Context: an optimization exercise on an open-source flow, tuned for small area. The choices shown serve that exercise and are no tape-out recipe.
In this exercise RTL edits were held to simulation tests only and were not proved equivalent to the original.
Not every run is shown, and edits may drop behaviour that the tests do not exercise.
Power and IR-drop figures of this design are not reliable: the tool's default activity estimate is inflated in some of its runs.

Fig. 1: run 1, metal layers overlaid
Scale: 1.5 px per um.
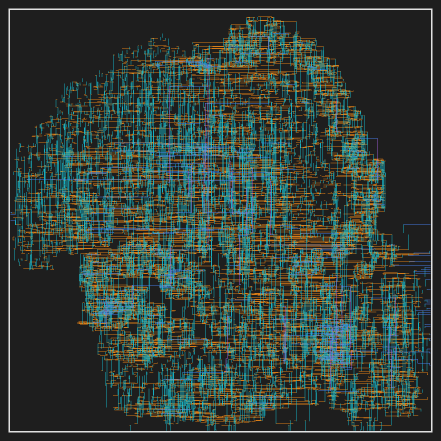
Fig. 2: run 1, the metal 2 layer
Scale: 1.5 px per um.
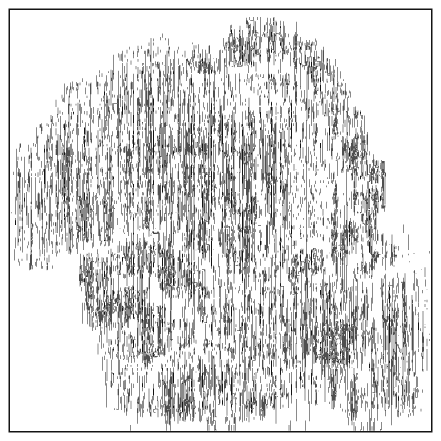
Fig. 3: run 1, cell sizes after repair
Scale: 1.5 px per um.
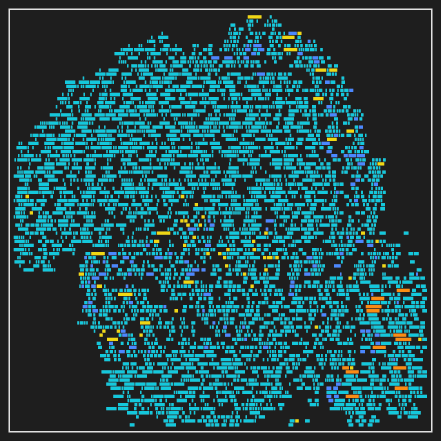
**flow/config.mk**
```make
export PLATFORM = sky130hd
export DESIGN_NAME = hsv_rgb_pwm
export DESIGN_NICKNAME = hsv_rgb_pwm
export VERILOG_FILES = /design/flow/design.v
export SDC_FILE = /design/flow/constraint.sdc
export NUM_CORES = 4
export LEC_CHECK = 0
export CAP_MARGIN = 20
export CORE_MARGIN = 2
export CORE_UTILIZATION = 40
export SLEW_MARGIN = 20
```
**flow/design.v**
```verilog
`timescale 1ns / 1ps
module hsv_to_rgb(
    input [8:0] Hue,Saturation ,Value, 
    input clk, reset,
    output reg [7:0] R,G,B
        );
    integer Hi, Vmin,a, Vinc, Vdec, v;
    reg [7:0] sostR, sostG, sostB;
    reg [7:0] nR, nG, nB;                    
    always@(posedge clk) begin
        if (reset==1) begin                      
            Hi <= 0;
            Vmin <= 0;
            a <= 0;   
            Vinc <= 0;
            Vdec <= 0;
            v <= 0;   
            R <= 8'b0;
            G <= 8'b0;
            B <= 8'b0;
            sostR<=0;
            sostG<=0;
            sostB<=0;
        end
        else begin                               
             Hi = (Hue/60)%6;
             Vmin = (100-Saturation)*Value/100;
             a = (Value-Vmin)* (Hue%60)/60;
             Vinc = Vmin + a;
             Vdec = Value - a; 
             Vinc = Vinc + Vinc + Vinc/2;
             Vdec = Vdec + Vdec + Vdec/2;
             Vmin = Vmin + Vmin + Vmin/2;
             v = Value + Value + Value/2;
             sostR = R;
             sostG = G;
             sostB = B;
             nR = R;
             nG = G;
             nB = B;
             case (Hi)
                   0  : begin nR = v; nG = Vinc; nB =Vmin; end
                   1  : begin nR = Vdec; nG = v; nB =Vmin; end
                   2  : begin nR = Vmin; nG = v; nB =Vinc; end
                   3  : begin nR = Vmin; nG = Vdec; nB =v; end
                   4  : begin nR = Vinc; nG = Vmin; nB =v; end
                   5  : begin nR = v; nG = Vmin; nB =Vdec; end
                   default :  begin nR = 0; nG = 0; nB =0; end
             endcase
             if ((sostR>10)&&(nR==0)) nR = 255;
             if ((sostG>10)&&(nG==0)) nG = 255;
             if ((sostB>10)&&(nB==0)) nB = 255;
             R <= nR;
             G <= nG;
             B <= nB;
             end
        end
endmodule
`timescale 1ns / 1ps
module PWM(
    input [7:0] R,G,B,
    input clk, reset,
    output reg [2:0]rgb_led_tri_o
    );
    reg[8:0] counter;
    integer temp1,temp2,temp3;
    reg sostR,sostG,sostB;
    always@(posedge clk)
    begin
        if (reset==1) begin                          
            rgb_led_tri_o <= 0;
            temp1<=0;
            temp2<=0;
            temp3<=0;
            counter <= 0;
        end
        else begin
            if ((temp1!=R)|(temp2!=G)|(temp3!=B)) begin  
                counter = 0;
                temp1 = R;
                temp2 = G;
                temp3 = B;
            end
            if(counter<R)                              
                rgb_led_tri_o[0] <=1'b1;
            else 
                rgb_led_tri_o[0] <=1'b0;
            if(counter<G) 
                rgb_led_tri_o[1] <=1'b1;
            else 
                rgb_led_tri_o[1] <=1'b0;
            if(counter<B) 
                   rgb_led_tri_o[2] <=1'b1;
            else 
                   rgb_led_tri_o[2] <=1'b0;    
            counter<=counter+1;
        end
    end
endmodule
`timescale 1ns / 1ps
module hsv_rgb_pwm(
    input clk,
    input reset,
    input [8:0] Hue,
    input [8:0] Saturation,
    input [8:0] Value,
    output [7:0] R,
    output [7:0] G,
    output [7:0] B,
    output [2:0] rgb_led_tri_o
    );
    hsv_to_rgb hsv_to_rgb_0 (
        .Hue(Hue), .Saturation(Saturation), .Value(Value),
        .clk(clk), .reset(reset),
        .R(R), .G(G), .B(B));
    PWM PWM_0 (
        .R(R), .G(G), .B(B),
        .clk(clk), .reset(reset),
        .rgb_led_tri_o(rgb_led_tri_o));
endmodule
```
**flow/run.sh**
```bash
#!/bin/bash
# synth_recipe.tcl (not shown) runs the flow's synth.tcl, then flattens the netlist and writes it again
# the make line also repeats each setting of config.mk as NAME=value (left out here)
make -C /OpenROAD-flow-scripts/flow DESIGN_CONFIG=/design/flow/config.mk WORK_HOME=/design/flow/orfs CLKGATE_MAP_FILE= SYNTH_SCRIPT=/design/flow/synth_recipe.tcl finish
```
**flow/constraint.sdc**
```tcl
create_clock -name core_clock -period 70.0 [get_ports {clk}]
set_input_delay 14.0000 -clock core_clock [delete_from_list [all_inputs] [get_ports {clk}]]
set_output_delay 14.0000 -clock core_clock [all_outputs]
set_load 0.01 [all_outputs]
```
==> flow_summary_export.csv, run 1 <==
group,metric,value,unit
outcome,outcome,"finished clean",
placed_design,place.gp.congestion,0.905,
logic_synthesis,yosys_warnings,2,
worst_setup_path,crit_buf_inv,15,
worst_setup_path,path_max_fanout,13,
clocking,cts_setup_buffers,0,
placed_design,port_buffers,55,
floorplanning,rows,101,
placed_design,dp.cells,4869,
floorplanning,die_area,78800,um2
clocking,cts.clk_slew.worst_paths,50,ps
floorplanning,core,75800,um2
drt,antenna_left,0,
worst_setup_path,required,70260,ps
sta,fin_setup_tns,0,ps
worst_setup_path,path_delay_family,"compound AO/OA/AOI/OAI gates",
floorplanning,die-height,281,um
placed_design,dpl.hpwl,65600,um
clocking,clockBufferDepth,2,
worst_setup_path,worstPathArrival,65560,ps
worst_setup_path,setup.worst_path.start_class,"input port",
layout,drive_gt1_share,4.66,%
clocking,cts_buffers,9,
logic_synthesis,netlist_area,30600,um2
layout,finalNonFillerCells,4885,
clocking,cts_tree,"done",
drt,drc,0,
worst_setup_path,max_stage_delay,570,ps
sta,min_period,65290,ps
logic_synthesis,synth-edff-count,0,
sta,slew_headroom,33.7,%
worst_setup_path,cp-end-kind,"flop",
logic_synthesis,async_flop_share,0,%
flow_run,max_cap_viol_count,0,
layout,mostFrequentLayoutCells,"inv_1, fa_1, nand2_1",
layout,final_net_count,4660,
global_route,grt_overflow_total,0,
layout,syn2layout_area_growth,8.26,%
sta,worst_slack,4710,ps
drt,drt_iter0_drc,1777,
sta,worst_slew_pin_slew,995,ps
-- Fig. 1 (at the start) --
| layer | colour | wire length |
|---|---|---|
| met2 | cyan | 37.8 mm |
| met4 | purple | 1040 um |
| met3 | blue | 3150 um |
| met1 | orange | 36.5 mm |
Via Count: 25800
GR Util All Layers: 20.3%

-- Fig. 2 (at the start) --
main direction: vertical
share of all routed wire: 48%
met2 GRT Util: 35.4%
Post-Route WL: 78500 um

-- Fig. 3 (at the start) --
| size | colour | cells |
|---|---|---|
| drive 2 | blue | 113 |
| drive 6 and up | orange | 12 |
| drive 3 to 4 | yellow | 57 |
| drive 1 or less | cyan | 3725 |

## run 1: stage by stage
| stage | area (um2) | util (%) |
|---|---|---|
| floorplan | 31100 | - |
| global route | 33200 | 43.7 |
| global placement | 32800 | 43.2 |
| finish | 33200 | 43.7 |
| CTS | 33100 | 43.7 |
| detailed placement | 32800 | 43.2 |
## run 1: layout make-up
| cell class | instances | area [um2] | share of cell area [%] |
|---|---|---|---|
| clock buffers | 11 | 243 | 0.732 |
| clock inverters | 5 | 75.1 | 0.226 |
| inverters | 766 | 2880 | 8.67 |
| multi-input cells | 2974 | 26700 | 80.6 |
| flip-flops and latches | 60 | 1200 | 3.62 |
| well taps | 978 | 1220 | 3.69 |
| repair buffers | 91 | 816 | 2.46 |
## run 1: metal layers
| metal | global-route usage, % | part of all wire, % |
|---|---|---|
| met2 | 35.4 | 48 |
| met1 | 28.2 | 47 |
| met5 | 0 | 0 |
| met4 | 2.92 | 1.3 |
| met3 | 1.14 | 4.0 |
## run 1: worst reg2reg max path: stages, from the launching register on
cell      delay (ps)
dfxtp_1          420
xor2_1           100
nor4_1           510
nand4_1          150
nor3_1           730
and2_1           390
ha_1             290
a21oi_1          140
nor2b_1           50
o21ai_0          150
nand2b_1          80
a21oi_1          170
nor2b_1           60
o21ai_0          140
nand2b_1          70
a211oi_1         310
## run 1: state kept, by name (all words and copies together), names as in the netlist
| register | flops |
|---|---|
| PWM_0.rgb_led_tri_o | 3 |
| PWM_0.temp1 | 8 |
| hsv_to_rgb_0.R | 8 |
| hsv_to_rgb_0.G | 8 |
| PWM_0.temp2 | 8 |
| PWM_0.counter | 9 |
| hsv_to_rgb_0.B | 8 |
| PWM_0.temp3 | 8 |
## run 1: path summary, 6_finish.rpt
path / start / endpoint / slack, ps / depth (start not counted)
worst max register to register: hsv_to_rgb_0.G[0]$_SDFF_PP0_ / PWM_0.rgb_led_tri_o[2]$_SDFF_PP0_ / 66120 / 15
worst max-delay path: Saturation[0] / hsv_to_rgb_0.B[4]$_SDFF_PP0_ / 4710 / 195
worst min register to register: PWM_0.counter[8]$_SDFF_PP0_ / PWM_0.counter[8]$_SDFF_PP0_ / 500 / 2
worst min-delay path: PWM_0.counter[8]$_SDFF_PP0_ / PWM_0.counter[8]$_SDFF_PP0_ / 500 / 2
## run 1: repair_timing
action                                  CTS  global route
endpoints found under the setup margin    0            24
hold buffers                              0             0
resized for setup                         0             8
## run 1: synthesized netlist by cell type (23+ instances only)
cell type    n  area, um2
xnor2_1    160       1400
fa_1       498       9970
nor2_1     251        942
a21oi_1    165        826
nand4_1     24        150
a31oi_1     23        144
o211ai_1    30        225
clkbuf_1    85        319
nand3_1     93        465
a211oi_1    33        248
and3_1      27        169
xor2_1      75        657
nand2b_1    54        338
o21bai_1    23        173
and2_1      94        588
inv_1      765       2870
a21o_1      47        353
o21a_1      24        180
nor2b_1     41        257
ha_1       231       2890
nor3_1      47        235
o21ai_0    109        546
or3_1       30        188
nand2_1    332       1250
dfxtp_1     60       1200
## run 1: cell families (layout without fill, tap and decap cells)
kind of cell / Yosys count / in the layout / synth area share (%)
simple gates: 1087 / 1087 / 17.4
buf+inv: 871 / 873 / 10.8
compound gates: 742 / 742 / 17.6
fa+ha+maj: 741 / 741 / 42.4
xor+xnor: 239 / 239 / 6.95
flops: 60 / 60 / 3.92
mux: 28 / 28 / 0.980
other cells: 2 / 137 / 0.0245
==> inputs of run 2 (changes only) <==
==> flow/design.v (replaced) <==
`timescale 1ns / 1ps
module hsv_to_rgb(
    input [8:0] Hue, Saturation, Value,
    input clk, reset,
    output reg [7:0] R, G, B,
    output restart
    );
    wire [6:0] S = Saturation[6:0];
    wire [6:0] V = Value[6:0];
    reg [2:0] Hi;
    reg [5:0] f;
    always @* begin
        if      (Hue < 9'd60)  begin Hi = 3'd0; f = Hue - 9'd0;   end
        else if (Hue < 9'd120) begin Hi = 3'd1; f = Hue - 9'd60;  end
        else if (Hue < 9'd180) begin Hi = 3'd2; f = Hue - 9'd120; end
        else if (Hue < 9'd240) begin Hi = 3'd3; f = Hue - 9'd180; end
        else if (Hue < 9'd300) begin Hi = 3'd4; f = Hue - 9'd240; end
        else if (Hue < 9'd360) begin Hi = 3'd5; f = Hue - 9'd300; end
        else                   begin Hi = 3'd0; f = 6'd0;         end
    end
    wire odd = Hi[0];
    wire [5:0] fd = odd ? 6'd60 - f : f;
    wire [13:0] sv = S * V;
    wire [6:0] d = (sv + 14'd99) / 14'd100;
    wire [6:0] m = V - d;
    wire [12:0] df = d * fd + (odd ? 13'd59 : 13'd0);
    wire [6:0] t = df / 13'd60;
    wire [6:0] mid = m + t;
    reg [1:0] sr, sg, sb;
    always @* begin
        case (Hi)
            3'd0: begin sr = 2'd0; sg = 2'd2; sb = 2'd1; end
            3'd1: begin sr = 2'd2; sg = 2'd0; sb = 2'd1; end
            3'd2: begin sr = 2'd1; sg = 2'd0; sb = 2'd2; end
            3'd3: begin sr = 2'd1; sg = 2'd2; sb = 2'd0; end
            3'd4: begin sr = 2'd2; sg = 2'd1; sb = 2'd0; end
            default: begin sr = 2'd0; sg = 2'd1; sb = 2'd2; end
        endcase
    end
    function [6:0] pick(input [1:0] s, input [6:0] v0, input [6:0] v1, input [6:0] v2);
        pick = (s == 2'd0) ? v0 : (s == 2'd1) ? v1 : v2;
    endfunction
    wire [6:0] xr = pick(sr, V, m, mid);
    wire [6:0] xg = pick(sg, V, m, mid);
    wire [6:0] xb = pick(sb, V, m, mid);
    function [7:0] level(input [6:0] x, input [7:0] cur);
        level = ({x, 1'b0} + x[6:1]) | {8{x == 7'd0 && (cur[7:4] != 4'd0 || cur[3:2] == 2'b11)}};
    endfunction
    wire [7:0] nR = level(xr, R);
    wire [7:0] nG = level(xg, G);
    wire [7:0] nB = level(xb, B);
    assign restart = reset || nR != R || nG != G || nB != B;
    always @(posedge clk) begin
        if (reset) begin
            R <= 8'd0; G <= 8'd0; B <= 8'd0;
        end else begin
            R <= nR; G <= nG; B <= nB;
        end
    end
endmodule
`timescale 1ns / 1ps
module PWM(
    input [7:0] R, G, B,
    input clk, reset, restart,
    output reg [2:0] rgb_led_tri_o
    );
    reg [8:0] c;
    always @(posedge clk) begin
        if (restart) c <= 9'd0;
        else         c <= c + 9'd1;
        if (reset) rgb_led_tri_o <= 3'b000;
        else rgb_led_tri_o <= {c < B, c < G, c < R};
    end
endmodule
`timescale 1ns / 1ps
module hsv_rgb_pwm(
    input clk,
    input reset,
    input [8:0] Hue,
    input [8:0] Saturation,
    input [8:0] Value,
    output [7:0] R,
    output [7:0] G,
    output [7:0] B,
    output [2:0] rgb_led_tri_o
    );
    wire restart;
    hsv_to_rgb hsv_to_rgb_0 (
        .Hue(Hue), .Saturation(Saturation), .Value(Value),
        .clk(clk), .reset(reset),
        .R(R), .G(G), .B(B), .restart(restart));
    PWM PWM_0 (
        .R(R), .G(G), .B(B),
        .clk(clk), .reset(reset), .restart(restart),
        .rgb_led_tri_o(rgb_led_tri_o));
endmodule
--- a/flow/config.mk
+++ b/flow/config.mk
@@ -5,6 +5,7 @@
 export SDC_FILE = /design/flow/constraint.sdc
 export NUM_CORES = 4
 export LEC_CHECK = 0
+export ABC_AREA = 1
 export CAP_MARGIN = 20
 export CORE_MARGIN = 2
 export CORE_UTILIZATION = 40
Fig. 4: run 2, cell sizes after repair
Scale: 2 px per um.
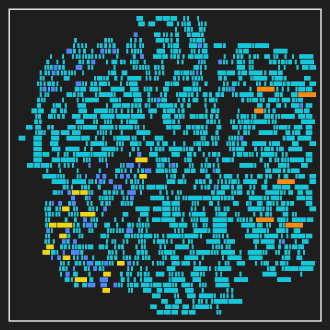
| size | colour | cells |
|---|---|---|
| drive 2 | blue | 71 |
| drive 1 or less | cyan | 1373 |
| drive 3 to 4 | yellow | 16 |
| drive 6 and up | orange | 6 |
Non-clock buffers: 51
final instance area: 10100 um2
P&R area growth vs syn: 10.3%

Fig. 5: run 2, metal layers overlaid
Scale: 3 px per um.
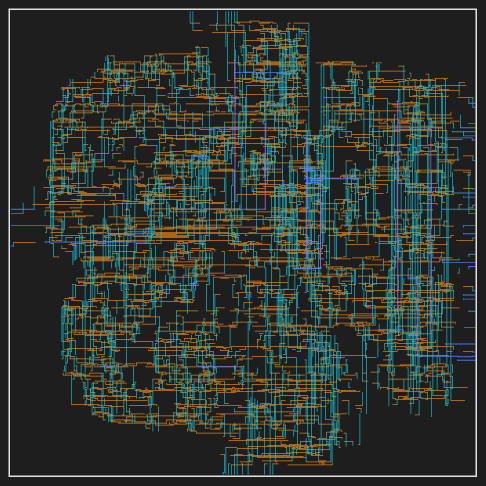
| layer | colour | wire length |
|---|---|---|
| met2 | cyan | 10200 um |
| met4 | purple | 313 um |
| met3 | blue | 547 um |
| met1 | orange | 10400 um |
Post-Route WL: 21500 um
Via Count: 8567
routed wire length per instance: 12.3 um
GR Util All Layers: 18.7%

Fig. 6: run 2, static IR drop
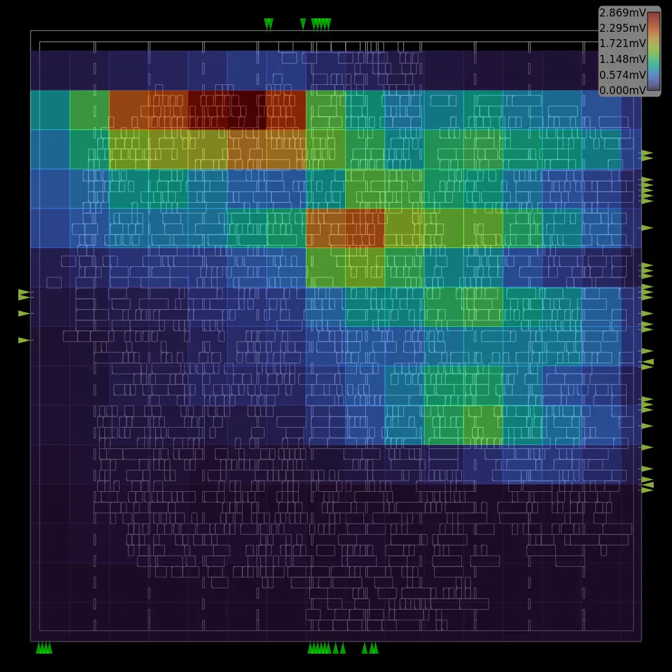

==> flow_summary_export.csv, run 2 <==
group,metric,value,unit
outcome,outcome,"finished clean",
layout,drive_gt1_share,6.34,%
flow_run,max_cap_viol_count,0,
layout,multi_input_area,7200,um2
placed_design,placed_cell_area,9940,um2
logic_synthesis,yosysMostFrequentCell,"nand2_1",
layout,seqCellArea,721,um2
logic_synthesis,async_flop_share,0,%
worst_setup_path,worstPathArrival,32990,ps
clocking,cts_tree,"done",
layout,final_net_count,1668,
floorplanning,core,22600,um2
floorplanning,rows,55,
clocking,cts_setup_buffers,0,
worst_setup_path,required,70220,ps
sta,worst_slack,37220,ps
logic_synthesis,netlist_area,9140,um2
worst_setup_path,setup.worst_path.start_class,"input port",
sta,fin_setup_tns,0,ps
clocking,cts.clk_slew.worst_paths,60,ps
worst_setup_path,path_max_fanout,11,
floorplanning,die-height,155,um
logic_synthesis,yosys-top-cells-area,"ha_1, nand2_1, fa_1, inv_1, dfxtp_1",
clocking,ctsResizeCount,0,
run 2: cells by family after synthesis:
kind of cell	after synthesis	synth area share [%]
adders and majority gates	174	28.4
DFF	36	7.88
and+or+nand+nor	626	31.0
AOI/OAI and AO/OA	198	12.9
xor gates and xnor gates	67	6.42
buffers and inverters	323	13.4
run 2: layer usage:
metal  track usage (%)  vias up  part of all wire (%)
met2              33.4      126                    48
met5                 0        -                     0
met4              3.32        0                   1.5
li1                  -     4567                     -
met3              1.11       17                   2.5
met1              25.3     3857                    48
run 2: worst max-delay path: cells and delay by family:
family,cells,cell delay (ps)
AOI/OAI and AO/OA,10,1640
xor gates and xnor gates,4,800
adders and majority gates,14,6110
buffers and inverters,12,1370
and+or+nand+nor,80,8980
run 2: worst paths after layout:
check,start,endpoint,cells past startpoint
max,Value[4],PWM_0.c[6]$_SDFF_PP0_,120
min,PWM_0.c[0]$_SDFF_PP0_,PWM_0.c[0]$_SDFF_PP0_,1
max reg2reg,hsv_to_rgb_0.B[3]$_SDFF_PP0_,PWM_0.c[6]$_SDFF_PP0_,15
min reg2reg,PWM_0.c[0]$_SDFF_PP0_,PWM_0.c[0]$_SDFF_PP0_,1
run 2: area by class of cell:
class | instances | area share (%)
repair buffers | 51 | 5.06
multi-input cells | 1065 | 71.4
flip-flops and latches | 36 | 7.15
clock buffers | 6 | 1.38
inverters | 306 | 11.4
clock inverters | 2 | 0.0993
well taps | 285 | 3.54
run 2: through the flow:
stage | util, % | hold slack (ps) | instances
global route | 44.7 | 510 | 1751
global placement | 44.0 | 451 | 1743
floorplan | - | 430 | 1424
CTS | 44.7 | 472 | 1751
finish | 44.7 | 465 | 1751
detailed placement | 44.0 | 458 | 1743
==> run 3: a larger rewrite; changed files in full <==
==> flow/design.v <==
`timescale 1ns / 1ps
module hsv_to_rgb(
    input [8:0] Hue, Saturation, Value,
    input clk, reset,
    output reg [7:0] R, G, B,
    output restart
    );
    wire [6:0] S = Saturation[6:0];
    wire [6:0] V = Value[6:0];
    reg [2:0] Hi;
    reg [5:0] K;
    always @* begin
        if      (Hue < 9'd60)  begin Hi = 3'd0; K = 6'd0;  end
        else if (Hue < 9'd120) begin Hi = 3'd1; K = 6'd57; end
        else if (Hue < 9'd180) begin Hi = 3'd2; K = 6'd8;  end
        else if (Hue < 9'd240) begin Hi = 3'd3; K = 6'd49; end
        else if (Hue < 9'd300) begin Hi = 3'd4; K = 6'd16; end
        else if (Hue < 9'd360) begin Hi = 3'd5; K = 6'd41; end
        else                   begin Hi = 3'd0; K = 6'd24; end
    end
    wire odd = Hi[0];
    wire [5:0] fd = (Hue[5:0] ^ {6{odd}}) + K;
wire n0;
wire n1;
wire n2;
wire n3;
wire n4;
wire n5;
wire n6;
wire n7;
wire n8;
wire n9;
wire n10;
wire n11;
wire n12;
wire n13;
wire n14;
wire n15;
wire n16;
wire n17;
wire n18;
wire n19;
wire n20;
wire n21;
wire n22;
wire n23;
wire n24;
wire n25;
wire n26;
wire n27;
wire n28;
wire n29;
wire n30;
wire n31;
wire n32;
wire n33;
wire n34;
wire n35;
wire n36;
wire n37;
wire n38;
wire n39;
wire n40;
wire n41;
wire n42;
wire n43;
wire n44;
wire n45;
wire n46;
wire n47;
wire n48;
wire n49;
wire n50;
wire n51;
wire n52;
wire n53;
wire n54;
wire n55;
wire n56;
wire n57;
wire n58;
wire n59;
wire n60;
wire n61;
wire n62;
wire n63;
wire n64;
wire n65;
wire n66;
wire n67;
wire n68;
wire n69;
wire n70;
wire n71;
wire n72;
wire n73;
wire n74;
wire n75;
wire n76;
wire n77;
wire n78;
wire n79;
wire n80;
wire n81;
wire n82;
wire n83;
wire n84;
wire n85;
wire n86;
wire n87;
wire n88;
wire n89;
wire n90;
wire n91;
wire n92;
wire n93;
wire n94;
wire n95;
wire n96;
wire n97;
wire n98;
wire n99;
wire n100;
wire n101;
wire n102;
wire n103;
wire n104;
wire n105;
wire n106;
wire n107;
wire n108;
wire n109;
wire n110;
wire n111;
wire n112;
wire n113;
wire n114;
wire n115;
wire n116;
wire n117;
wire n118;
wire n119;
wire n120;
wire n121;
wire n122;
wire n123;
wire n124;
wire n125;
wire n126;
wire n127;
wire n128;
wire n129;
wire n130;
wire n131;
wire n132;
wire n133;
wire n134;
wire n135;
wire n136;
wire n137;
wire n138;
wire n139;
wire n140;
wire n141;
wire n142;
wire n143;
wire n144;
wire n145;
wire n146;
wire n147;
wire n148;
wire n149;
wire n150;
wire n151;
wire n152;
wire n153;
wire n154;
wire n155;
wire n156;
wire n157;
wire n158;
wire n159;
wire n160;
wire n161;
wire n162;
wire n163;
wire n164;
wire n165;
wire n166;
wire n167;
wire n168;
wire n169;
wire n170;
wire n171;
wire n172;
wire n173;
wire n174;
wire n175;
wire n176;
wire n177;
wire n178;
wire n179;
wire n180;
wire n181;
wire n182;
wire n183;
wire n184;
wire n185;
wire n186;
wire n187;
wire n188;
wire n189;
wire n190;
wire n191;
wire n192;
wire n193;
wire n194;
wire n195;
wire n196;
wire n197;
wire n198;
wire n199;
wire n200;
wire n201;
wire n202;
wire n203;
wire n204;
wire n205;
wire n206;
wire n207;
wire n208;
wire n209;
wire n210;
wire n211;
wire n212;
wire n213;
wire n214;
wire n215;
wire n216;
wire n217;
wire n218;
wire n219;
wire n220;
wire n221;
wire n222;
wire n223;
wire n224;
wire n225;
wire n226;
wire n227;
wire n228;
wire n229;
wire n230;
wire n231;
wire n232;
wire n233;
wire n234;
wire n235;
wire n236;
wire n237;
wire n238;
wire n239;
wire n240;
wire n241;
wire n242;
wire n243;
wire n244;
wire n245;
wire n246;
wire n247;
wire n248;
wire n249;
wire n250;
wire n251;
wire n252;
wire n253;
wire n254;
wire n255;
wire n256;
wire n257;
wire n258;
wire n259;
wire n260;
wire n261;
wire n262;
wire n263;
wire n264;
wire n265;
wire n266;
wire n267;
wire n268;
wire n269;
wire n270;
wire n271;
wire n272;
wire n273;
wire n274;
wire n275;
wire n276;
wire n277;
wire n278;
wire n279;
wire n280;
wire n281;
wire n282;
wire n283;
wire n284;
wire n285;
wire n286;
wire n287;
wire n288;
wire n289;
wire n290;
wire n291;
wire n292;
wire n293;
wire n294;
wire n295;
wire n296;
wire n297;
wire n298;
wire n299;
wire n300;
wire n301;
wire n302;
wire n303;
wire n304;
wire n305;
wire n306;
wire n307;
wire n308;
wire n309;
wire n310;
wire n311;
wire n312;
wire n313;
wire n314;
wire n315;
wire n316;
wire n317;
wire n318;
wire n319;
wire n320;
wire n321;
wire n322;
wire n323;
wire n324;
wire n325;
wire n326;
wire n327;
wire n328;
wire n329;
wire n330;
wire n331;
wire n332;
wire n333;
wire n334;
wire n335;
wire n336;
wire n337;
wire n338;
wire n339;
wire n340;
wire n341;
wire n342;
wire n343;
wire n344;
wire n345;
wire n346;
wire n347;
wire n348;
wire n349;
wire n350;
wire n351;
wire n352;
wire n353;
wire n354;
wire n355;
wire n356;
wire n357;
wire n358;
wire n359;
wire n360;
wire n361;
wire n362;
wire n363;
wire n364;
wire n365;
wire n366;
wire n367;
wire n368;
wire n369;
wire n370;
wire n371;
wire n372;
wire n373;
wire n374;
wire n375;
wire n376;
wire n377;
wire n378;
wire n379;
wire n380;
wire n381;
wire n382;
wire n383;
wire n384;
wire n385;
wire n386;
wire n387;
wire n388;
wire n389;
wire n390;
wire n391;
wire n392;
wire n393;
wire n394;
wire n395;
wire n396;
wire n397;
wire n398;
wire n399;
wire n400;
wire n401;
wire n402;
wire n403;
wire n404;
wire n405;
wire n406;
wire n407;
wire n408;
wire n409;
wire n410;
wire n411;
wire n412;
wire n413;
wire n414;
wire n415;
wire n416;
wire n417;
wire n418;
wire n419;
wire n420;
wire n421;
wire n422;
wire n423;
wire n424;
wire n425;
wire n426;
wire n427;
wire n428;
wire n429;
wire n430;
wire n431;
wire n432;
wire n433;
wire n434;
wire n435;
wire n436;
wire n437;
wire n438;
wire n439;
wire n440;
wire n441;
wire n442;
wire n443;
wire n444;
wire n445;
wire n446;
wire n447;
wire n448;
wire n449;
wire n450;
wire n451;
wire n452;
wire n453;
wire n454;
wire n455;
wire n456;
wire n457;
wire n458;
wire n459;
wire n460;
wire n461;
wire n462;
wire n463;
wire n464;
assign n0 = ~(S[0] & V[6]) ^ ~(S[1] & V[5]);
assign n1 = ~(~(S[0] & V[6]) | ~(S[1] & V[5]));
assign n2 = ~(S[1] & V[6]) ^ ~(S[2] & V[5]);
assign n3 = ~(~(S[1] & V[6]) | ~(S[2] & V[5]));
assign n4 = ~(S[0] & V[4]) ^ ~(S[1] & V[3]);
assign n5 = ~(~(S[0] & V[4]) | ~(S[1] & V[3]));
assign n6 = ~(S[0] & V[5]) ^ ~(S[1] & V[4]) ^ ~(S[2] & V[3]);
assign n7 = (~(S[0] & V[5]) & ~(S[1] & V[4])) | (~(S[0] & V[5]) & ~(S[2] & V[3])) | (~(S[1] & V[4]) & ~(S[2] & V[3]));
assign n8 = ~(S[3] & V[2]) ^ ~(S[4] & V[1]);
assign n9 = ~(~(S[3] & V[2]) | ~(S[4] & V[1]));
assign n10 = ~(n0);
assign n11 = n10 ^ ~(S[2] & V[4]) ^ ~(S[3] & V[3]);
assign n12 = (n10 & ~(S[2] & V[4])) | (n10 & ~(S[3] & V[3])) | (~(S[2] & V[4]) & ~(S[3] & V[3]));
assign n13 = ~(S[4] & V[2]) ^ ~(S[5] & V[1]) ^ ~(S[6] & V[0]);
assign n14 = (~(S[4] & V[2]) & ~(S[5] & V[1])) | (~(S[4] & V[2]) & ~(S[6] & V[0])) | (~(S[5] & V[1]) & ~(S[6] & V[0]));
assign n15 = ~(n2);
assign n16 = n15 ^ ~(S[3] & V[4]) ^ ~(S[4] & V[3]);
assign n17 = (n15 & ~(S[3] & V[4])) | (n15 & ~(S[4] & V[3])) | (~(S[3] & V[4]) & ~(S[4] & V[3]));
assign n18 = ~(n1);
assign n19 = ~(S[5] & V[2]) ^ ~(S[6] & V[1]) ^ n18;
assign n20 = (~(S[5] & V[2]) & ~(S[6] & V[1])) | (~(S[5] & V[2]) & n18) | (~(S[6] & V[1]) & n18);
assign n21 = ~(S[2] & V[6]) ^ ~(S[3] & V[5]) ^ ~(S[4] & V[4]);
assign n22 = (~(S[2] & V[6]) & ~(S[3] & V[5])) | (~(S[2] & V[6]) & ~(S[4] & V[4])) | (~(S[3] & V[5]) & ~(S[4] & V[4]));
assign n23 = ~(n3);
assign n24 = ~(S[5] & V[3]) ^ ~(S[6] & V[2]) ^ n23;
assign n25 = (~(S[5] & V[3]) & ~(S[6] & V[2])) | (~(S[5] & V[3]) & n23) | (~(S[6] & V[2]) & n23);
assign n26 = ~(S[3] & V[6]) ^ ~(S[4] & V[5]) ^ ~(S[5] & V[4]);
assign n27 = (~(S[3] & V[6]) & ~(S[4] & V[5])) | (~(S[3] & V[6]) & ~(S[5] & V[4])) | (~(S[4] & V[5]) & ~(S[5] & V[4]));
assign n28 = ~(S[0] & V[3]) ^ ~(S[1] & V[2]);
assign n29 = ~(~(S[0] & V[3]) | ~(S[1] & V[2]));
assign n30 = ~(n4);
assign n31 = n30 ^ ~(S[2] & V[2]) ^ ~(S[3] & V[1]);
assign n32 = (n30 & ~(S[2] & V[2])) | (n30 & ~(S[3] & V[1])) | (~(S[2] & V[2]) & ~(S[3] & V[1]));
assign n33 = ~(n8);
assign n34 = n6 ^ n33 ^ ~(S[5] & V[0]);
assign n35 = (n6 & n33) | (n6 & ~(S[5] & V[0])) | (n33 & ~(S[5] & V[0]));
assign n36 = n11 ^ n13 ^ n7;
assign n37 = (n11 & n13) | (n11 & n7) | (n13 & n7);
assign n38 = n16 ^ n19 ^ n12;
assign n39 = (n16 & n19) | (n16 & n12) | (n19 & n12);
assign n40 = n21 ^ n24 ^ n17;
assign n41 = (n21 & n24) | (n21 & n17) | (n24 & n17);
assign n42 = n26 ^ ~(S[6] & V[3]) ^ n22;
assign n43 = (n26 & ~(S[6] & V[3])) | (n26 & n22) | (~(S[6] & V[3]) & n22);
assign n44 = ~(S[4] & V[6]) ^ ~(S[5] & V[5]) ^ ~(S[6] & V[4]);
assign n45 = (~(S[4] & V[6]) & ~(S[5] & V[5])) | (~(S[4] & V[6]) & ~(S[6] & V[4])) | (~(S[5] & V[5]) & ~(S[6] & V[4]));
assign n46 = ~(S[0] & V[2]) ^ ~(S[1] & V[1]);
assign n47 = ~(~(S[0] & V[2]) | ~(S[1] & V[1]));
assign n48 = ~(n28);
assign n49 = n48 ^ ~(S[2] & V[1]) ^ ~(S[3] & V[0]);
assign n50 = (n48 & ~(S[2] & V[1])) | (n48 & ~(S[3] & V[0])) | (~(S[2] & V[1]) & ~(S[3] & V[0]));
assign n51 = ~(n29);
assign n52 = n31 ^ ~(S[4] & V[0]) ^ n51;
assign n53 = (n31 & ~(S[4] & V[0])) | (n31 & n51) | (~(S[4] & V[0]) & n51);
assign n54 = ~(n5);
assign n55 = n34 ^ n54 ^ n32;
assign n56 = (n34 & n54) | (n34 & n32) | (n54 & n32);
assign n57 = ~(n9);
assign n58 = n36 ^ n57 ^ n35;
assign n59 = (n36 & n57) | (n36 & n35) | (n57 & n35);
assign n60 = n38 ^ n14 ^ n37;
assign n61 = (n38 & n14) | (n38 & n37) | (n14 & n37);
assign n62 = n40 ^ n20 ^ n39;
assign n63 = (n40 & n20) | (n40 & n39) | (n20 & n39);
assign n64 = n42 ^ n25 ^ n41;
assign n65 = (n42 & n25) | (n42 & n41) | (n25 & n41);
assign n66 = n44 ^ n27 ^ n43;
assign n67 = (n44 & n27) | (n44 & n43) | (n27 & n43);
assign n68 = ~(S[5] & V[6]) ^ ~(S[6] & V[5]) ^ n45;
assign n69 = (~(S[5] & V[6]) & ~(S[6] & V[5])) | (~(S[5] & V[6]) & n45) | (~(S[6] & V[5]) & n45);
assign n70 = ~(S[0] & V[1]) ^ ~(S[1] & V[0]);
assign n71 = ~(~(S[0] & V[1]) | ~(S[1] & V[0]));
assign n72 = ~(~(S[2] & V[0]));
assign n73 = n46 ^ n72 ^ n71;
assign n74 = (n46 & n72) | (n46 & n71) | (n72 & n71);
assign n75 = ~(n49);
assign n76 = n75 ^ n47 ^ n74;
assign n77 = (n75 & n47) | (n75 & n74) | (n47 & n74);
assign n78 = ~(n77);
assign n79 = n52 ^ n50 ^ n78;
assign n80 = (n52 & n50) | (n52 & n78) | (n50 & n78);
assign n81 = n55 ^ n53 ^ n80;
assign n82 = (n55 & n53) | (n55 & n80) | (n53 & n80);
assign n83 = n58 ^ n56 ^ n82;
assign n84 = (n58 & n56) | (n58 & n82) | (n56 & n82);
assign n85 = n60 ^ n59 ^ n84;
assign n86 = (n60 & n59) | (n60 & n84) | (n59 & n84);
assign n87 = n62 ^ n61 ^ n86;
assign n88 = (n62 & n61) | (n62 & n86) | (n61 & n86);
assign n89 = n64 ^ n63 ^ n88;
assign n90 = (n64 & n63) | (n64 & n88) | (n63 & n88);
assign n91 = n66 ^ n65 ^ n90;
assign n92 = (n66 & n65) | (n66 & n90) | (n65 & n90);
assign n93 = n68 ^ n67 ^ n92;
assign n94 = (n68 & n67) | (n68 & n92) | (n67 & n92);
assign n95 = ~(S[6] & V[6]) ^ n69 ^ n94;
assign n96 = (~(S[6] & V[6]) & n69) | (~(S[6] & V[6]) & n94) | (n69 & n94);
assign n97 = ~(~(S[0] & V[0]));
assign n98 = n70;
assign n99 = n73;
assign n100 = n76;
assign n101 = ~(n79);
assign n102 = ~(n81);
assign n103 = ~(n83);
assign n104 = ~(n85);
assign n105 = ~(n87);
assign n106 = ~(n89);
assign n107 = ~(n91);
assign n108 = ~(n93);
assign n109 = ~(n95);
assign n110 = ~(n96);
assign n111 = n97 ^ n100;
assign n112 = n97 & n100;
assign n113 = n98 ^ n101;
assign n114 = n98 & n101;
assign n115 = n97 ^ n99 ^ n102;
assign n116 = (n97 & n99) | (n97 & n102) | (n99 & n102);
assign n117 = n107 ^ n109;
assign n118 = ~(n107 | n109);
assign n119 = n98 ^ n100 ^ n103;
assign n120 = (n98 & n100) | (n98 & n103) | (n100 & n103);
assign n121 = ~(1'b1);
assign n122 = n108 ^ n110 ^ n121;
assign n123 = (n108 & n110) | (n108 & n121) | (n110 & n121);
assign n124 = n99 ^ n101 ^ n104;
assign n125 = (n99 & n101) | (n99 & n104) | (n101 & n104);
assign n126 = n100 ^ n102 ^ n105;
assign n127 = (n100 & n102) | (n100 & n105) | (n102 & n105);
assign n128 = n111 ^ n105;
assign n129 = n111 & ~n105;
assign n130 = ~(n113);
assign n131 = n130 ^ n106 ^ n108;
assign n132 = (n130 & n106) | (n130 & n108) | (n106 & n108);
assign n133 = n115 ^ n117 ^ 1'b1;
assign n134 = (n115 & n117) | (n115 & 1'b1) | (n117 & 1'b1);
assign n135 = ~(n122);
assign n136 = n119 ^ n135 ^ n116;
assign n137 = (n119 & n135) | (n119 & n116) | (n135 & n116);
assign n138 = ~(n109);
assign n139 = n124 ^ n138 ^ n120;
assign n140 = (n124 & n138) | (n124 & n120) | (n138 & n120);
assign n141 = ~(n110);
assign n142 = n126 ^ n141 ^ 1'b1;
assign n143 = (n126 & n141) | (n126 & 1'b1) | (n141 & 1'b1);
assign n144 = n101 ^ n103 ^ n106;
assign n145 = (n101 & n103) | (n101 & n106) | (n103 & n106);
assign n146 = n102 ^ n104 ^ n107;
assign n147 = (n102 & n104) | (n102 & n107) | (n104 & n107);
assign n148 = n103 ^ n105 ^ n108;
assign n149 = (n103 & n105) | (n103 & n108) | (n105 & n108);
assign n150 = n104 ^ n106;
assign n151 = n104 & n106;
assign n152 = n105 ^ n107;
assign n153 = n105 & n107;
assign n154 = n128 ^ n107;
assign n155 = ~(n128 | n107);
assign n156 = ~(n131);
assign n157 = n156 ^ n112 ^ n129;
assign n158 = (n156 & n112) | (n156 & n129) | (n112 & n129);
assign n159 = ~(n132);
assign n160 = n133 ^ n114 ^ n159;
assign n161 = (n133 & n114) | (n133 & n159) | (n114 & n159);
assign n162 = n136 ^ n118 ^ n134;
assign n163 = (n136 & n118) | (n136 & n134) | (n118 & n134);
assign n164 = ~(n123);
assign n165 = n139 ^ n164 ^ n137;
assign n166 = (n139 & n164) | (n139 & n137) | (n164 & n137);
assign n167 = n142 ^ n125 ^ n140;
assign n168 = (n142 & n125) | (n142 & n140) | (n125 & n140);
assign n169 = n144 ^ n127 ^ n143;
assign n170 = (n144 & n127) | (n144 & n143) | (n127 & n143);
assign n171 = n146 ^ 1'b1 ^ n145;
assign n172 = (n146 & 1'b1) | (n146 & n145) | (1'b1 & n145);
assign n173 = n148 ^ 1'b1 ^ n147;
assign n174 = (n148 & 1'b1) | (n148 & n147) | (1'b1 & n147);
assign n175 = n150 ^ n109 ^ n149;
assign n176 = (n150 & n109) | (n150 & n149) | (n109 & n149);
assign n177 = n152 ^ n110 ^ n151;
assign n178 = (n152 & n110) | (n152 & n151) | (n110 & n151);
assign n179 = n106 ^ n108 ^ n153;
assign n180 = (n106 & n108) | (n106 & n153) | (n108 & n153);
assign n181 = n107 ^ n109;
assign n182 = n107 & n109;
assign n183 = n108 ^ n110;
assign n184 = n108 & n110;
assign n185 = n154 ^ 1'b1;
assign n186 = n154 & 1'b1;
assign n187 = n157 ^ n155 ^ n186;
assign n188 = (n157 & n155) | (n157 & n186) | (n155 & n186);
assign n189 = n160 ^ n158 ^ n188;
assign n190 = (n160 & n158) | (n160 & n188) | (n158 & n188);
assign n191 = n162 ^ n161 ^ n190;
assign n192 = (n162 & n161) | (n162 & n190) | (n161 & n190);
assign n193 = n165 ^ n163 ^ n192;
assign n194 = (n165 & n163) | (n165 & n192) | (n163 & n192);
assign n195 = n167 ^ n166 ^ n194;
assign n196 = (n167 & n166) | (n167 & n194) | (n166 & n194);
assign n197 = n169 ^ n168 ^ n196;
assign n198 = (n169 & n168) | (n169 & n196) | (n168 & n196);
assign n199 = n171 ^ n170 ^ n198;
assign n200 = (n171 & n170) | (n171 & n198) | (n170 & n198);
assign n201 = n173 ^ n172 ^ n200;
assign n202 = (n173 & n172) | (n173 & n200) | (n172 & n200);
assign n203 = n175 ^ n174 ^ n202;
assign n204 = (n175 & n174) | (n175 & n202) | (n174 & n202);
assign n205 = n177 ^ n176 ^ n204;
assign n206 = (n177 & n176) | (n177 & n204) | (n176 & n204);
assign n207 = n179 ^ n178 ^ n206;
assign n208 = (n179 & n178) | (n179 & n206) | (n178 & n206);
assign n209 = n181 ^ n180 ^ n208;
assign n210 = (n181 & n180) | (n181 & n208) | (n180 & n208);
assign n211 = n183 ^ n182 ^ n210;
assign n212 = (n183 & n182) | (n183 & n210) | (n182 & n210);
assign n213 = n109 ^ n184 ^ n212;
assign n214 = (n109 & n184) | (n109 & n212) | (n184 & n212);
assign n215 = n110 ^ n214;
assign n216 = n110 & n214;
assign n217 = n203;
assign n218 = n205;
assign n219 = n207;
assign n220 = n209;
assign n221 = n211;
assign n222 = n213;
assign n223 = n215;
assign n224 = V[0] ^ n217;
assign n225 = V[0] & ~n217;
assign n226 = V[1] ^ n218;
assign n227 = V[1] & ~n218;
assign n228 = V[2] ^ n219;
assign n229 = V[2] & ~n219;
assign n230 = V[3] ^ n220;
assign n231 = V[3] & ~n220;
assign n232 = V[4] ^ n221;
assign n233 = V[4] & ~n221;
assign n234 = V[5] ^ n222;
assign n235 = V[5] & ~n222;
assign n236 = V[6] ^ n223;
assign n237 = V[6] & ~n223;
assign n238 = n224 ^ 1'b1;
assign n239 = 1'b1 & ~n224;
assign n240 = ~(n226);
assign n241 = n240 ^ n225 ^ n239;
assign n242 = (n240 & n225) | (n240 & n239) | (n225 & n239);
assign n243 = ~(n228);
assign n244 = n243 ^ n227 ^ n242;
assign n245 = (n243 & n227) | (n243 & n242) | (n227 & n242);
assign n246 = ~(n230);
assign n247 = n246 ^ n229 ^ n245;
assign n248 = (n246 & n229) | (n246 & n245) | (n229 & n245);
assign n249 = ~(n232);
assign n250 = n249 ^ n231 ^ n248;
assign n251 = (n249 & n231) | (n249 & n248) | (n231 & n248);
assign n252 = ~(n234);
assign n253 = n252 ^ n233 ^ n251;
assign n254 = (n252 & n233) | (n252 & n251) | (n233 & n251);
assign n255 = ~(n236);
assign n256 = n255 ^ n235 ^ n254;
assign n257 = (n255 & n235) | (n255 & n254) | (n235 & n254);
assign n258 = ~(n238);
assign n259 = n241;
assign n260 = n244;
assign n261 = n247;
assign n262 = n250;
assign n263 = n253;
assign n264 = n256;
assign n265 = ~(n217 & fd[4]) ^ ~(n218 & fd[3]);
assign n266 = ~(~(n217 & fd[4]) | ~(n218 & fd[3]));
assign n267 = ~(n217 & fd[5]) ^ ~(n218 & fd[4]) ^ ~(n219 & fd[3]);
assign n268 = (~(n217 & fd[5]) & ~(n218 & fd[4])) | (~(n217 & fd[5]) & ~(n219 & fd[3])) | (~(n218 & fd[4]) & ~(n219 & fd[3]));
assign n269 = ~(n220 & fd[2]) ^ ~(n221 & fd[1]);
assign n270 = ~(~(n220 & fd[2]) | ~(n221 & fd[1]));
assign n271 = ~(n218 & fd[5]) ^ ~(n219 & fd[4]) ^ ~(n220 & fd[3]);
assign n272 = (~(n218 & fd[5]) & ~(n219 & fd[4])) | (~(n218 & fd[5]) & ~(n220 & fd[3])) | (~(n219 & fd[4]) & ~(n220 & fd[3]));
assign n273 = ~(n221 & fd[2]) ^ ~(n222 & fd[1]) ^ ~(n223 & fd[0]);
assign n274 = (~(n221 & fd[2]) & ~(n222 & fd[1])) | (~(n221 & fd[2]) & ~(n223 & fd[0])) | (~(n222 & fd[1]) & ~(n223 & fd[0]));
assign n275 = ~(n219 & fd[5]) ^ ~(n220 & fd[4]) ^ ~(n221 & fd[3]);
assign n276 = (~(n219 & fd[5]) & ~(n220 & fd[4])) | (~(n219 & fd[5]) & ~(n221 & fd[3])) | (~(n220 & fd[4]) & ~(n221 & fd[3]));
assign n277 = ~(n222 & fd[2]) ^ ~(n223 & fd[1]);
assign n278 = ~(~(n222 & fd[2]) | ~(n223 & fd[1]));
assign n279 = ~(n220 & fd[5]) ^ ~(n221 & fd[4]) ^ ~(n222 & fd[3]);
assign n280 = (~(n220 & fd[5]) & ~(n221 & fd[4])) | (~(n220 & fd[5]) & ~(n222 & fd[3])) | (~(n221 & fd[4]) & ~(n222 & fd[3]));
assign n281 = ~(n217 & fd[3]) ^ ~(n218 & fd[2]);
assign n282 = ~(~(n217 & fd[3]) | ~(n218 & fd[2]));
assign n283 = ~(n265);
assign n284 = n283 ^ ~(n219 & fd[2]) ^ ~(n220 & fd[1]);
assign n285 = (n283 & ~(n219 & fd[2])) | (n283 & ~(n220 & fd[1])) | (~(n219 & fd[2]) & ~(n220 & fd[1]));
assign n286 = ~(n269);
assign n287 = n267 ^ n286 ^ ~(n222 & fd[0]);
assign n288 = (n267 & n286) | (n267 & ~(n222 & fd[0])) | (n286 & ~(n222 & fd[0]));
assign n289 = n271 ^ n273 ^ n268;
assign n290 = (n271 & n273) | (n271 & n268) | (n273 & n268);
assign n291 = ~(n277);
assign n292 = n275 ^ n291 ^ n272;
assign n293 = (n275 & n291) | (n275 & n272) | (n291 & n272);
assign n294 = n279 ^ ~(n223 & fd[2]) ^ n276;
assign n295 = (n279 & ~(n223 & fd[2])) | (n279 & n276) | (~(n223 & fd[2]) & n276);
assign n296 = ~(n221 & fd[5]) ^ ~(n222 & fd[4]) ^ ~(n223 & fd[3]);
assign n297 = (~(n221 & fd[5]) & ~(n222 & fd[4])) | (~(n221 & fd[5]) & ~(n223 & fd[3])) | (~(n222 & fd[4]) & ~(n223 & fd[3]));
assign n298 = ~(n217 & fd[2]) ^ ~(n218 & fd[1]);
assign n299 = ~(~(n217 & fd[2]) | ~(n218 & fd[1]));
assign n300 = ~(n281);
assign n301 = n300 ^ ~(n219 & fd[1]) ^ ~(n220 & fd[0]);
assign n302 = (n300 & ~(n219 & fd[1])) | (n300 & ~(n220 & fd[0])) | (~(n219 & fd[1]) & ~(n220 & fd[0]));
assign n303 = ~(n282);
assign n304 = n284 ^ ~(n221 & fd[0]) ^ n303;
assign n305 = (n284 & ~(n221 & fd[0])) | (n284 & n303) | (~(n221 & fd[0]) & n303);
assign n306 = ~(n266);
assign n307 = n287 ^ n306 ^ n285;
assign n308 = (n287 & n306) | (n287 & n285) | (n306 & n285);
assign n309 = ~(n270);
assign n310 = n289 ^ n309 ^ n288;
assign n311 = (n289 & n309) | (n289 & n288) | (n309 & n288);
assign n312 = n292 ^ n274 ^ n290;
assign n313 = (n292 & n274) | (n292 & n290) | (n274 & n290);
assign n314 = ~(n278);
assign n315 = n294 ^ n314 ^ n293;
assign n316 = (n294 & n314) | (n294 & n293) | (n314 & n293);
assign n317 = n296 ^ n280 ^ n295;
assign n318 = (n296 & n280) | (n296 & n295) | (n280 & n295);
assign n319 = ~(n222 & fd[5]) ^ ~(n223 & fd[4]) ^ n297;
assign n320 = (~(n222 & fd[5]) & ~(n223 & fd[4])) | (~(n222 & fd[5]) & n297) | (~(n223 & fd[4]) & n297);
assign n321 = ~(n217 & fd[1]) ^ ~(n218 & fd[0]);
assign n322 = ~(~(n217 & fd[1]) | ~(n218 & fd[0]));
assign n323 = ~(~(n219 & fd[0]));
assign n324 = n298 ^ n323 ^ n322;
assign n325 = (n298 & n323) | (n298 & n322) | (n323 & n322);
assign n326 = ~(n301);
assign n327 = n326 ^ n299 ^ n325;
assign n328 = (n326 & n299) | (n326 & n325) | (n299 & n325);
assign n329 = ~(n328);
assign n330 = n304 ^ n302 ^ n329;
assign n331 = (n304 & n302) | (n304 & n329) | (n302 & n329);
assign n332 = n307 ^ n305 ^ n331;
assign n333 = (n307 & n305) | (n307 & n331) | (n305 & n331);
assign n334 = n310 ^ n308 ^ n333;
assign n335 = (n310 & n308) | (n310 & n333) | (n308 & n333);
assign n336 = n312 ^ n311 ^ n335;
assign n337 = (n312 & n311) | (n312 & n335) | (n311 & n335);
assign n338 = n315 ^ n313 ^ n337;
assign n339 = (n315 & n313) | (n315 & n337) | (n313 & n337);
assign n340 = n317 ^ n316 ^ n339;
assign n341 = (n317 & n316) | (n317 & n339) | (n316 & n339);
assign n342 = n319 ^ n318 ^ n341;
assign n343 = (n319 & n318) | (n319 & n341) | (n318 & n341);
assign n344 = ~(n223 & fd[5]) ^ n320 ^ n343;
assign n345 = (~(n223 & fd[5]) & n320) | (~(n223 & fd[5]) & n343) | (n320 & n343);
assign n346 = ~(~(n217 & fd[0]));
assign n347 = n321;
assign n348 = n324;
assign n349 = n327;
assign n350 = ~(n330);
assign n351 = ~(n332);
assign n352 = ~(n334);
assign n353 = ~(n336);
assign n354 = ~(n338);
assign n355 = ~(n340);
assign n356 = ~(n342);
assign n357 = ~(n344);
assign n358 = ~(n345);
assign n359 = n346 ^ n350;
assign n360 = n346 & n350;
assign n361 = n347 ^ n351;
assign n362 = n347 & n351;
assign n363 = n348 ^ n352;
assign n364 = n348 & n352;
assign n365 = n349 ^ n353;
assign n366 = n349 & n353;
assign n367 = n350 ^ n354;
assign n368 = n350 & n354;
assign n369 = n348 ^ n352;
assign n370 = n348 & n352;
assign n371 = n349 ^ n353 ^ n357;
assign n372 = (n349 & n353) | (n349 & n357) | (n353 & n357);
assign n373 = n359 ^ n354 ^ n358;
assign n374 = (n359 & n354) | (n359 & n358) | (n354 & n358);
assign n375 = n361 ^ n355 ^ odd;
assign n376 = (n361 & n355) | (n361 & odd) | (n355 & odd);
assign n377 = n363 ^ n356 ^ odd;
assign n378 = (n363 & n356) | (n363 & odd) | (n356 & odd);
assign n379 = n365 ^ n357 ^ odd;
assign n380 = (n365 & n357) | (n365 & odd) | (n357 & odd);
assign n381 = n367 ^ n358 ^ odd;
assign n382 = (n367 & n358) | (n367 & odd) | (n358 & odd);
assign n383 = n351 ^ n355 ^ odd;
assign n384 = (n351 & n355) | (n351 & odd) | (n355 & odd);
assign n385 = n369 ^ n356;
assign n386 = n369 & n356;
assign n387 = n371 ^ odd ^ n370;
assign n388 = (n371 & odd) | (n371 & n370) | (odd & n370);
assign n389 = n373 ^ 1'b1 ^ n372;
assign n390 = (n373 & 1'b1) | (n373 & n372) | (1'b1 & n372);
assign n391 = n375 ^ n360 ^ n374;
assign n392 = (n375 & n360) | (n375 & n374) | (n360 & n374);
assign n393 = n377 ^ n362 ^ n376;
assign n394 = (n377 & n362) | (n377 & n376) | (n362 & n376);
assign n395 = n379 ^ n364 ^ n378;
assign n396 = (n379 & n364) | (n379 & n378) | (n364 & n378);
assign n397 = n381 ^ n366 ^ n380;
assign n398 = (n381 & n366) | (n381 & n380) | (n366 & n380);
assign n399 = n383 ^ n368 ^ n382;
assign n400 = (n383 & n368) | (n383 & n382) | (n368 & n382);
assign n401 = n352 ^ n356 ^ n384;
assign n402 = (n352 & n356) | (n352 & n384) | (n356 & n384);
assign n403 = n353 ^ n357;
assign n404 = n353 & n357;
assign n405 = n354 ^ n358;
assign n406 = n354 & n358;
assign n407 = n385 ^ 1'b1;
assign n408 = n385 & 1'b1;
assign n409 = n387 ^ n386 ^ n408;
assign n410 = (n387 & n386) | (n387 & n408) | (n386 & n408);
assign n411 = n389 ^ n388 ^ n410;
assign n412 = (n389 & n388) | (n389 & n410) | (n388 & n410);
assign n413 = n391 ^ n390 ^ n412;
assign n414 = (n391 & n390) | (n391 & n412) | (n390 & n412);
assign n415 = n393 ^ n392 ^ n414;
assign n416 = (n393 & n392) | (n393 & n414) | (n392 & n414);
assign n417 = n395 ^ n394 ^ n416;
assign n418 = (n395 & n394) | (n395 & n416) | (n394 & n416);
assign n419 = n397 ^ n396 ^ n418;
assign n420 = (n397 & n396) | (n397 & n418) | (n396 & n418);
assign n421 = n399 ^ n398 ^ n420;
assign n422 = (n399 & n398) | (n399 & n420) | (n398 & n420);
assign n423 = n401 ^ n400 ^ n422;
assign n424 = (n401 & n400) | (n401 & n422) | (n400 & n422);
assign n425 = n403 ^ n402 ^ n424;
assign n426 = (n403 & n402) | (n403 & n424) | (n402 & n424);
assign n427 = n405 ^ n404 ^ n426;
assign n428 = (n405 & n404) | (n405 & n426) | (n404 & n426);
assign n429 = n355 ^ n406 ^ n428;
assign n430 = (n355 & n406) | (n355 & n428) | (n406 & n428);
assign n431 = n356 ^ n430;
assign n432 = n356 & n430;
assign n433 = n357 ^ n432;
assign n434 = n357 & n432;
assign n435 = n358 ^ n434;
assign n436 = n358 & n434;
assign n437 = n423;
assign n438 = n425;
assign n439 = n427;
assign n440 = n429;
assign n441 = n431;
assign n442 = n433;
assign n443 = n435;
assign n444 = n258 ^ n437;
assign n445 = n258 & n437;
assign n446 = n259 ^ n438 ^ n445;
assign n447 = (n259 & n438) | (n259 & n445) | (n438 & n445);
assign n448 = n260 ^ n439 ^ n447;
assign n449 = (n260 & n439) | (n260 & n447) | (n439 & n447);
assign n450 = n261 ^ n440 ^ n449;
assign n451 = (n261 & n440) | (n261 & n449) | (n440 & n449);
assign n452 = n262 ^ n441 ^ n451;
assign n453 = (n262 & n441) | (n262 & n451) | (n441 & n451);
assign n454 = n263 ^ n442 ^ n453;
assign n455 = (n263 & n442) | (n263 & n453) | (n442 & n453);
assign n456 = n264 ^ n443 ^ n455;
assign n457 = (n264 & n443) | (n264 & n455) | (n443 & n455);
assign n458 = n444;
assign n459 = n446;
assign n460 = n448;
assign n461 = n450;
assign n462 = n452;
assign n463 = n454;
assign n464 = n456;
    wire [6:0] dd = {n223, n222, n221, n220, n219, n218, n217};
    wire [6:0] mm = {n264, n263, n262, n261, n260, n259, n258};
    wire [6:0] md = {n464, n463, n462, n461, n460, n459, n458};
    reg [2:0] sr, sg, sb;    
    always @* begin
        case (Hi)
            3'd0: begin sr = 3'b001; sg = 3'b100; sb = 3'b010; end
            3'd1: begin sr = 3'b100; sg = 3'b001; sb = 3'b010; end
            3'd2: begin sr = 3'b010; sg = 3'b001; sb = 3'b100; end
            3'd3: begin sr = 3'b010; sg = 3'b100; sb = 3'b001; end
            3'd4: begin sr = 3'b100; sg = 3'b010; sb = 3'b001; end
            default: begin sr = 3'b001; sg = 3'b010; sb = 3'b100; end
        endcase
    end
    function [6:0] pick(input [2:0] s, input [6:0] v0, input [6:0] v1, input [6:0] v2);
        pick = ({7{s[0]}} & v0) | ({7{s[1]}} & v1) | ({7{s[2]}} & v2);
    endfunction
    wire [6:0] xr = pick(sr, V, mm, md);
    wire [6:0] xg = pick(sg, V, mm, md);
    wire [6:0] xb = pick(sb, V, mm, md);
    function [7:0] level(input [6:0] x, input [7:0] cur);
        level = ({x, 1'b0} + x[6:1]) | {8{x == 7'd0 && (cur[7:4] != 4'd0 || cur[3:2] == 2'b11)}};
    endfunction
    wire [7:0] nR = level(xr, R);
    wire [7:0] nG = level(xg, G);
    wire [7:0] nB = level(xb, B);
    assign restart = reset || nR != R || nG != G || nB != B;
    always @(posedge clk) begin
        if (reset) begin
            R <= 8'd0; G <= 8'd0; B <= 8'd0;
        end else begin
            R <= nR; G <= nG; B <= nB;
        end
    end
endmodule
`timescale 1ns / 1ps
module PWM(
    input [7:0] R, G, B,
    input clk, reset, restart,
    output reg [2:0] rgb_led_tri_o
    );
    reg [8:0] c;
    always @(posedge clk) begin
        if (restart) c <= 9'd0;
        else         c <= c + 9'd1;
        if (reset) rgb_led_tri_o <= 3'b000;
        else rgb_led_tri_o <= {c < B, c < G, c < R};
    end
endmodule
`timescale 1ns / 1ps
module hsv_rgb_pwm(
    input clk,
    input reset,
    input [8:0] Hue,
    input [8:0] Saturation,
    input [8:0] Value,
    output [7:0] R,
    output [7:0] G,
    output [7:0] B,
    output [2:0] rgb_led_tri_o
    );
    wire restart;
    hsv_to_rgb hsv_to_rgb_0 (
        .Hue(Hue), .Saturation(Saturation), .Value(Value),
        .clk(clk), .reset(reset),
        .R(R), .G(G), .B(B), .restart(restart));
    PWM PWM_0 (
        .R(R), .G(G), .B(B),
        .clk(clk), .reset(reset), .restart(restart),
        .rgb_led_tri_o(rgb_led_tri_o));
endmodule
Fig. 7: run 3, static IR drop
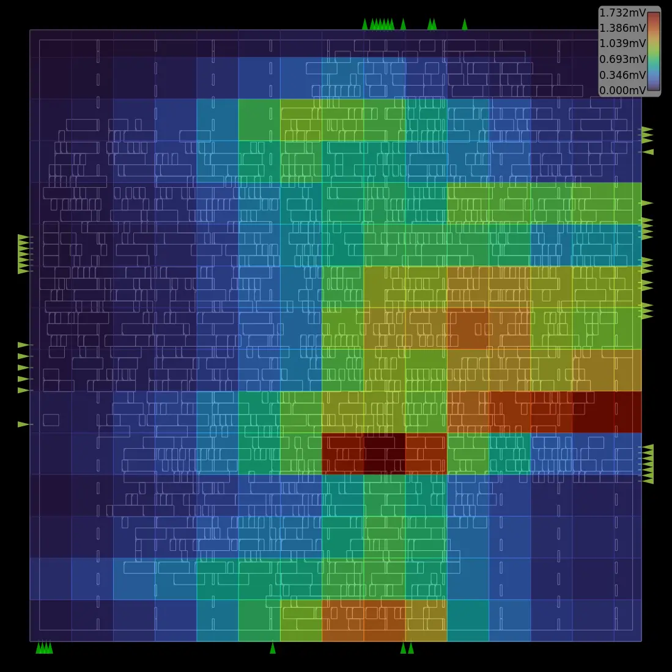

Fig. 8: run 3, sequential cells grouped by signal name
Scale: 2 px per um. Other sequential cells in the stronger grey, the rest of the logic in the fainter grey.
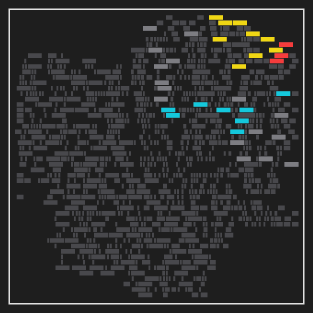
| netlist name | colour | placed flops |
|---|---|---|
| hsv_to_rgb_0.B | cyan | 8 |
| PWM_0.rgb_led_tri_o | red | 3 |
| PWM_0.c | yellow | 9 |
not coloured: 16

Fig. 9: run 3, cell sizes after repair
Scale: 2 px per um.
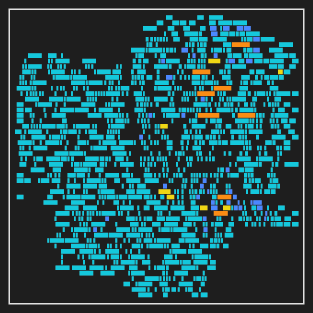
| size | colour | cells |
|---|---|---|
| drive 6 and up | orange | 8 |
| drive 1 or less | cyan | 1098 |
| drive 3 to 4 | yellow | 7 |
| drive 2 | blue | 41 |

==> flow_summary_export.csv, run 3 <==
group,metric,value,unit
outcome,outcome,"finished clean",
worst_setup_path,ff2ff_path_depth,14,
global_route,grt_overflow_total,0,
sta,fin_setup_tns,0,ps
placed_design,port_buffers,51,
worst_setup_path,r2r-end,"PWM_0.c[8]$_SDFF_PP0_",
layout,final_net_count,1387,
worst_setup_path,rrSetupSlack,67520,ps
clocking,ctsResizeCount,0,
global_route,grt.total_usage,18.4,%
layout,syn2layout_area_growth,11.6,%
placed_design,place.gp.congestion,0.866,
worst_setup_path,required,70200,ps
worst_setup_path,path_max_fanout,11,
worst_setup_path,cp-end-kind,"flop",
logic_synthesis,synth_area_leader_cell,"fa_1",
clocking,cts.clk_slew.worst_paths,50,ps
floorplanning,core,20100,um2
drt,drt_iter0_drc,317,
logic_synthesis,netlist_area,8130,um2
drt,drc,0,
sta,hold_ws,521,ps
logic_synthesis,async_flop_share,0,%
floorplanning,die_area,21500,um2
flow_run,max_cap_viol_count,0,
-- run 3: cell types whose count changed after synthesis, sizes merged, moves of 29 or more --
| cell | before | now |
|---|---|---|
| xor2 | 46 | 17 |
| nand2 | 401 | 276 |
| nand3 | 80 | 45 |
| ha | 118 | 85 |
| o21ai | 69 | 11 |
| fa | 56 | 120 |
-- run 3: final cells by class --
| class | count | area (um2) | share of cell area, % |
|---|---|---|---|
| Timing Repair Buffer | 52 | 518 | 5.71 |
| Inverter | 303 | 1140 | 12.5 |
| Clock inverter | 2 | 35.0 | 0.386 |
| Clock buffer | 6 | 129 | 1.42 |
| Sequential cell | 36 | 721 | 7.95 |
| Tap cell | 270 | 338 | 3.72 |
| Multi-Input combinational cell | 755 | 6190 | 68.3 |
-- run 3: worst max-delay path, delay by kind of cell --
kind / cells / cell delay [ps]
AND/OR/NAND/NOR: 14 / 1410
buffers and inverters: 15 / 1940
adder cells (fa/ha/maj): 39 / 15920
AO/OA/AOI/OAI: 14 / 2040
XOR/XNOR: 2 / 710
-- run 3: logic make-up (layout without fill, tap and decap cells) --
kind of cell / count (synthesis) / after routing / synth area share (%)
adders and majority gates: 205 / 205 / 42.6
buffers and inverters: 318 / 363 / 14.9
AOI/OAI and AO/OA: 86 / 86 / 6.39
xor gates and xnor gates: 33 / 33 / 3.56
DFF: 36 / 36 / 8.87
and+or+nand+nor: 431 / 431 / 23.6
-- run 3: how the worst max path moves through the flow --
stage               startpoint                     to  slack, ps  depth (start not counted)
floorplan             Value[4]  PWM_0.c[0]$_SDFF_PP0_      35960                         81
global placement      Value[4]  PWM_0.c[2]$_SDFF_PP0_      33900                         84
detailed placement    Value[3]  PWM_0.c[8]$_SDFF_PP0_      33740                         88
CTS                   Value[3]  PWM_0.c[8]$_SDFF_PP0_      33980                         88
global route          Value[4]  PWM_0.c[1]$_SDFF_PP0_      32780                         88
finish                Value[3]  PWM_0.c[8]$_SDFF_PP0_      34140                         84
-- run 3: stage by stage --
| step | utilization [%] | cell area [um2] |
|---|---|---|
| after CTS | 45.1 | 9070 |
| after global routing | 45.1 | 9070 |
| after detailed placement | 44.3 | 8910 |
| after global placement | 44.3 | 8910 |
| after floorplan | - | 8130 |
| final | 45.1 | 9070 |
-- run 3: routing by layer --
metal  routed length [um]  up-vias  GRT usage (%)  share of wire (%)
li1                     -     3388              -                  -
met1                 8980     3145           26.1                 49
met2                 8770      123           31.9                 47
met3                  636        8           1.22                3.4
met4                   76        0           2.33               0.41
met5                    0        -              0                  0
==> inputs of run 4 (changes only) <==
==> flow/flow/run.sh (new file) <==
#!/bin/bash
# Own flow: the standard synthesis, then a cleanup of the adder logic
# (polar.py: full adders used inverted where that saves inverters; resynth.sh:
# the logic between adder cells and flip-flops re-mapped by ABC for area),
# then the standard layout with small port buffers.
# Each tool's output goes to a log file of its own in the work folder.
set -euo pipefail
W=$(pwd)
F=$W/flow
R=$W/orfs/results/${FLOW_PLATFORM:-sky130hd}/hsv_rgb_pwm/base
export LIB=$FLOW_HOME/platforms/sky130hd/lib/sky130_fd_sc_hd__tt_025C_1v80.lib
export CFG=$FLOW_HOME/platforms/sky130hd/config.mk
bash standard.sh synth > $W/log_synth.txt 2>&1
cp $R/1_2_yosys.v $W/netlist_standard.v
python3 $F/polar.py $W/netlist_standard.v $W/netlist_polar.v > $W/log_polar.txt 2>&1
mkdir -p $W/resynth
TMPD=$W/resynth bash $F/resynth.sh $W/netlist_polar.v $W/netlist_resynth.v $F/area.abc > $W/log_resynth.txt 2>&1
cp $W/resynth/rs.log $W/log_resynth_yosys.txt
cp $W/netlist_resynth.v $R/1_2_yosys.v
rm -f $R/1_synth.odb $R/1_synth.sdc
bash standard.sh finish "BUFFER_PORTS_ARGS=-buffer_cell sky130_fd_sc_hd__buf_1" > $W/log_layout.txt 2>&1
==> flow/flow/area.abc (new file) <==
strash
ifraig
dc2
dch -f
amap
topo
==> flow/flow/models.py (new file) <==
#!/usr/bin/env python3
"""Writes Verilog models (for techmap) of the single-output combinational cells of
a liberty file, except the ones named on the command line's keep list.
Usage: models.py lib out.v"""
import re, sys
lib = open(sys.argv[1]).read()
out = []
for cm in re.finditer(r'\n\s*cell\s*\(\s*"?([\w]+)"?\s*\)\s*\{', lib):
    name = cm.group(1)
    # find the cell's text: up to the next top-level cell
    start = cm.end()
    nxt = re.search(r'\n\s*cell\s*\(', lib[start:])
    text = lib[start: start + nxt.start()] if nxt else lib[start:]
    if re.search(r'\b(ff|latch|statetable)\s*\(', text): continue
    pins = re.findall(r'\n\s*pin\s*\(\s*"?(\w+)"?\s*\)\s*\{(.*?)\n\s{8}\}', text, re.S)
    ins, outs = [], []
    for pn, pt in pins:
        d = re.search(r'direction\s*:\s*"?(\w+)"?', pt)
        if not d: continue
        if d.group(1) == 'input': ins.append(pn)
        elif d.group(1) == 'output':
            f = re.search(r'function\s*:\s*"([^"]*)"', pt)
            outs.append((pn, f.group(1) if f else None))
    if len(outs) != 1 or outs[0][1] is None or not ins: continue
    fn = outs[0][1].replace('!', '~').replace('*', '&').replace('+', '|')
    on = outs[0][0]
    out.append(f"module {name}({', '.join(ins + [on])});\n  input {', '.join(ins)};\n  output {on};\n  assign {on} = {fn};\nendmodule\n")
open(sys.argv[2], 'w').write("\n".join(out))
sys.stderr.write(f"models: {len(out)} cells\n")
==> flow/flow/polar.py (new file) <==
#!/usr/bin/env python3
"""Inverter removal around full adders. A full adder is self-dual: inverting its
three inputs inverts both outputs. This chooses, for every fa cell, whether to
use it inverted so that the fewest inverters are needed between cells, then
rewrites the netlist (all inverters rebuilt, at most one per signal).
Usage: polar.py in.v out.v"""
import re, sys, random

src = open(sys.argv[1]).read()
m = re.search(r'^(.*?;\n)(\s*sky130_fd_sc_hd__.*)(endmodule.*)$', src, re.S)
head, body, tail = m.group(1), m.group(2), m.group(3)
# head must hold the port list and wire declarations only
cell_re = re.compile(r'\s*(sky130_fd_sc_hd__\w+)\s+(\S+)\s*\((.*?)\);', re.S)
cells = []
pos = 0
for cm in cell_re.finditer(body):
    assert body[pos:cm.start()].strip() == '', body[pos:cm.start()][:200]
    pos = cm.end()
    pins = [(p, n.strip()) for p, n in re.findall(r'\.(\w+)\(([^()]*)\)', cm.group(3))]
    cells.append([cm.group(1), cm.group(2), pins])
assert body[pos:].strip() == ''
OUTPINS = {'Y', 'X', 'SUM', 'COUT', 'Q', 'Q_N', 'HI', 'LO'}
def is_inv(t): return re.match(r'sky130_fd_sc_hd__(clk)?inv_\d+$', t) is not None
def is_glue(t):
    if re.match(r'sky130_fd_sc_hd__(fa|dfxtp|dfrtp|dfstp|dfxbp|conb)_', t): return False
    if re.match(r'sky130_fd_sc_hd__ha_', t): return HA_GLUE
    return True
HA_GLUE = __import__('os').environ.get('HA_GLUE', '1') == '1'
def is_fa(t): return re.match(r'sky130_fd_sc_hd__fa_\d+$', t) is not None

drv = {}
for i, (t, n, pins) in enumerate(cells):
    for p, net in pins:
        if p in OUTPINS: drv[net] = (i, p)
inv_of = {}  # inverter output net -> input net
for t, n, pins in cells:
    if is_inv(t):
        d = dict(pins); inv_of[d['Y']] = d['A']
def root(net):
    par = 0
    while net in inv_of:
        net = inv_of[net]; par ^= 1
    return net, par

# ports: nets named in the module header as inputs/outputs are roots / rigid loads
port_nets = set()
for mm in re.finditer(r'^\s*(input|output)\s+(\[(\d+):(\d+)\]\s*)?([\\\w.$\[\]]+)\s*;', head, re.M):
    name = mm.group(5)
    if mm.group(2):
        hi, lo = int(mm.group(3)), int(mm.group(4))
        for b in range(min(hi, lo), max(hi, lo) + 1): port_nets.add(f"{name}[{b}]")
    else:
        port_nets.add(name)
out_ports = set()
for mm in re.finditer(r'^\s*output\s+(\[(\d+):(\d+)\]\s*)?([\\\w.$\[\]]+)\s*;', head, re.M):
    name = mm.group(4)
    if mm.group(1):
        hi, lo = int(mm.group(2)), int(mm.group(3))
        for b in range(min(hi, lo), max(hi, lo) + 1): out_ports.add(f"{name}[{b}]")
    else: out_ports.add(name)

fa_idx = [i for i, c in enumerate(cells) if is_fa(c[0])]
fa_pos = {i: k for k, i in enumerate(fa_idx)}
# loads: root -> list of (cell index or None, pin, parity)
loads = {}
for i, (t, n, pins) in enumerate(cells):
    if is_inv(t): continue
    for p, net in pins:
        if p in OUTPINS: continue
        if net.startswith("1'b") or net == '': continue
        r, par = root(net)
        loads.setdefault(r, []).append((i, p, par))
for net in out_ports:
    r, par = root(net)
    if (r, par) != (net, 0):
        loads.setdefault(r, []).append((None, net, par))
# nets that are output ports driven through inverters keep their names

roots = set(loads)
for net, (i, p) in drv.items():
    if not is_inv(cells[i][0]): roots.add(net)

def fa_of_driver(r):
    d = drv.get(r)
    if d and is_fa(cells[d[0]][0]): return fa_pos[d[0]]
    return None

root_list = sorted(roots)
rinfo = []
for r in root_list:
    dfa = fa_of_driver(r)
    ls = []; soft = []
    for (i, p, par) in loads.get(r, []):
        f = fa_pos.get(i) if i is not None else None
        ls.append((f, par)); soft.append(i is not None and is_glue(cells[i][0]))
    d = drv.get(r)
    soft_drv = d is not None and is_glue(cells[d[0]][0])
    rinfo.append((dfa, ls, soft_drv, soft))
# roots touching each fa
touch = [set() for _ in fa_idx]
for k, (dfa, ls, _, _) in enumerate(rinfo):
    if dfa is not None: touch[dfa].add(k)
    for f, par in ls:
        if f is not None: touch[f].add(k)

GLUE_W = float(__import__('os').environ.get('GLUE_W', '0.25'))
def rcost(k, flip):
    dfa, ls, soft_drv, soft = rinfo[k]
    prov = flip[dfa] if dfa is not None else 0
    hard = False; softm = False
    for (f, par), sl in zip(ls, soft):
        if (par ^ (flip[f] if f is not None else 0)) != prov:
            if sl: softm = True
            else: hard = True
    if hard: return GLUE_W if soft_drv else 1.0
    return GLUE_W if softm else 0.0

def total(flip): return sum(rcost(k, flip) for k in range(len(rinfo)))

best = None
rng = random.Random(1)
for trial in range(30):
    flip = [0] * len(fa_idx) if trial == 0 else [rng.randint(0, 1) for _ in fa_idx]
    improved = True
    while improved:
        improved = False
        order = list(range(len(fa_idx))); rng.shuffle(order)
        for f in order:
            before = sum(rcost(k, flip) for k in touch[f])
            flip[f] ^= 1
            after = sum(rcost(k, flip) for k in touch[f])
            if after < before or (after == before and rng.random() < 0.3 and trial > 0):
                improved = improved or after < before
            else:
                flip[f] ^= 1
    c = total(flip)
    if best is None or c < best[0]: best = (c, flip[:])
orig_inv = sum(1 for c in cells if is_inv(c[0]))
cost0 = total([0]*len(fa_idx))
cost, flip = best
sys.stderr.write(f"polar: {len(fa_idx)} fa, inverters {orig_inv}, cost {cost0} -> {cost}, flipped {sum(flip)}\n")

# rebuild
newc = 0
def newnet():
    global newc
    newc += 1
    return f"_pol{newc}_"
# canonical nets: (r, 0) -> r ; (r, 1) -> an existing inverter output with parity 1 if any
canon = {}
for net in inv_of:
    r, par = root(net)
    if par == 1 and (r, 1) not in canon: canon[(r, 1)] = net
for net in out_ports:
    if net in inv_of:
        r, par = root(net)
        if par == 1: canon[(r, 1)] = net
def cname(r, q):
    if q == 0: return r
    if (r, 1) not in canon: canon[(r, 1)] = newnet()
    return canon[(r, 1)]
flipset = {fa_idx[f] for f in range(len(fa_idx)) if flip[f]}
out = []
used = {}
new_wires = set()
for i, (t, n, pins) in enumerate(cells):
    if is_inv(t): continue
    np_ = []
    fl = i in flipset
    for p, net in pins:
        if p in OUTPINS:
            if net == '' : np_.append((p, net)); continue
            q = 1 if fl else 0
            nn = cname(net, q)
            np_.append((p, nn)); used.setdefault(net, set()).add(q)
            new_wires.add(nn)
        elif net.startswith("1'b") or net == '':
            np_.append((p, net))
        else:
            r, par = root(net)
            q = par ^ (1 if fl else 0)
            np_.append((p, cname(r, q))); used.setdefault(r, set()).add(q)
            new_wires.add(cname(r, q))
    out.append((t, n, np_))
for net in out_ports:
    r, par = root(net)
    if (r, par) != (net, 0):
        assert cname(r, par) == net, net
        used.setdefault(r, set()).add(par)
ninv = 0
for r in root_list:
    d = drv.get(r)
    dfl = d is not None and d[0] in flipset
    prov = 1 if dfl else 0
    for q in used.get(r, set()):
        if q != prov:
            ninv += 1
            out.append(("sky130_fd_sc_hd__inv_1", f"_polinv{ninv}_", [("A", cname(r, prov)), ("Y", cname(r, q))]))
sys.stderr.write(f"polar: wrote {ninv} inverters\n")
declared = set(re.findall(r'^\s*wire\s+(?:\[\d+:\d+\]\s*)?(\S+)\s*;', head, re.M))
extra = [w for w in sorted(new_wires) if w.startswith('_pol') and w not in declared]
lines = [head.rstrip('\n')]
for w in extra: lines.append(f"  wire {w};")
for t, n, pins in out:
    lines.append(f"  {t} {n} (")
    lines.append(",\n".join(f"    .{p}({net}{' ' if net.startswith(chr(92)) else ''})" for p, net in pins))
    lines.append("  );")
lines.append(tail)
open(sys.argv[2], 'w').write("\n".join(lines))
==> flow/flow/resynth.sh (new file) <==
#!/bin/bash
# resynth.sh in.v out.v [abc script]: re-map the logic between the adder cells,
# flip-flops and tie cells with ABC for area.
set -e
HERE=$(cd $(dirname $0) && pwd)
LIB=${LIB:-/OpenROAD-flow-scripts/flow/platforms/sky130hd/lib/sky130_fd_sc_hd__tt_025C_1v80.lib}
CFG=${CFG:-/OpenROAD-flow-scripts/flow/platforms/sky130hd/config.mk}
T=${TMPD:-$(mktemp -d)}
python3 $HERE/models.py $LIB $T/models.v 2>/dev/null
if [ "${HA_GLUE:-1}" = 1 ]; then cat >> $T/models.v <<'EOM'
module sky130_fd_sc_hd__ha_1(A, B, COUT, SUM);
  input A, B;
  output COUT, SUM;
  assign SUM = A ^ B;
  assign COUT = A & B;
endmodule
EOM
fi
DU=$(for c in $(grep -o "sky130_fd_sc_hd__\(probe\w*\|lpflow\w*\)" $CFG); do echo -n "-dont_use $c "; done)
SCRIPT=${3:-$HERE/area.abc}
cat > $T/rs.ys <<EOY
read_liberty -lib $LIB
read_verilog $1
hierarchy -top hsv_rgb_pwm
techmap -map $T/models.v
techmap
opt_expr
opt_clean
abc -liberty $LIB $DU -script $SCRIPT
opt_clean -purge
hilomap -singleton -hicell sky130_fd_sc_hd__conb_1 HI -locell sky130_fd_sc_hd__conb_1 LO
insbuf -buf sky130_fd_sc_hd__buf_4 A X
splitnets
opt_clean -purge
check -assert
tee -o $T/stat.txt stat -liberty $LIB
write_verilog -noattr -nohex -nodec $2
EOY
Y=$(command -v yosys || echo $FLOW_HOME/../tools/install/yosys/bin/yosys)
$Y -q -l $T/rs.log -s $T/rs.ys > /dev/null
grep -i "chip area" $T/stat.txt
==> flow/standard.sh (new file) <==
#!/bin/bash
# synth_recipe.tcl (not shown) runs the flow's synth.tcl, then flattens the netlist and writes it again
# the make line also repeats each setting of config.mk as NAME=value (left out here)
make -C /OpenROAD-flow-scripts/flow DESIGN_CONFIG=/design/flow/config.mk WORK_HOME=/design/flow/orfs CLKGATE_MAP_FILE= SYNTH_SCRIPT=/design/flow/synth_recipe.tcl "${@:-finish}"
--- a/flow/config.mk
+++ b/flow/config.mk
@@ -9,4 +9,5 @@
 export CAP_MARGIN = 20
 export CORE_MARGIN = 2
 export CORE_UTILIZATION = 40
+export CTS_BUF_LIST = sky130_fd_sc_hd__clkbuf_4
 export SLEW_MARGIN = 20
removed: flow/run.sh
Fig. 10: run 4, the metal 2 layer
Scale: 4 px per um.
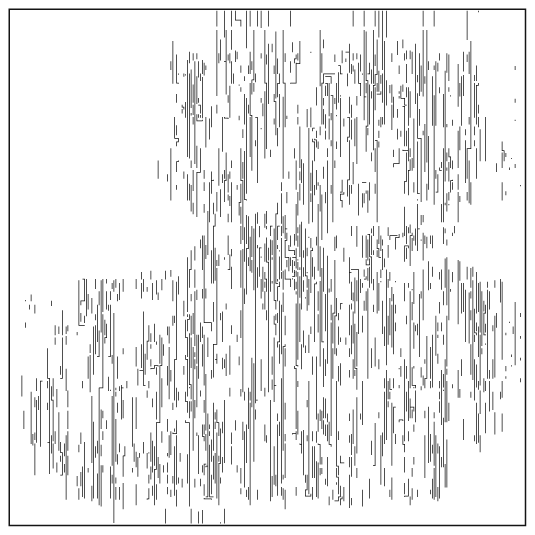
longest straight run: 52.4 um
nets with wire on the layer: 832
share of all routed wire: 45%
Via Count: 5669
Post-Route WL: 15800 um
met2 GRT Util: 33.1%

Fig. 11: run 4, static IR drop
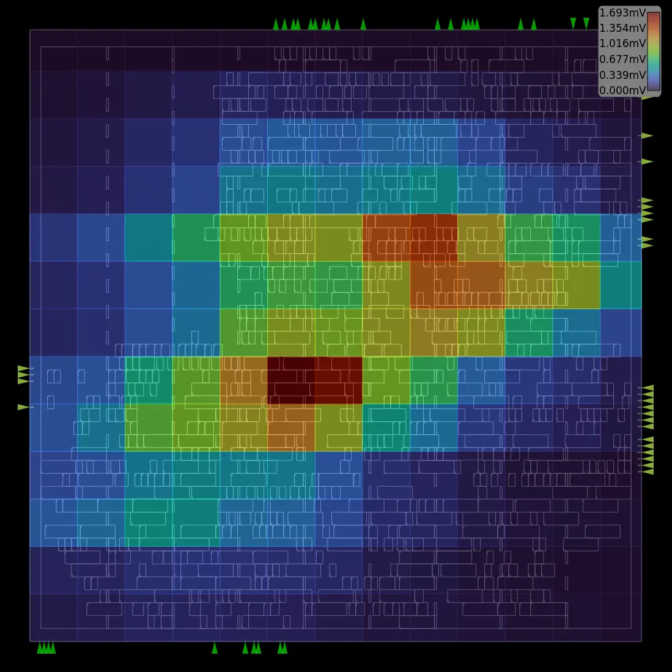

Fig. 12: run 4, metal layers overlaid
Scale: 4 px per um.
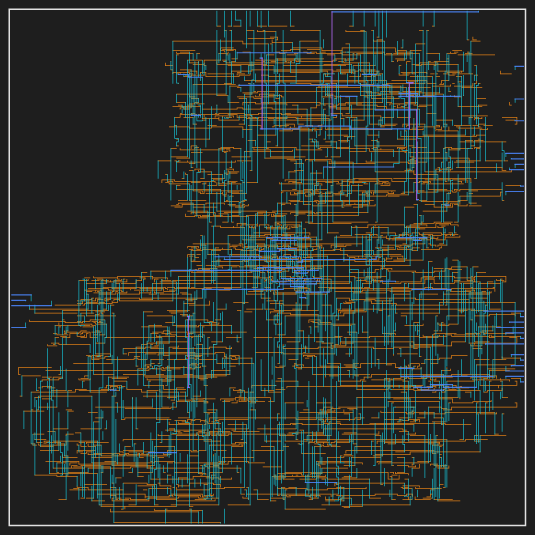
GR Util All Layers: 20.7%
routed wire length per instance: 15.2 um

==> flow_summary_export.csv, run 4 <==
group,metric,value,unit
sta,fin_setup_tns,0,ps
worst_setup_path,ff2ff_path_depth,18,
worst_setup_path,cp-end-kind,"flop",
drt,drc,0,
hold_path,hold-path-endpoint,"PWM_0.c[0]$_SDFF_PP0_",
clocking,cts.clk_slew.worst_paths,110,ps
clocking,cts_tree,"done",
drt,antenna_left,0,
worst_setup_path,setup.worst_path.start_class,"input port",
logic_synthesis,netlist_area,6220,um2
placed_design,place.gp.congestion,0.838,
clocking,cts_hold_buf,0,
sta,min_period,38380,ps
placed_design,dpl.hpwl,13600,um
layout,top_register,"PWM_0.c",
worst_setup_path,worstReg2RegStart,"hsv_to_rgb_0.B[3]$_SDFF_PP0_",
worst_setup_path,r2r-end,"PWM_0.c[1]$_SDFF_PP0_",
hold_path,min_path_cells,1,
sta,clock.fmax,26.1,MHz
sta,worst_slew_pin_slew,942,ps
layout,mostFrequentLayoutCells,"nor2_1, fa_1, clkinv_1",
floorplanning,die_area,16600,um2
worst_setup_path,max_stage_delay,650,ps
layout,largest_reg_flops,9,
worst_setup_path,worstPathArrival,38650,ps
hold_path,min_path_type,"flop to flop",
clocking,ctsResizeCount,0,
outcome,outcome,"finished clean",
flow_run,max_cap_viol_count,0,
clocking,cts_setup_buffers,0,
layout,syn2layout_area_growth,8.51,%
sta,hold_ws,430,ps
clocking,cts_buffers,5,
placed_design,port_buffers,51,
drt,drt_iter0_drc,437,
layout,drive_gt1_share,1.30,%
clocking,clockBufferDepth,2,
floorplanning,rows,45,
worst_setup_path,path_max_fanout,9,
floorplanning,core,15200,um2
drt,viasPerCell,5.47,
hold_path,hp-start,"PWM_0.c[0]$_SDFF_PP0_",
logic_synthesis,yosys_warnings,2,
layout,final_net_count,997,
sta,slew_headroom,36.5,%
global_route,grt_overflow_total,0,
floorplanning,die-height,129,um
worst_setup_path,rrSetupSlack,65770,ps
worst_setup_path,required,70270,ps
sta,worst_slack,31620,ps
layout,final_util,44.4,%
==> run 4: changes by cell type in the layout (fill, tap and decap cells not counted), moves of 31 or more <==
cell | previous run | this run
clkinv_1 | 3 | 112
clkdlybuf4s50_1 | 51 | 0
nand2_1 | 264 | 71
nand3_1 | 40 | 2
ha_1 | 85 | 0
buf_1 | 0 | 51
inv_1 | 295 | 0
o21ai_0 | 8 | 39
nor2_1 | 73 | 191
==> run 4: layer usage <==
layer | GRT usage [%] | routed length [um] | vias up
li1 | - | - | 2819
met1 | 31.8 | 8000 | 2706
met2 | 33.1 | 7100 | 134
met3 | 1.66 | 577 | 10
met4 | 2.49 | 96 | 0
met5 | 0 | 0 | -
==> run 4: through the flow <==
stage	instance area [um2]	cells
after floorplan	6220	787
after global placement	6670	1029
after detailed placement	6670	1029
after CTS	6750	1037
after global routing	6750	1037
final	6750	1037
==> run 4: area by class of cell <==
type / instances / area, um2 / area share (%)
Inverter: 112 / 420 / 6.23
Sequential cell: 36 / 721 / 10.7
Timing Repair Buffer: 54 / 214 / 3.17
Clock buffer: 6 / 45.0 / 0.668
Multi-Input combinational cell: 639 / 5080 / 75.2
Clock inverter: 2 / 35.0 / 0.519
Tap cell: 188 / 235 / 3.49
==> run 4: how the worst max path moves through the flow <==
stage	startpoint	endpoint	cells after the start
3_5_place_dp	Value[3]	PWM_0.c[3]$_SDFF_PP0_	83
5_1_grt	Value[3]	PWM_0.c[3]$_SDFF_PP0_	81
2_1_floorplan	Saturation[1]	PWM_0.c[1]$_SDFF_PP0_	80
3_3_place_gp	Value[3]	PWM_0.c[6]$_SDFF_PP0_	82
6_report	Value[3]	PWM_0.c[1]$_SDFF_PP0_	83
4_1_cts	Value[3]	PWM_0.c[7]$_SDFF_PP0_	83
==> run 4: worst max-delay path, delay by kind of cell <==
kind	cells	cell delay, ps
buffers and inverters	6	1220
AO/OA/AOI/OAI	24	4560
AND/OR/NAND/NOR	16	3100
adder cells (fa/ha/maj)	37	15760
==> inputs of run 5 (changes only) <==
--- a/flow/design.v
+++ b/flow/design.v
@@ -483,8 +483,6 @@
 wire n460;
 wire n461;
 wire n462;
-wire n463;
-wire n464;
 assign n0 = ~(S[0] & V[6]) ^ ~(S[1] & V[5]);
 assign n1 = ~(~(S[0] & V[6]) | ~(S[1] & V[5]));
 assign n2 = ~(S[1] & V[6]) ^ ~(S[2] & V[5]);
@@ -854,46 +852,46 @@
 assign n366 = n349 & n353;
 assign n367 = n350 ^ n354;
 assign n368 = n350 & n354;
-assign n369 = n348 ^ n352;
-assign n370 = n348 & n352;
-assign n371 = n349 ^ n353 ^ n357;
-assign n372 = (n349 & n353) | (n349 & n357) | (n353 & n357);
-assign n373 = n359 ^ n354 ^ n358;
-assign n374 = (n359 & n354) | (n359 & n358) | (n354 & n358);
-assign n375 = n361 ^ n355 ^ odd;
-assign n376 = (n361 & n355) | (n361 & odd) | (n355 & odd);
-assign n377 = n363 ^ n356 ^ odd;
-assign n378 = (n363 & n356) | (n363 & odd) | (n356 & odd);
-assign n379 = n365 ^ n357 ^ odd;
-assign n380 = (n365 & n357) | (n365 & odd) | (n357 & odd);
-assign n381 = n367 ^ n358 ^ odd;
-assign n382 = (n367 & n358) | (n367 & odd) | (n358 & odd);
-assign n383 = n351 ^ n355 ^ odd;
-assign n384 = (n351 & n355) | (n351 & odd) | (n355 & odd);
-assign n385 = n369 ^ n356;
-assign n386 = n369 & n356;
-assign n387 = n371 ^ odd ^ n370;
-assign n388 = (n371 & odd) | (n371 & n370) | (odd & n370);
-assign n389 = n373 ^ 1'b1 ^ n372;
-assign n390 = (n373 & 1'b1) | (n373 & n372) | (1'b1 & n372);
-assign n391 = n375 ^ n360 ^ n374;
-assign n392 = (n375 & n360) | (n375 & n374) | (n360 & n374);
-assign n393 = n377 ^ n362 ^ n376;
-assign n394 = (n377 & n362) | (n377 & n376) | (n362 & n376);
-assign n395 = n379 ^ n364 ^ n378;
-assign n396 = (n379 & n364) | (n379 & n378) | (n364 & n378);
-assign n397 = n381 ^ n366 ^ n380;
-assign n398 = (n381 & n366) | (n381 & n380) | (n366 & n380);
-assign n399 = n383 ^ n368 ^ n382;
-assign n400 = (n383 & n368) | (n383 & n382) | (n368 & n382);
-assign n401 = n352 ^ n356 ^ n384;
-assign n402 = (n352 & n356) | (n352 & n384) | (n356 & n384);
-assign n403 = n353 ^ n357;
-assign n404 = n353 & n357;
-assign n405 = n354 ^ n358;
-assign n406 = n354 & n358;
-assign n407 = n385 ^ 1'b1;
-assign n408 = n385 & 1'b1;
+assign n369 = n349 ^ n353;
+assign n370 = n349 & n353;
+assign n371 = n359 ^ n354 ^ n358;
+assign n372 = (n359 & n354) | (n359 & n358) | (n354 & n358);
+assign n373 = n361 ^ n355 ^ odd;
+assign n374 = (n361 & n355) | (n361 & odd) | (n355 & odd);
+assign n375 = n363 ^ n356 ^ odd;
+assign n376 = (n363 & n356) | (n363 & odd) | (n356 & odd);
+assign n377 = n365 ^ n357 ^ odd;
+assign n378 = (n365 & n357) | (n365 & odd) | (n357 & odd);
+assign n379 = n367 ^ n358 ^ odd;
+assign n380 = (n367 & n358) | (n367 & odd) | (n358 & odd);
+assign n381 = n351 ^ n355 ^ odd;
+assign n382 = (n351 & n355) | (n351 & odd) | (n355 & odd);
+assign n383 = n348 ^ n352;
+assign n384 = n348 & n352;
+assign n385 = n369 ^ n357 ^ odd;
+assign n386 = (n369 & n357) | (n369 & odd) | (n357 & odd);
+assign n387 = n371 ^ 1'b1 ^ n370;
+assign n388 = (n371 & 1'b1) | (n371 & n370) | (1'b1 & n370);
+assign n389 = n373 ^ n360 ^ n372;
+assign n390 = (n373 & n360) | (n373 & n372) | (n360 & n372);
+assign n391 = n375 ^ n362 ^ n374;
+assign n392 = (n375 & n362) | (n375 & n374) | (n362 & n374);
+assign n393 = n377 ^ n364 ^ n376;
+assign n394 = (n377 & n364) | (n377 & n376) | (n364 & n376);
+assign n395 = n379 ^ n366 ^ n378;
+assign n396 = (n379 & n366) | (n379 & n378) | (n366 & n378);
+assign n397 = n381 ^ n368 ^ n380;
+assign n398 = (n381 & n368) | (n381 & n380) | (n368 & n380);
+assign n399 = n352 ^ n356 ^ n382;
+assign n400 = (n352 & n356) | (n352 & n382) | (n356 & n382);
+assign n401 = n353 ^ n357;
+assign n402 = n353 & n357;
+assign n403 = n354 ^ n358;
+assign n404 = n354 & n358;
+assign n405 = n383 ^ n356;
+assign n406 = n383 & n356;
+assign n407 = n385 ^ n384 ^ n406;
+assign n408 = (n385 & n384) | (n385 & n406) | (n384 & n406);
 assign n409 = n387 ^ n386 ^ n408;
 assign n410 = (n387 & n386) | (n387 & n408) | (n386 & n408);
 assign n411 = n389 ^ n388 ^ n410;
@@ -912,47 +910,45 @@
 assign n424 = (n401 & n400) | (n401 & n422) | (n400 & n422);
 assign n425 = n403 ^ n402 ^ n424;
 assign n426 = (n403 & n402) | (n403 & n424) | (n402 & n424);
-assign n427 = n405 ^ n404 ^ n426;
-assign n428 = (n405 & n404) | (n405 & n426) | (n404 & n426);
-assign n429 = n355 ^ n406 ^ n428;
-assign n430 = (n355 & n406) | (n355 & n428) | (n406 & n428);
-assign n431 = n356 ^ n430;
-assign n432 = n356 & n430;
-assign n433 = n357 ^ n432;
-assign n434 = n357 & n432;
-assign n435 = n358 ^ n434;
-assign n436 = n358 & n434;
-assign n437 = n423;
-assign n438 = n425;
-assign n439 = n427;
-assign n440 = n429;
-assign n441 = n431;
-assign n442 = n433;
-assign n443 = n435;
-assign n444 = n258 ^ n437;
-assign n445 = n258 & n437;
-assign n446 = n259 ^ n438 ^ n445;
-assign n447 = (n259 & n438) | (n259 & n445) | (n438 & n445);
-assign n448 = n260 ^ n439 ^ n447;
-assign n449 = (n260 & n439) | (n260 & n447) | (n439 & n447);
-assign n450 = n261 ^ n440 ^ n449;
-assign n451 = (n261 & n440) | (n261 & n449) | (n440 & n449);
-assign n452 = n262 ^ n441 ^ n451;
-assign n453 = (n262 & n441) | (n262 & n451) | (n441 & n451);
-assign n454 = n263 ^ n442 ^ n453;
-assign n455 = (n263 & n442) | (n263 & n453) | (n442 & n453);
-assign n456 = n264 ^ n443 ^ n455;
-assign n457 = (n264 & n443) | (n264 & n455) | (n443 & n455);
-assign n458 = n444;
-assign n459 = n446;
-assign n460 = n448;
-assign n461 = n450;
-assign n462 = n452;
-assign n463 = n454;
-assign n464 = n456;
+assign n427 = n355 ^ n404 ^ n426;
+assign n428 = (n355 & n404) | (n355 & n426) | (n404 & n426);
+assign n429 = n356 ^ n428;
+assign n430 = n356 & n428;
+assign n431 = n357 ^ n430;
+assign n432 = n357 & n430;
+assign n433 = n358 ^ n432;
+assign n434 = n358 & n432;
+assign n435 = n421;
+assign n436 = n423;
+assign n437 = n425;
+assign n438 = n427;
+assign n439 = n429;
+assign n440 = n431;
+assign n441 = n433;
+assign n442 = n258 ^ n435;
+assign n443 = n258 & n435;
+assign n444 = n259 ^ n436 ^ n443;
+assign n445 = (n259 & n436) | (n259 & n443) | (n436 & n443);
+assign n446 = n260 ^ n437 ^ n445;
+assign n447 = (n260 & n437) | (n260 & n445) | (n437 & n445);
+assign n448 = n261 ^ n438 ^ n447;
+assign n449 = (n261 & n438) | (n261 & n447) | (n438 & n447);
+assign n450 = n262 ^ n439 ^ n449;
+assign n451 = (n262 & n439) | (n262 & n449) | (n439 & n449);
+assign n452 = n263 ^ n440 ^ n451;
+assign n453 = (n263 & n440) | (n263 & n451) | (n440 & n451);
+assign n454 = n264 ^ n441 ^ n453;
+assign n455 = (n264 & n441) | (n264 & n453) | (n441 & n453);
+assign n456 = n442;
+assign n457 = n444;
+assign n458 = n446;
+assign n459 = n448;
+assign n460 = n450;
+assign n461 = n452;
+assign n462 = n454;
     wire [6:0] dd = {n223, n222, n221, n220, n219, n218, n217};
     wire [6:0] mm = {n264, n263, n262, n261, n260, n259, n258};
-    wire [6:0] md = {n464, n463, n462, n461, n460, n459, n458};
+    wire [6:0] md = {n462, n461, n460, n459, n458, n457, n456};
     reg [2:0] sr, sg, sb;    
     always @* begin
         case (Hi)
--- a/flow/flow/run.sh
+++ b/flow/flow/run.sh
@@ -18,4 +18,6 @@
 cp $W/resynth/rs.log $W/log_resynth_yosys.txt
 cp $W/netlist_resynth.v $R/1_2_yosys.v
 rm -f $R/1_synth.odb $R/1_synth.sdc
-bash standard.sh finish "BUFFER_PORTS_ARGS=-buffer_cell sky130_fd_sc_hd__buf_1" > $W/log_layout.txt 2>&1
+bash standard.sh finish "BUFFER_PORTS_ARGS=-buffer_cell sky130_fd_sc_hd__buf_1" \
+  "CTS_ARGS=-sink_clustering_enable -sink_clustering_size 40 -sink_clustering_max_diameter 400 -repair_clock_nets -buf_list sky130_fd_sc_hd__clkbuf_16 -dont_use_dummy_load" \
+  > $W/log_layout.txt 2>&1
--- a/flow/flow/polar.py
+++ b/flow/flow/polar.py
@@ -103,7 +103,7 @@
     for f, par in ls:
         if f is not None: touch[f].add(k)
 
-GLUE_W = float(__import__('os').environ.get('GLUE_W', '0.25'))
+GLUE_W = float(__import__('os').environ.get('GLUE_W', '0.1'))
 def rcost(k, flip):
     dfa, ls, soft_drv, soft = rinfo[k]
     prov = flip[dfa] if dfa is not None else 0
--- a/flow/config.mk
+++ b/flow/config.mk
@@ -8,6 +8,5 @@
 export ABC_AREA = 1
 export CAP_MARGIN = 20
 export CORE_MARGIN = 2
-export CORE_UTILIZATION = 40
-export CTS_BUF_LIST = sky130_fd_sc_hd__clkbuf_4
+export CORE_UTILIZATION = 60
 export SLEW_MARGIN = 20
Fig. 13: run 5, sequential cells grouped by signal name
Scale: 4 px per um. Other sequential cells in the stronger grey, the rest of the logic in the fainter grey.
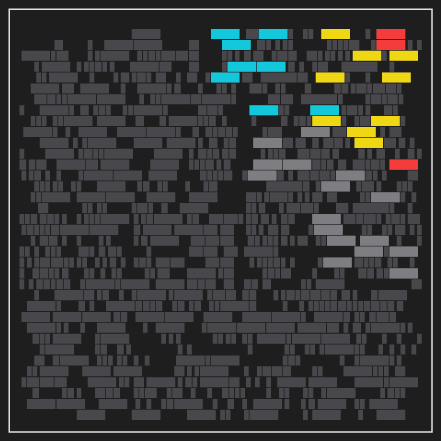
| netlist name | colour | placed flops |
|---|---|---|
| PWM_0.c | yellow | 9 |
| PWM_0.rgb_led_tri_o | red | 3 |
| hsv_to_rgb_0.B | cyan | 8 |
not coloured: 16
fraction of area in registers: 10.8%
fin util: 67.7%
Reg area: 721 um2

Fig. 14: run 5, static IR drop
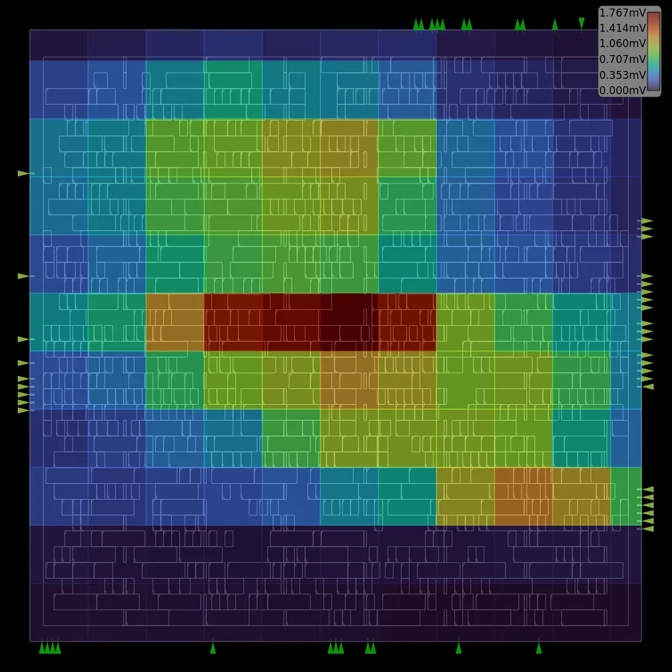

Fig. 15: run 5, cell sizes after repair
Scale: 4 px per um.
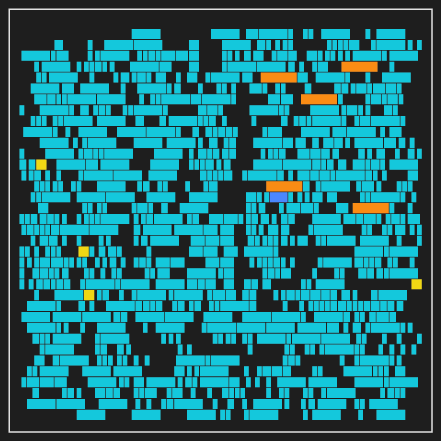
final instance area: 6680 um2
final worst setup slack: 31400 ps
Non-clock buffers: 55
P&R area growth vs syn: 8.43%

==> flow_summary_export.csv, run 5 <==
group,metric,value,unit
outcome,outcome,"finished clean",
hold_path,min_path_type,"flop to flop",
drt,viasPerCell,6.06,
worst_setup_path,required,70180,ps
sta,slew_headroom,41.4,%
sta,worst_slew_pin_slew,878,ps
logic_synthesis,netlist_area,6160,um2
clocking,ctsResizeCount,0,
floorplanning,rows,36,
clocking,cts_buffers,5,
worst_setup_path,worstReg2RegStart,"hsv_to_rgb_0.B[6]$_SDFF_PP0_",
hold_path,hp-start,"PWM_0.c[0]$_SDFF_PP0_",
floorplanning,die_area,11100,um2
worst_setup_path,cp-end-kind,"flop",
worst_setup_path,path_max_fanout,9,
worst_setup_path,path_delay_family,"adder cells",
layout,top_register,"PWM_0.c",
placed_design,placed_cell_area,6540,um2
layout,largest_reg_flops,9,
sta,hold_viol,0,
sta,clock.fmax,25.9,MHz
layout,drive_gt1_share,1.18,%
worst_setup_path,crit_buf_inv,6,
placed_design,dpl.hpwl,13800,um
global_route,grt.total_usage,30.5,%
worst_setup_path,worstPathArrival,38790,ps
clocking,cts.clk_slew.worst_paths,60,ps
drt,drt-total-wl,16200,um
sta,min_period,38600,ps
drt,drc,0,
sta,hold_ws,431,ps
placed_design,port_buffers,51,
worst_setup_path,max_stage_delay,680,ps
logic_synthesis,yosys_warnings,2,
clocking,cts_setup_buffers,0,
floorplanning,die-height,105,um
floorplanning,core,9860,um2
worst_setup_path,setup.worst_path.start_class,"input port",
clocking,cts_hold_buf,0,
run 5: stage by stage:
| step | std cells | setup WS [ps] |
|---|---|---|
| 2_1_floorplan | 786 | 33290 |
| 3_3_place_gp | 974 | 31190 |
| 3_5_place_dp | 974 | 30950 |
| 4_1_cts | 979 | 31190 |
| 5_1_grt | 979 | 30030 |
| 6_report | 979 | 31400 |
run 5: worst reg2reg max path: cells and delay by family (launching register included):
family	cells	cell delay (ps)
buf+inv	2	260
simple gates	7	1430
flops	1	330
compound gates	9	2370
run 5: area by class of cell:
| type | instances | area share, % |
|---|---|---|
| multi-input cells | 642 | 75.4 |
| flip-flops and latches | 36 | 10.8 |
| inverters | 108 | 6.07 |
| repair buffers | 55 | 3.32 |
| well taps | 133 | 2.49 |
| clock buffers | 5 | 1.87 |
run 5: path summary, 6_finish.rpt:
| path | end | slack [ps] | cells after the start |
|---|---|---|---|
| worst max register to register | PWM_0.c[2]$_SDFF_PP0_ | 65530 | 18 |
| worst max-delay path | PWM_0.c[2]$_SDFF_PP0_ | 31400 | 73 |
| worst min-delay path | PWM_0.c[0]$_SDFF_PP0_ | 430 | 1 |
| worst min register to register | PWM_0.c[0]$_SDFF_PP0_ | 430 | 1 |
run 5: metal layers:
metal / vias up / routed length, um / part of all wire, % / global-route usage, %
li1: 2818 / - / - / -
met5: - / 0 / 0 / 0
met2: 272 / 7810 / 48 / 51.5
met4: 0 / 350 / 2.2 / 6.95
met3: 38 / 1380 / 8.5 / 5.19
met1: 2802 / 6650 / 41 / 41.4
==> inputs of run 6 (changes only) <==
--- a/flow/flow/run.sh
+++ b/flow/flow/run.sh
@@ -19,5 +19,5 @@
 cp $W/netlist_resynth.v $R/1_2_yosys.v
 rm -f $R/1_synth.odb $R/1_synth.sdc
 bash standard.sh finish "BUFFER_PORTS_ARGS=-buffer_cell sky130_fd_sc_hd__buf_1" \
-  "CTS_ARGS=-sink_clustering_enable -sink_clustering_size 40 -sink_clustering_max_diameter 400 -repair_clock_nets -buf_list sky130_fd_sc_hd__clkbuf_16 -dont_use_dummy_load" \
+  "CTS_ARGS=-sink_clustering_enable -repair_clock_nets -buf_list sky130_fd_sc_hd__clkbuf_8 -dont_use_dummy_load" \
   > $W/log_layout.txt 2>&1
--- a/flow/config.mk
+++ b/flow/config.mk
@@ -8,5 +8,5 @@
 export ABC_AREA = 1
 export CAP_MARGIN = 20
 export CORE_MARGIN = 2
-export CORE_UTILIZATION = 60
+export CORE_UTILIZATION = 50
 export SLEW_MARGIN = 20
Fig. 16: run 6, sequential cells grouped by signal name
Scale: 3 px per um. Other sequential cells in the stronger grey, the rest of the logic in the fainter grey.
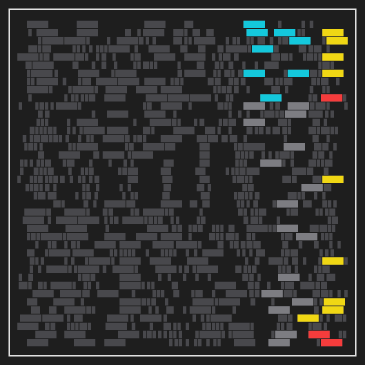
| netlist name | colour | placed flops |
|---|---|---|
| hsv_to_rgb_0.B | cyan | 8 |
| PWM_0.rgb_led_tri_o | red | 3 |
| PWM_0.c | yellow | 9 |
fraction of area in registers: 10.9%
fin util: 55.2%

Fig. 17: run 6, static IR drop
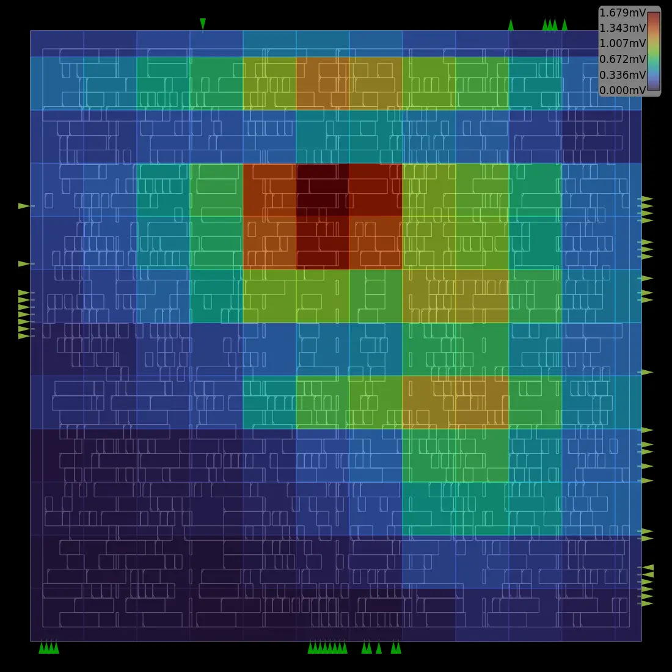

Fig. 18: run 6, metal layers overlaid
Scale: 4 px per um.
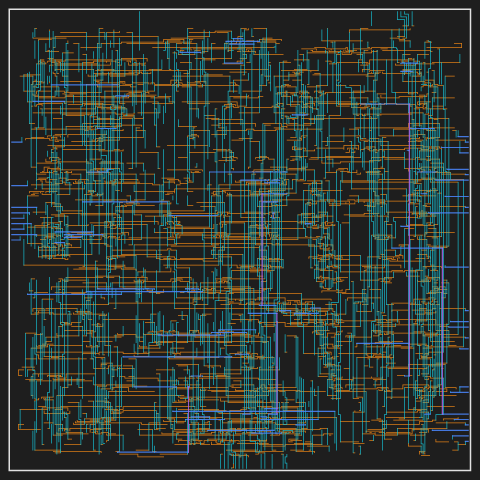
| layer | colour | wire length |
|---|---|---|
| met1 | orange | 7170 um |
| met4 | purple | 179 um |
| met3 | blue | 653 um |
| met2 | cyan | 8670 um |

==> flow_summary_export.csv, run 6 <==
group,metric,value,unit
logic_synthesis,yosys_warnings,2,
layout,multi_input_area,5040,um2
layout,seqCellArea,721,um2
placed_design,dp.cells,987,
sta,clock.fmax,25.8,MHz
worst_setup_path,setup.worst_path.start_class,"input port",
drt,viasPerCell,5.83,
outcome,outcome,"finished clean",
clocking,clockBufferDepth,2,
worst_setup_path,cp-end-kind,"flop",
floorplanning,die-height,115,um
worst_setup_path,path_max_fanout,9,
floorplanning,die_area,13200,um2
hold_path,min_path_type,"flop to flop",
clocking,cts_tree,"done",
logic_synthesis,netlist_area,6160,um2
global_route,grt_overflow_total,0,
worst_setup_path,worstPathArrival,38940,ps
floorplanning,core,12000,um2
flow_run,max_cap_viol_count,0,
clocking,cts_hold_buf,0,
clocking,cts_buffers,5,
layout,final_net_count,994,
drt,post_drt_wl_per_cell,16.8,um
drt,drt-total-wl,16700,um
layout,finalNonFillerCells,992,
placed_design,dpl.hpwl,14300,um
global_route,grt.total_usage,26.3,%
placed_design,placed_cell_area,6550,um2
floorplanning,rows,40,
placed_design,port_buffers,51,
[run 6: layout make-up]
| type | instances | area share (%) |
|---|---|---|
| multi-input cells | 642 | 76.0 |
| flip-flops and latches | 36 | 10.9 |
| inverters | 108 | 6.12 |
| repair buffers | 54 | 3.23 |
| well taps | 147 | 2.77 |
| clock buffers | 5 | 1.04 |
[run 6: final timing paths]
path / slack [ps] / from / end / depth (start not counted)
hold / removal: 430 / PWM_0.c[0]$_SDFF_PP0_ / PWM_0.c[0]$_SDFF_PP0_ / 1
hold reg to reg: 430 / PWM_0.c[0]$_SDFF_PP0_ / PWM_0.c[0]$_SDFF_PP0_ / 1
setup reg to reg: 65420 / hsv_to_rgb_0.B[4]$_SDFF_PP0_ / PWM_0.c[7]$_SDFF_PP0_ / 18
setup / recovery: 31260 / Value[1] / PWM_0.c[7]$_SDFF_PP0_ / 70
[run 6: stage by stage]
stage	util, %	worst slack [ps]	hold WS (ps)
3_3_place_gp	54.6	30810	411
4_1_cts	55.1	30810	444
2_1_floorplan	-	33290	401
5_1_grt	55.2	29900	469
6_report	55.2	31260	435
3_5_place_dp	54.6	30540	428
[run 6: per-layer routing]
metal  routed length (um)  track usage [%]  part of all wire, %  up-vias
met2                 8670             48.7                   52      157
met4                  178             5.62                  1.1        0
met1                 7170             33.9                   43     2805
met3                  653             1.85                  3.9       13
met5                    0                0                    0        -
li1                     -                -                    -     2808
[run 6: worst max-delay path, delay by kind of cell]
kind | cells | cell delay (ps)
compound gates | 19 | 4320
fa+ha+maj | 36 | 16000
simple gates | 11 | 3410
buf+inv | 4 | 1170
==> inputs of run 7 (changes only) <==
--- a/flow/design.v
+++ b/flow/design.v
@@ -966,18 +966,25 @@
     wire [6:0] xr = pick(sr, V, mm, md);
     wire [6:0] xg = pick(sg, V, mm, md);
     wire [6:0] xb = pick(sb, V, mm, md);
-    function [7:0] level(input [6:0] x, input [7:0] cur);
-        level = ({x, 1'b0} + x[6:1]) | {8{x == 7'd0 && (cur[7:4] != 4'd0 || cur[3:2] == 2'b11)}};
+    reg [6:0] yr, yg, yb;
+    function [7:0] k(input [6:0] y);
+        k = {y, 1'b0} + y[6:1];
     endfunction
-    wire [7:0] nR = level(xr, R);
-    wire [7:0] nG = level(xg, G);
-    wire [7:0] nB = level(xb, B);
-    assign restart = reset || nR != R || nG != G || nB != B;
+    always @* begin
+        R = k(yr); G = k(yg); B = k(yb);
+    end
+    function [6:0] code(input [6:0] x, input [6:0] cur);
+        code = (x == 7'd0 && cur >= 7'd5) ? 7'd102 : x;
+    endfunction
+    wire [6:0] nr = code(xr, yr);
+    wire [6:0] ng = code(xg, yg);
+    wire [6:0] nb = code(xb, yb);
+    assign restart = reset || nr != yr || ng != yg || nb != yb;
     always @(posedge clk) begin
         if (reset) begin
-            R <= 8'd0; G <= 8'd0; B <= 8'd0;
+            yr <= 7'd0; yg <= 7'd0; yb <= 7'd0;
         end else begin
-            R <= nR; G <= nG; B <= nB;
+            yr <= nr; yg <= ng; yb <= nb;
         end
     end
 endmodule
==> flow/flow/run.sh (replaced) <==
#!/bin/bash
# Own flow: the standard synthesis, then a cleanup of the adder logic
# (polar.py: full adders used inverted where that saves inverters; resynth.sh:
# the logic between adder cells and flip-flops re-mapped by ABC for area;
# best.sh tries a few settings of both and keeps the smallest netlist),
# then the standard layout with small port buffers and a plain clock tree.
# Each tool's output goes to a log file of its own in the work folder.
set -euo pipefail
W=$(pwd)
F=$W/flow
R=$W/orfs/results/${FLOW_PLATFORM:-sky130hd}/hsv_rgb_pwm/base
export LIB=$FLOW_HOME/platforms/sky130hd/lib/sky130_fd_sc_hd__tt_025C_1v80.lib
export CFG=$FLOW_HOME/platforms/sky130hd/config.mk
bash standard.sh synth > $W/log_synth.txt 2>&1
cp $R/1_2_yosys.v $W/netlist_standard.v
NJ=${NUM_CORES:-4} bash $F/best.sh $W/netlist_standard.v $W/netlist_resynth.v $W/resynth > $W/log_resynth.txt 2>&1
cp $W/netlist_resynth.v $R/1_2_yosys.v
rm -f $R/1_synth.odb $R/1_synth.sdc
bash standard.sh finish "BUFFER_PORTS_ARGS=-buffer_cell sky130_fd_sc_hd__buf_1" \
  "CTS_ARGS=-sink_clustering_enable -repair_clock_nets -buf_list sky130_fd_sc_hd__clkbuf_8 -dont_use_dummy_load" \
  > $W/log_layout.txt 2>&1
==> flow/flow/area2.abc (new file) <==
strash
ifraig
dc2
dch -f
amap
strash
dch -f
amap
topo
==> flow/flow/best.sh (new file) <==
#!/bin/bash
# best.sh in.v out.v workdir: try several inverter choices (polar.py) and ABC
# scripts (resynth.sh) in parallel and keep the smallest netlist.
HERE=$(cd $(dirname $0) && pwd)
IN=$1; OUT=$2; WD=$3
mkdir -p $WD
i=0
for gw in 0.05 0.1 0.25 0.5; do
  for sc in ${SCRIPTS:-area area2 deep}; do
    i=$((i+1)); D=$WD/t$i; mkdir -p $D
    (
      GLUE_W=$gw python3 $HERE/polar.py $IN $D/pol.v > $D/polar.log 2>&1 &&
      TMPD=$D bash $HERE/resynth.sh $D/pol.v $D/rs.v $HERE/$sc.abc > $D/area.txt 2>&1
      echo "GLUE_W=$gw script=$sc" >> $D/area.txt
    ) &
    if (( i % ${NJ:-4} == 0 )); then wait; fi
  done
done
wait
best=""; bestA=1e18
for D in $WD/t*; do
  a=$(grep -o "Chip area for module.*: [0-9.]*" $D/area.txt 2>/dev/null | awk '{print $NF}')
  [ -n "$a" ] || continue
  echo "$D $a $(tail -1 $D/area.txt)"
  if awk "BEGIN{exit !($a < $bestA)}"; then bestA=$a; best=$D; fi
done
echo "best: $best $bestA"
cp $best/rs.v $OUT
==> flow/flow/deep.abc (new file) <==
strash
ifraig
&get -n
&deepsyn -T 60
&put
dch -f
amap
topo
--- a/flow/flow/polar.py
+++ b/flow/flow/polar.py
@@ -142,10 +142,12 @@
 
 # rebuild
 newc = 0
+TAG = "pol"
+while f"_{TAG}" in src: TAG += "x"
 def newnet():
     global newc
     newc += 1
-    return f"_pol{newc}_"
+    return f"_{TAG}{newc}_"
 # canonical nets: (r, 0) -> r ; (r, 1) -> an existing inverter output with parity 1 if any
 canon = {}
 for net in inv_of:
@@ -195,10 +197,10 @@
     for q in used.get(r, set()):
         if q != prov:
             ninv += 1
-            out.append(("sky130_fd_sc_hd__inv_1", f"_polinv{ninv}_", [("A", cname(r, prov)), ("Y", cname(r, q))]))
+            out.append(("sky130_fd_sc_hd__inv_1", f"_{TAG}inv{ninv}_", [("A", cname(r, prov)), ("Y", cname(r, q))]))
 sys.stderr.write(f"polar: wrote {ninv} inverters\n")
 declared = set(re.findall(r'^\s*wire\s+(?:\[\d+:\d+\]\s*)?(\S+)\s*;', head, re.M))
-extra = [w for w in sorted(new_wires) if w.startswith('_pol') and w not in declared]
+extra = [w for w in sorted(new_wires) if w.startswith('_' + TAG) and w not in declared]
 lines = [head.rstrip('\n')]
 for w in extra: lines.append(f"  wire {w};")
 for t, n, pins in out:
Fig. 19: run 7, static IR drop
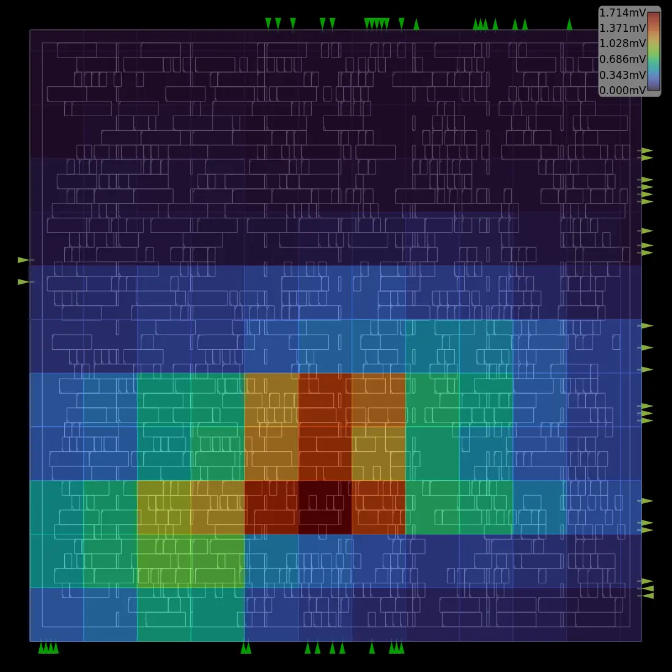

Fig. 20: run 7, the metal 2 layer
Scale: 4 px per um.
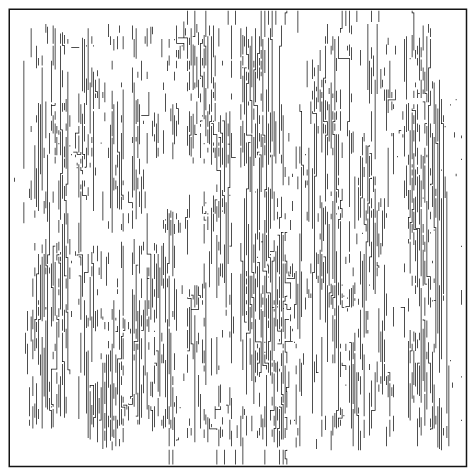
main direction: vertical
longest straight run: 55.4 um
share of all routed wire: 52%
wire length on this layer: 8310 um

Fig. 21: run 7, metal layers overlaid
Scale: 4 px per um.
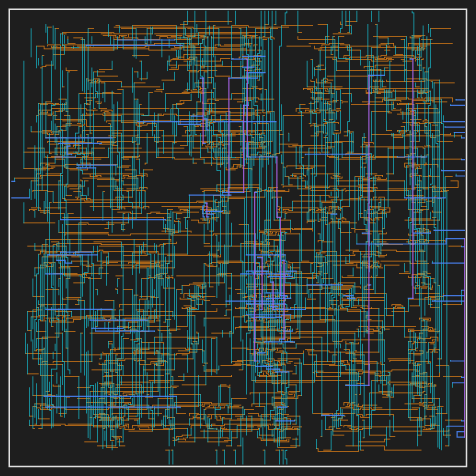
| layer | colour | wire length |
|---|---|---|
| met3 | blue | 674 um |
| met2 | cyan | 8310 um |
| met4 | purple | 399 um |
| met1 | orange | 6710 um |
routed wire length per instance: 16.6 um
Post-Route WL: 16100 um
Via Count: 5754

==> flow_summary_export.csv, run 7 <==
group,metric,value,unit
worst_setup_path,max_stage_delay,710,ps
layout,syn2layout_area_growth,7.35,%
worst_setup_path,cp-end-kind,"flop",
drt,antenna_left,0,
logic_synthesis,netlist_area,6040,um2
floorplanning,rows,40,
clocking,cts.clk_slew.worst_paths,70,ps
clocking,ctsResizeCount,0,
worst_setup_path,required,70210,ps
worst_setup_path,worstReg2RegStart,"hsv_to_rgb_0.yb[1]$_SDFF_PP0_",
worst_setup_path,ff2ff_path_depth,13,
drt,drt_iter0_drc,412,
drt,drc,0,
hold_path,hp-start,"PWM_0.c[0]$_SDFF_PP0_",
worst_setup_path,r2r-end,"PWM_0.c[2]$_SDFF_PP0_",
layout,seqCellArea,661,um2
sta,slew_headroom,28.8,%
clocking,cts_hold_buf,0,
clocking,cts_setup_buffers,0,
floorplanning,die-height,114,um
placed_design,dpl.hpwl,13600,um
sta,hold_viol,0,
sta,fin_setup_tns,0,ps
worst_setup_path,crit_path_end,"PWM_0.c[2]$_SDFF_PP0_",
layout,multi_input_area,4960,um2
clocking,clockBufferDepth,2,
placed_design,place.gp.congestion,0.901,
outcome,outcome,"finished clean",
hold_path,min_path_type,"flop to flop",
worst_setup_path,path_max_fanout,9,
clocking,cts_buffers,5,
worst_setup_path,rrSetupSlack,66190,ps
run 7: cell types whose count changed in the layout (fill, tap and decap cells not counted), moves of 4 or more:
cell	delta
a2111oi_0	-4
a211oi_1	-4
a221oi_1	+7
a222oi_1	+6
a22oi_1	-10
nand2_1	+20
nor2_1	-22
run 7: worst min path at each step:
stage	slack [ps]	end	depth (start not counted)
after floorplan	450	PWM_0.c[0]$_SDFF_PP0_	1
after detailed placement	490	PWM_0.c[0]$_SDFF_PP0_	1
after global routing	540	PWM_0.c[0]$_SDFF_PP0_	1
after CTS	500	PWM_0.c[0]$_SDFF_PP0_	1
final	500	PWM_0.c[0]$_SDFF_PP0_	1
after global placement	480	PWM_0.c[0]$_SDFF_PP0_	1
run 7: critical path, delay by kind of cell:
family                   cells  cell delay (ps)
AND/OR/NAND/NOR             13             2460
adder cells (fa/ha/maj)     34            14580
AO/OA/AOI/OAI               22             4670
buffers and inverters        8             1600
run 7: layout make-up:
type	count	share of cell area, %
Multi-Input combinational cell	627	76.5
Sequential cell	33	10.2
Inverter	105	6.08
Timing Repair Buffer	54	3.30
Tap cell	147	2.84
Clock buffer	5	1.06
run 7: metal layers:
| layer | GRT usage [%] | part of all wire [%] | routed length [um] |
|---|---|---|---|
| met5 | 0 | 0 | 0 |
| met4 | 8.54 | 2.5 | 399 |
| met3 | 1.75 | 4.2 | 674 |
| met2 | 48.1 | 52 | 8310 |
| met1 | 34.6 | 42 | 6710 |
run 7: through the flow:
step | instance area [um2] | setup WS [ps] | cells | hold WS (ps)
floorplan | 6040 | 35320 | 768 | 447
detailed placement | 6420 | 32280 | 966 | 487
CTS | 6490 | 32510 | 971 | 501
finish | 6490 | 32880 | 971 | 501
global placement | 6420 | 32600 | 966 | 477
global route | 6490 | 31290 | 971 | 544

## Gallery

Sequential cells grouped by signal name.
image #1
Scale: 3 px per um. Other sequential cells in the stronger grey, the rest of the logic in the fainter grey.
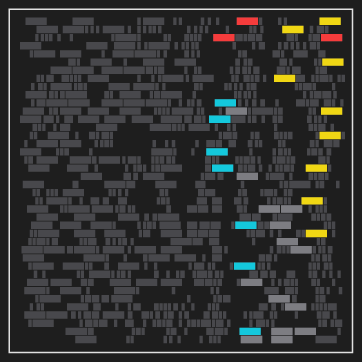
image #2
Scale: 2 px per um. Other sequential cells in the stronger grey, the rest of the logic in the fainter grey.
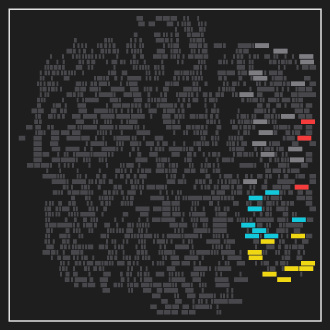
image #3
Scale: 1.5 px per um. Other sequential cells in the stronger grey, the rest of the logic in the fainter grey.
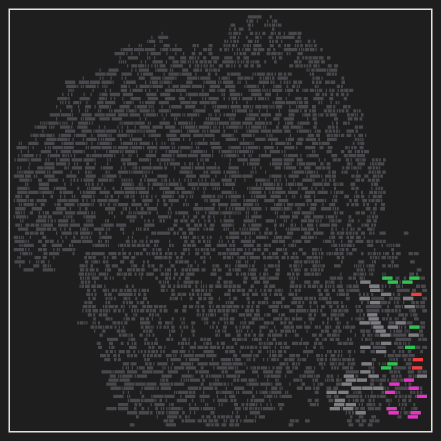
image #4
Scale: 3 px per um. Other sequential cells in the stronger grey, the rest of the logic in the fainter grey.
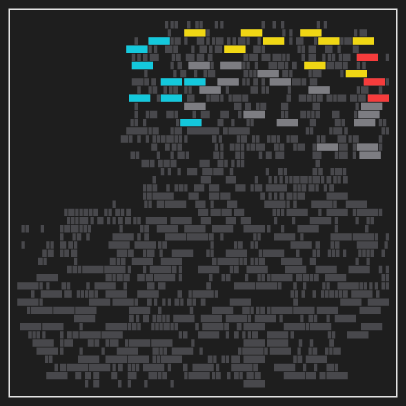
The one with the most cells is image #3.
The one with the most sequential cells is image #3.
image #4 -> run 4
image #2 -> run 2
image #1 -> run 7
image #3 -> run 1


==> layout pictures side by side <==
The metal 2 layer.
Plate I
Scale: 4 px per um.
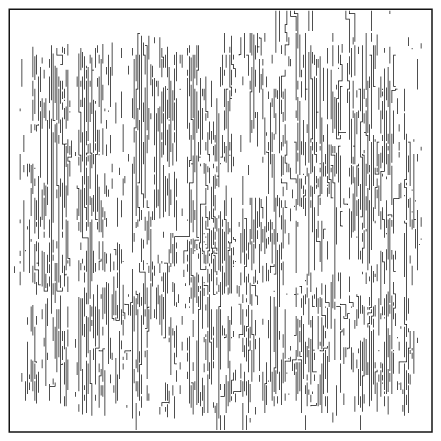
Plate II
Scale: 4 px per um.
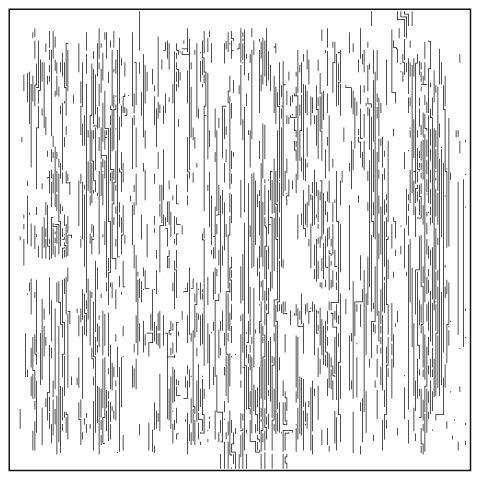
Plate III
Scale: 3 px per um.
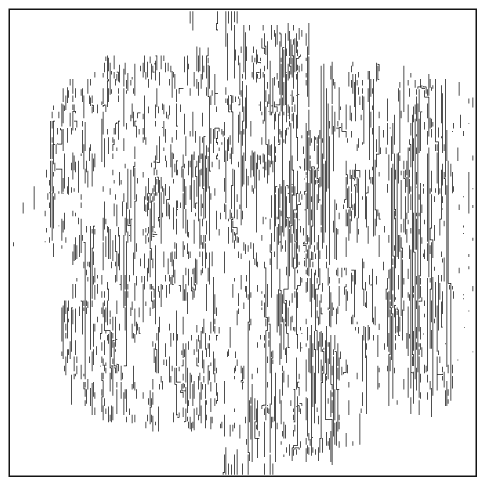
Of these, smallest die: Plate I
Of these, largest die: Plate III
| picture | from |
|---|---|
| Plate III | run 2 |
| Plate II | run 6 |
| Plate I | run 5 |

Key to Plate II:
share of all routed wire: 52%
wire length on this layer: 8670 um
nets with wire on the layer: 867
main direction: vertical

-- afterwards: timing with drivers on the ports --
How much do the figures lean on ideal ports? The routed layouts below were timed once more, with nothing changed but the port constraints.
Step 1 sets driving cells, clkbuf_16 on the clock port and buf_2 on the other inputs (assumed; they add their load-dependent delay and slew).
Step 2, shift: input delay + t, output delay - t, t = (earliest + latest rising clock arrival at the registers) / 2. This alone moves slack from input paths to output paths.
a / b / c = no drivers / after step 1 / after step 2; a / b = the first two.
run | shift t [ns] | setup WS [ns] | pins driven straight from the clock port
run 1 | 0.350 | 4.708 / 4.716 / 4.366 | 1
run 2 | 0.317 | 37.224 / 37.232 / 36.915 | 1
run 3 | 0.309 | 34.136 / 34.145 / 33.835 | 1
run 4 | 0.370 | 31.620 / 31.620 / 31.250 | 1
run 5 | 0.298 | 31.397 / 31.397 / 31.098 | 1
run 6 | 0.323 | 31.262 / 31.268 / 30.945 | 1
run 7 | 0.321 | 32.879 / 32.883 / 32.562 | 1
After both steps every run listed still meets setup and hold. For run 4, which loses most, drivers alone change the setup slack by 0.000 ns; drivers and shift together by -0.370 ns.
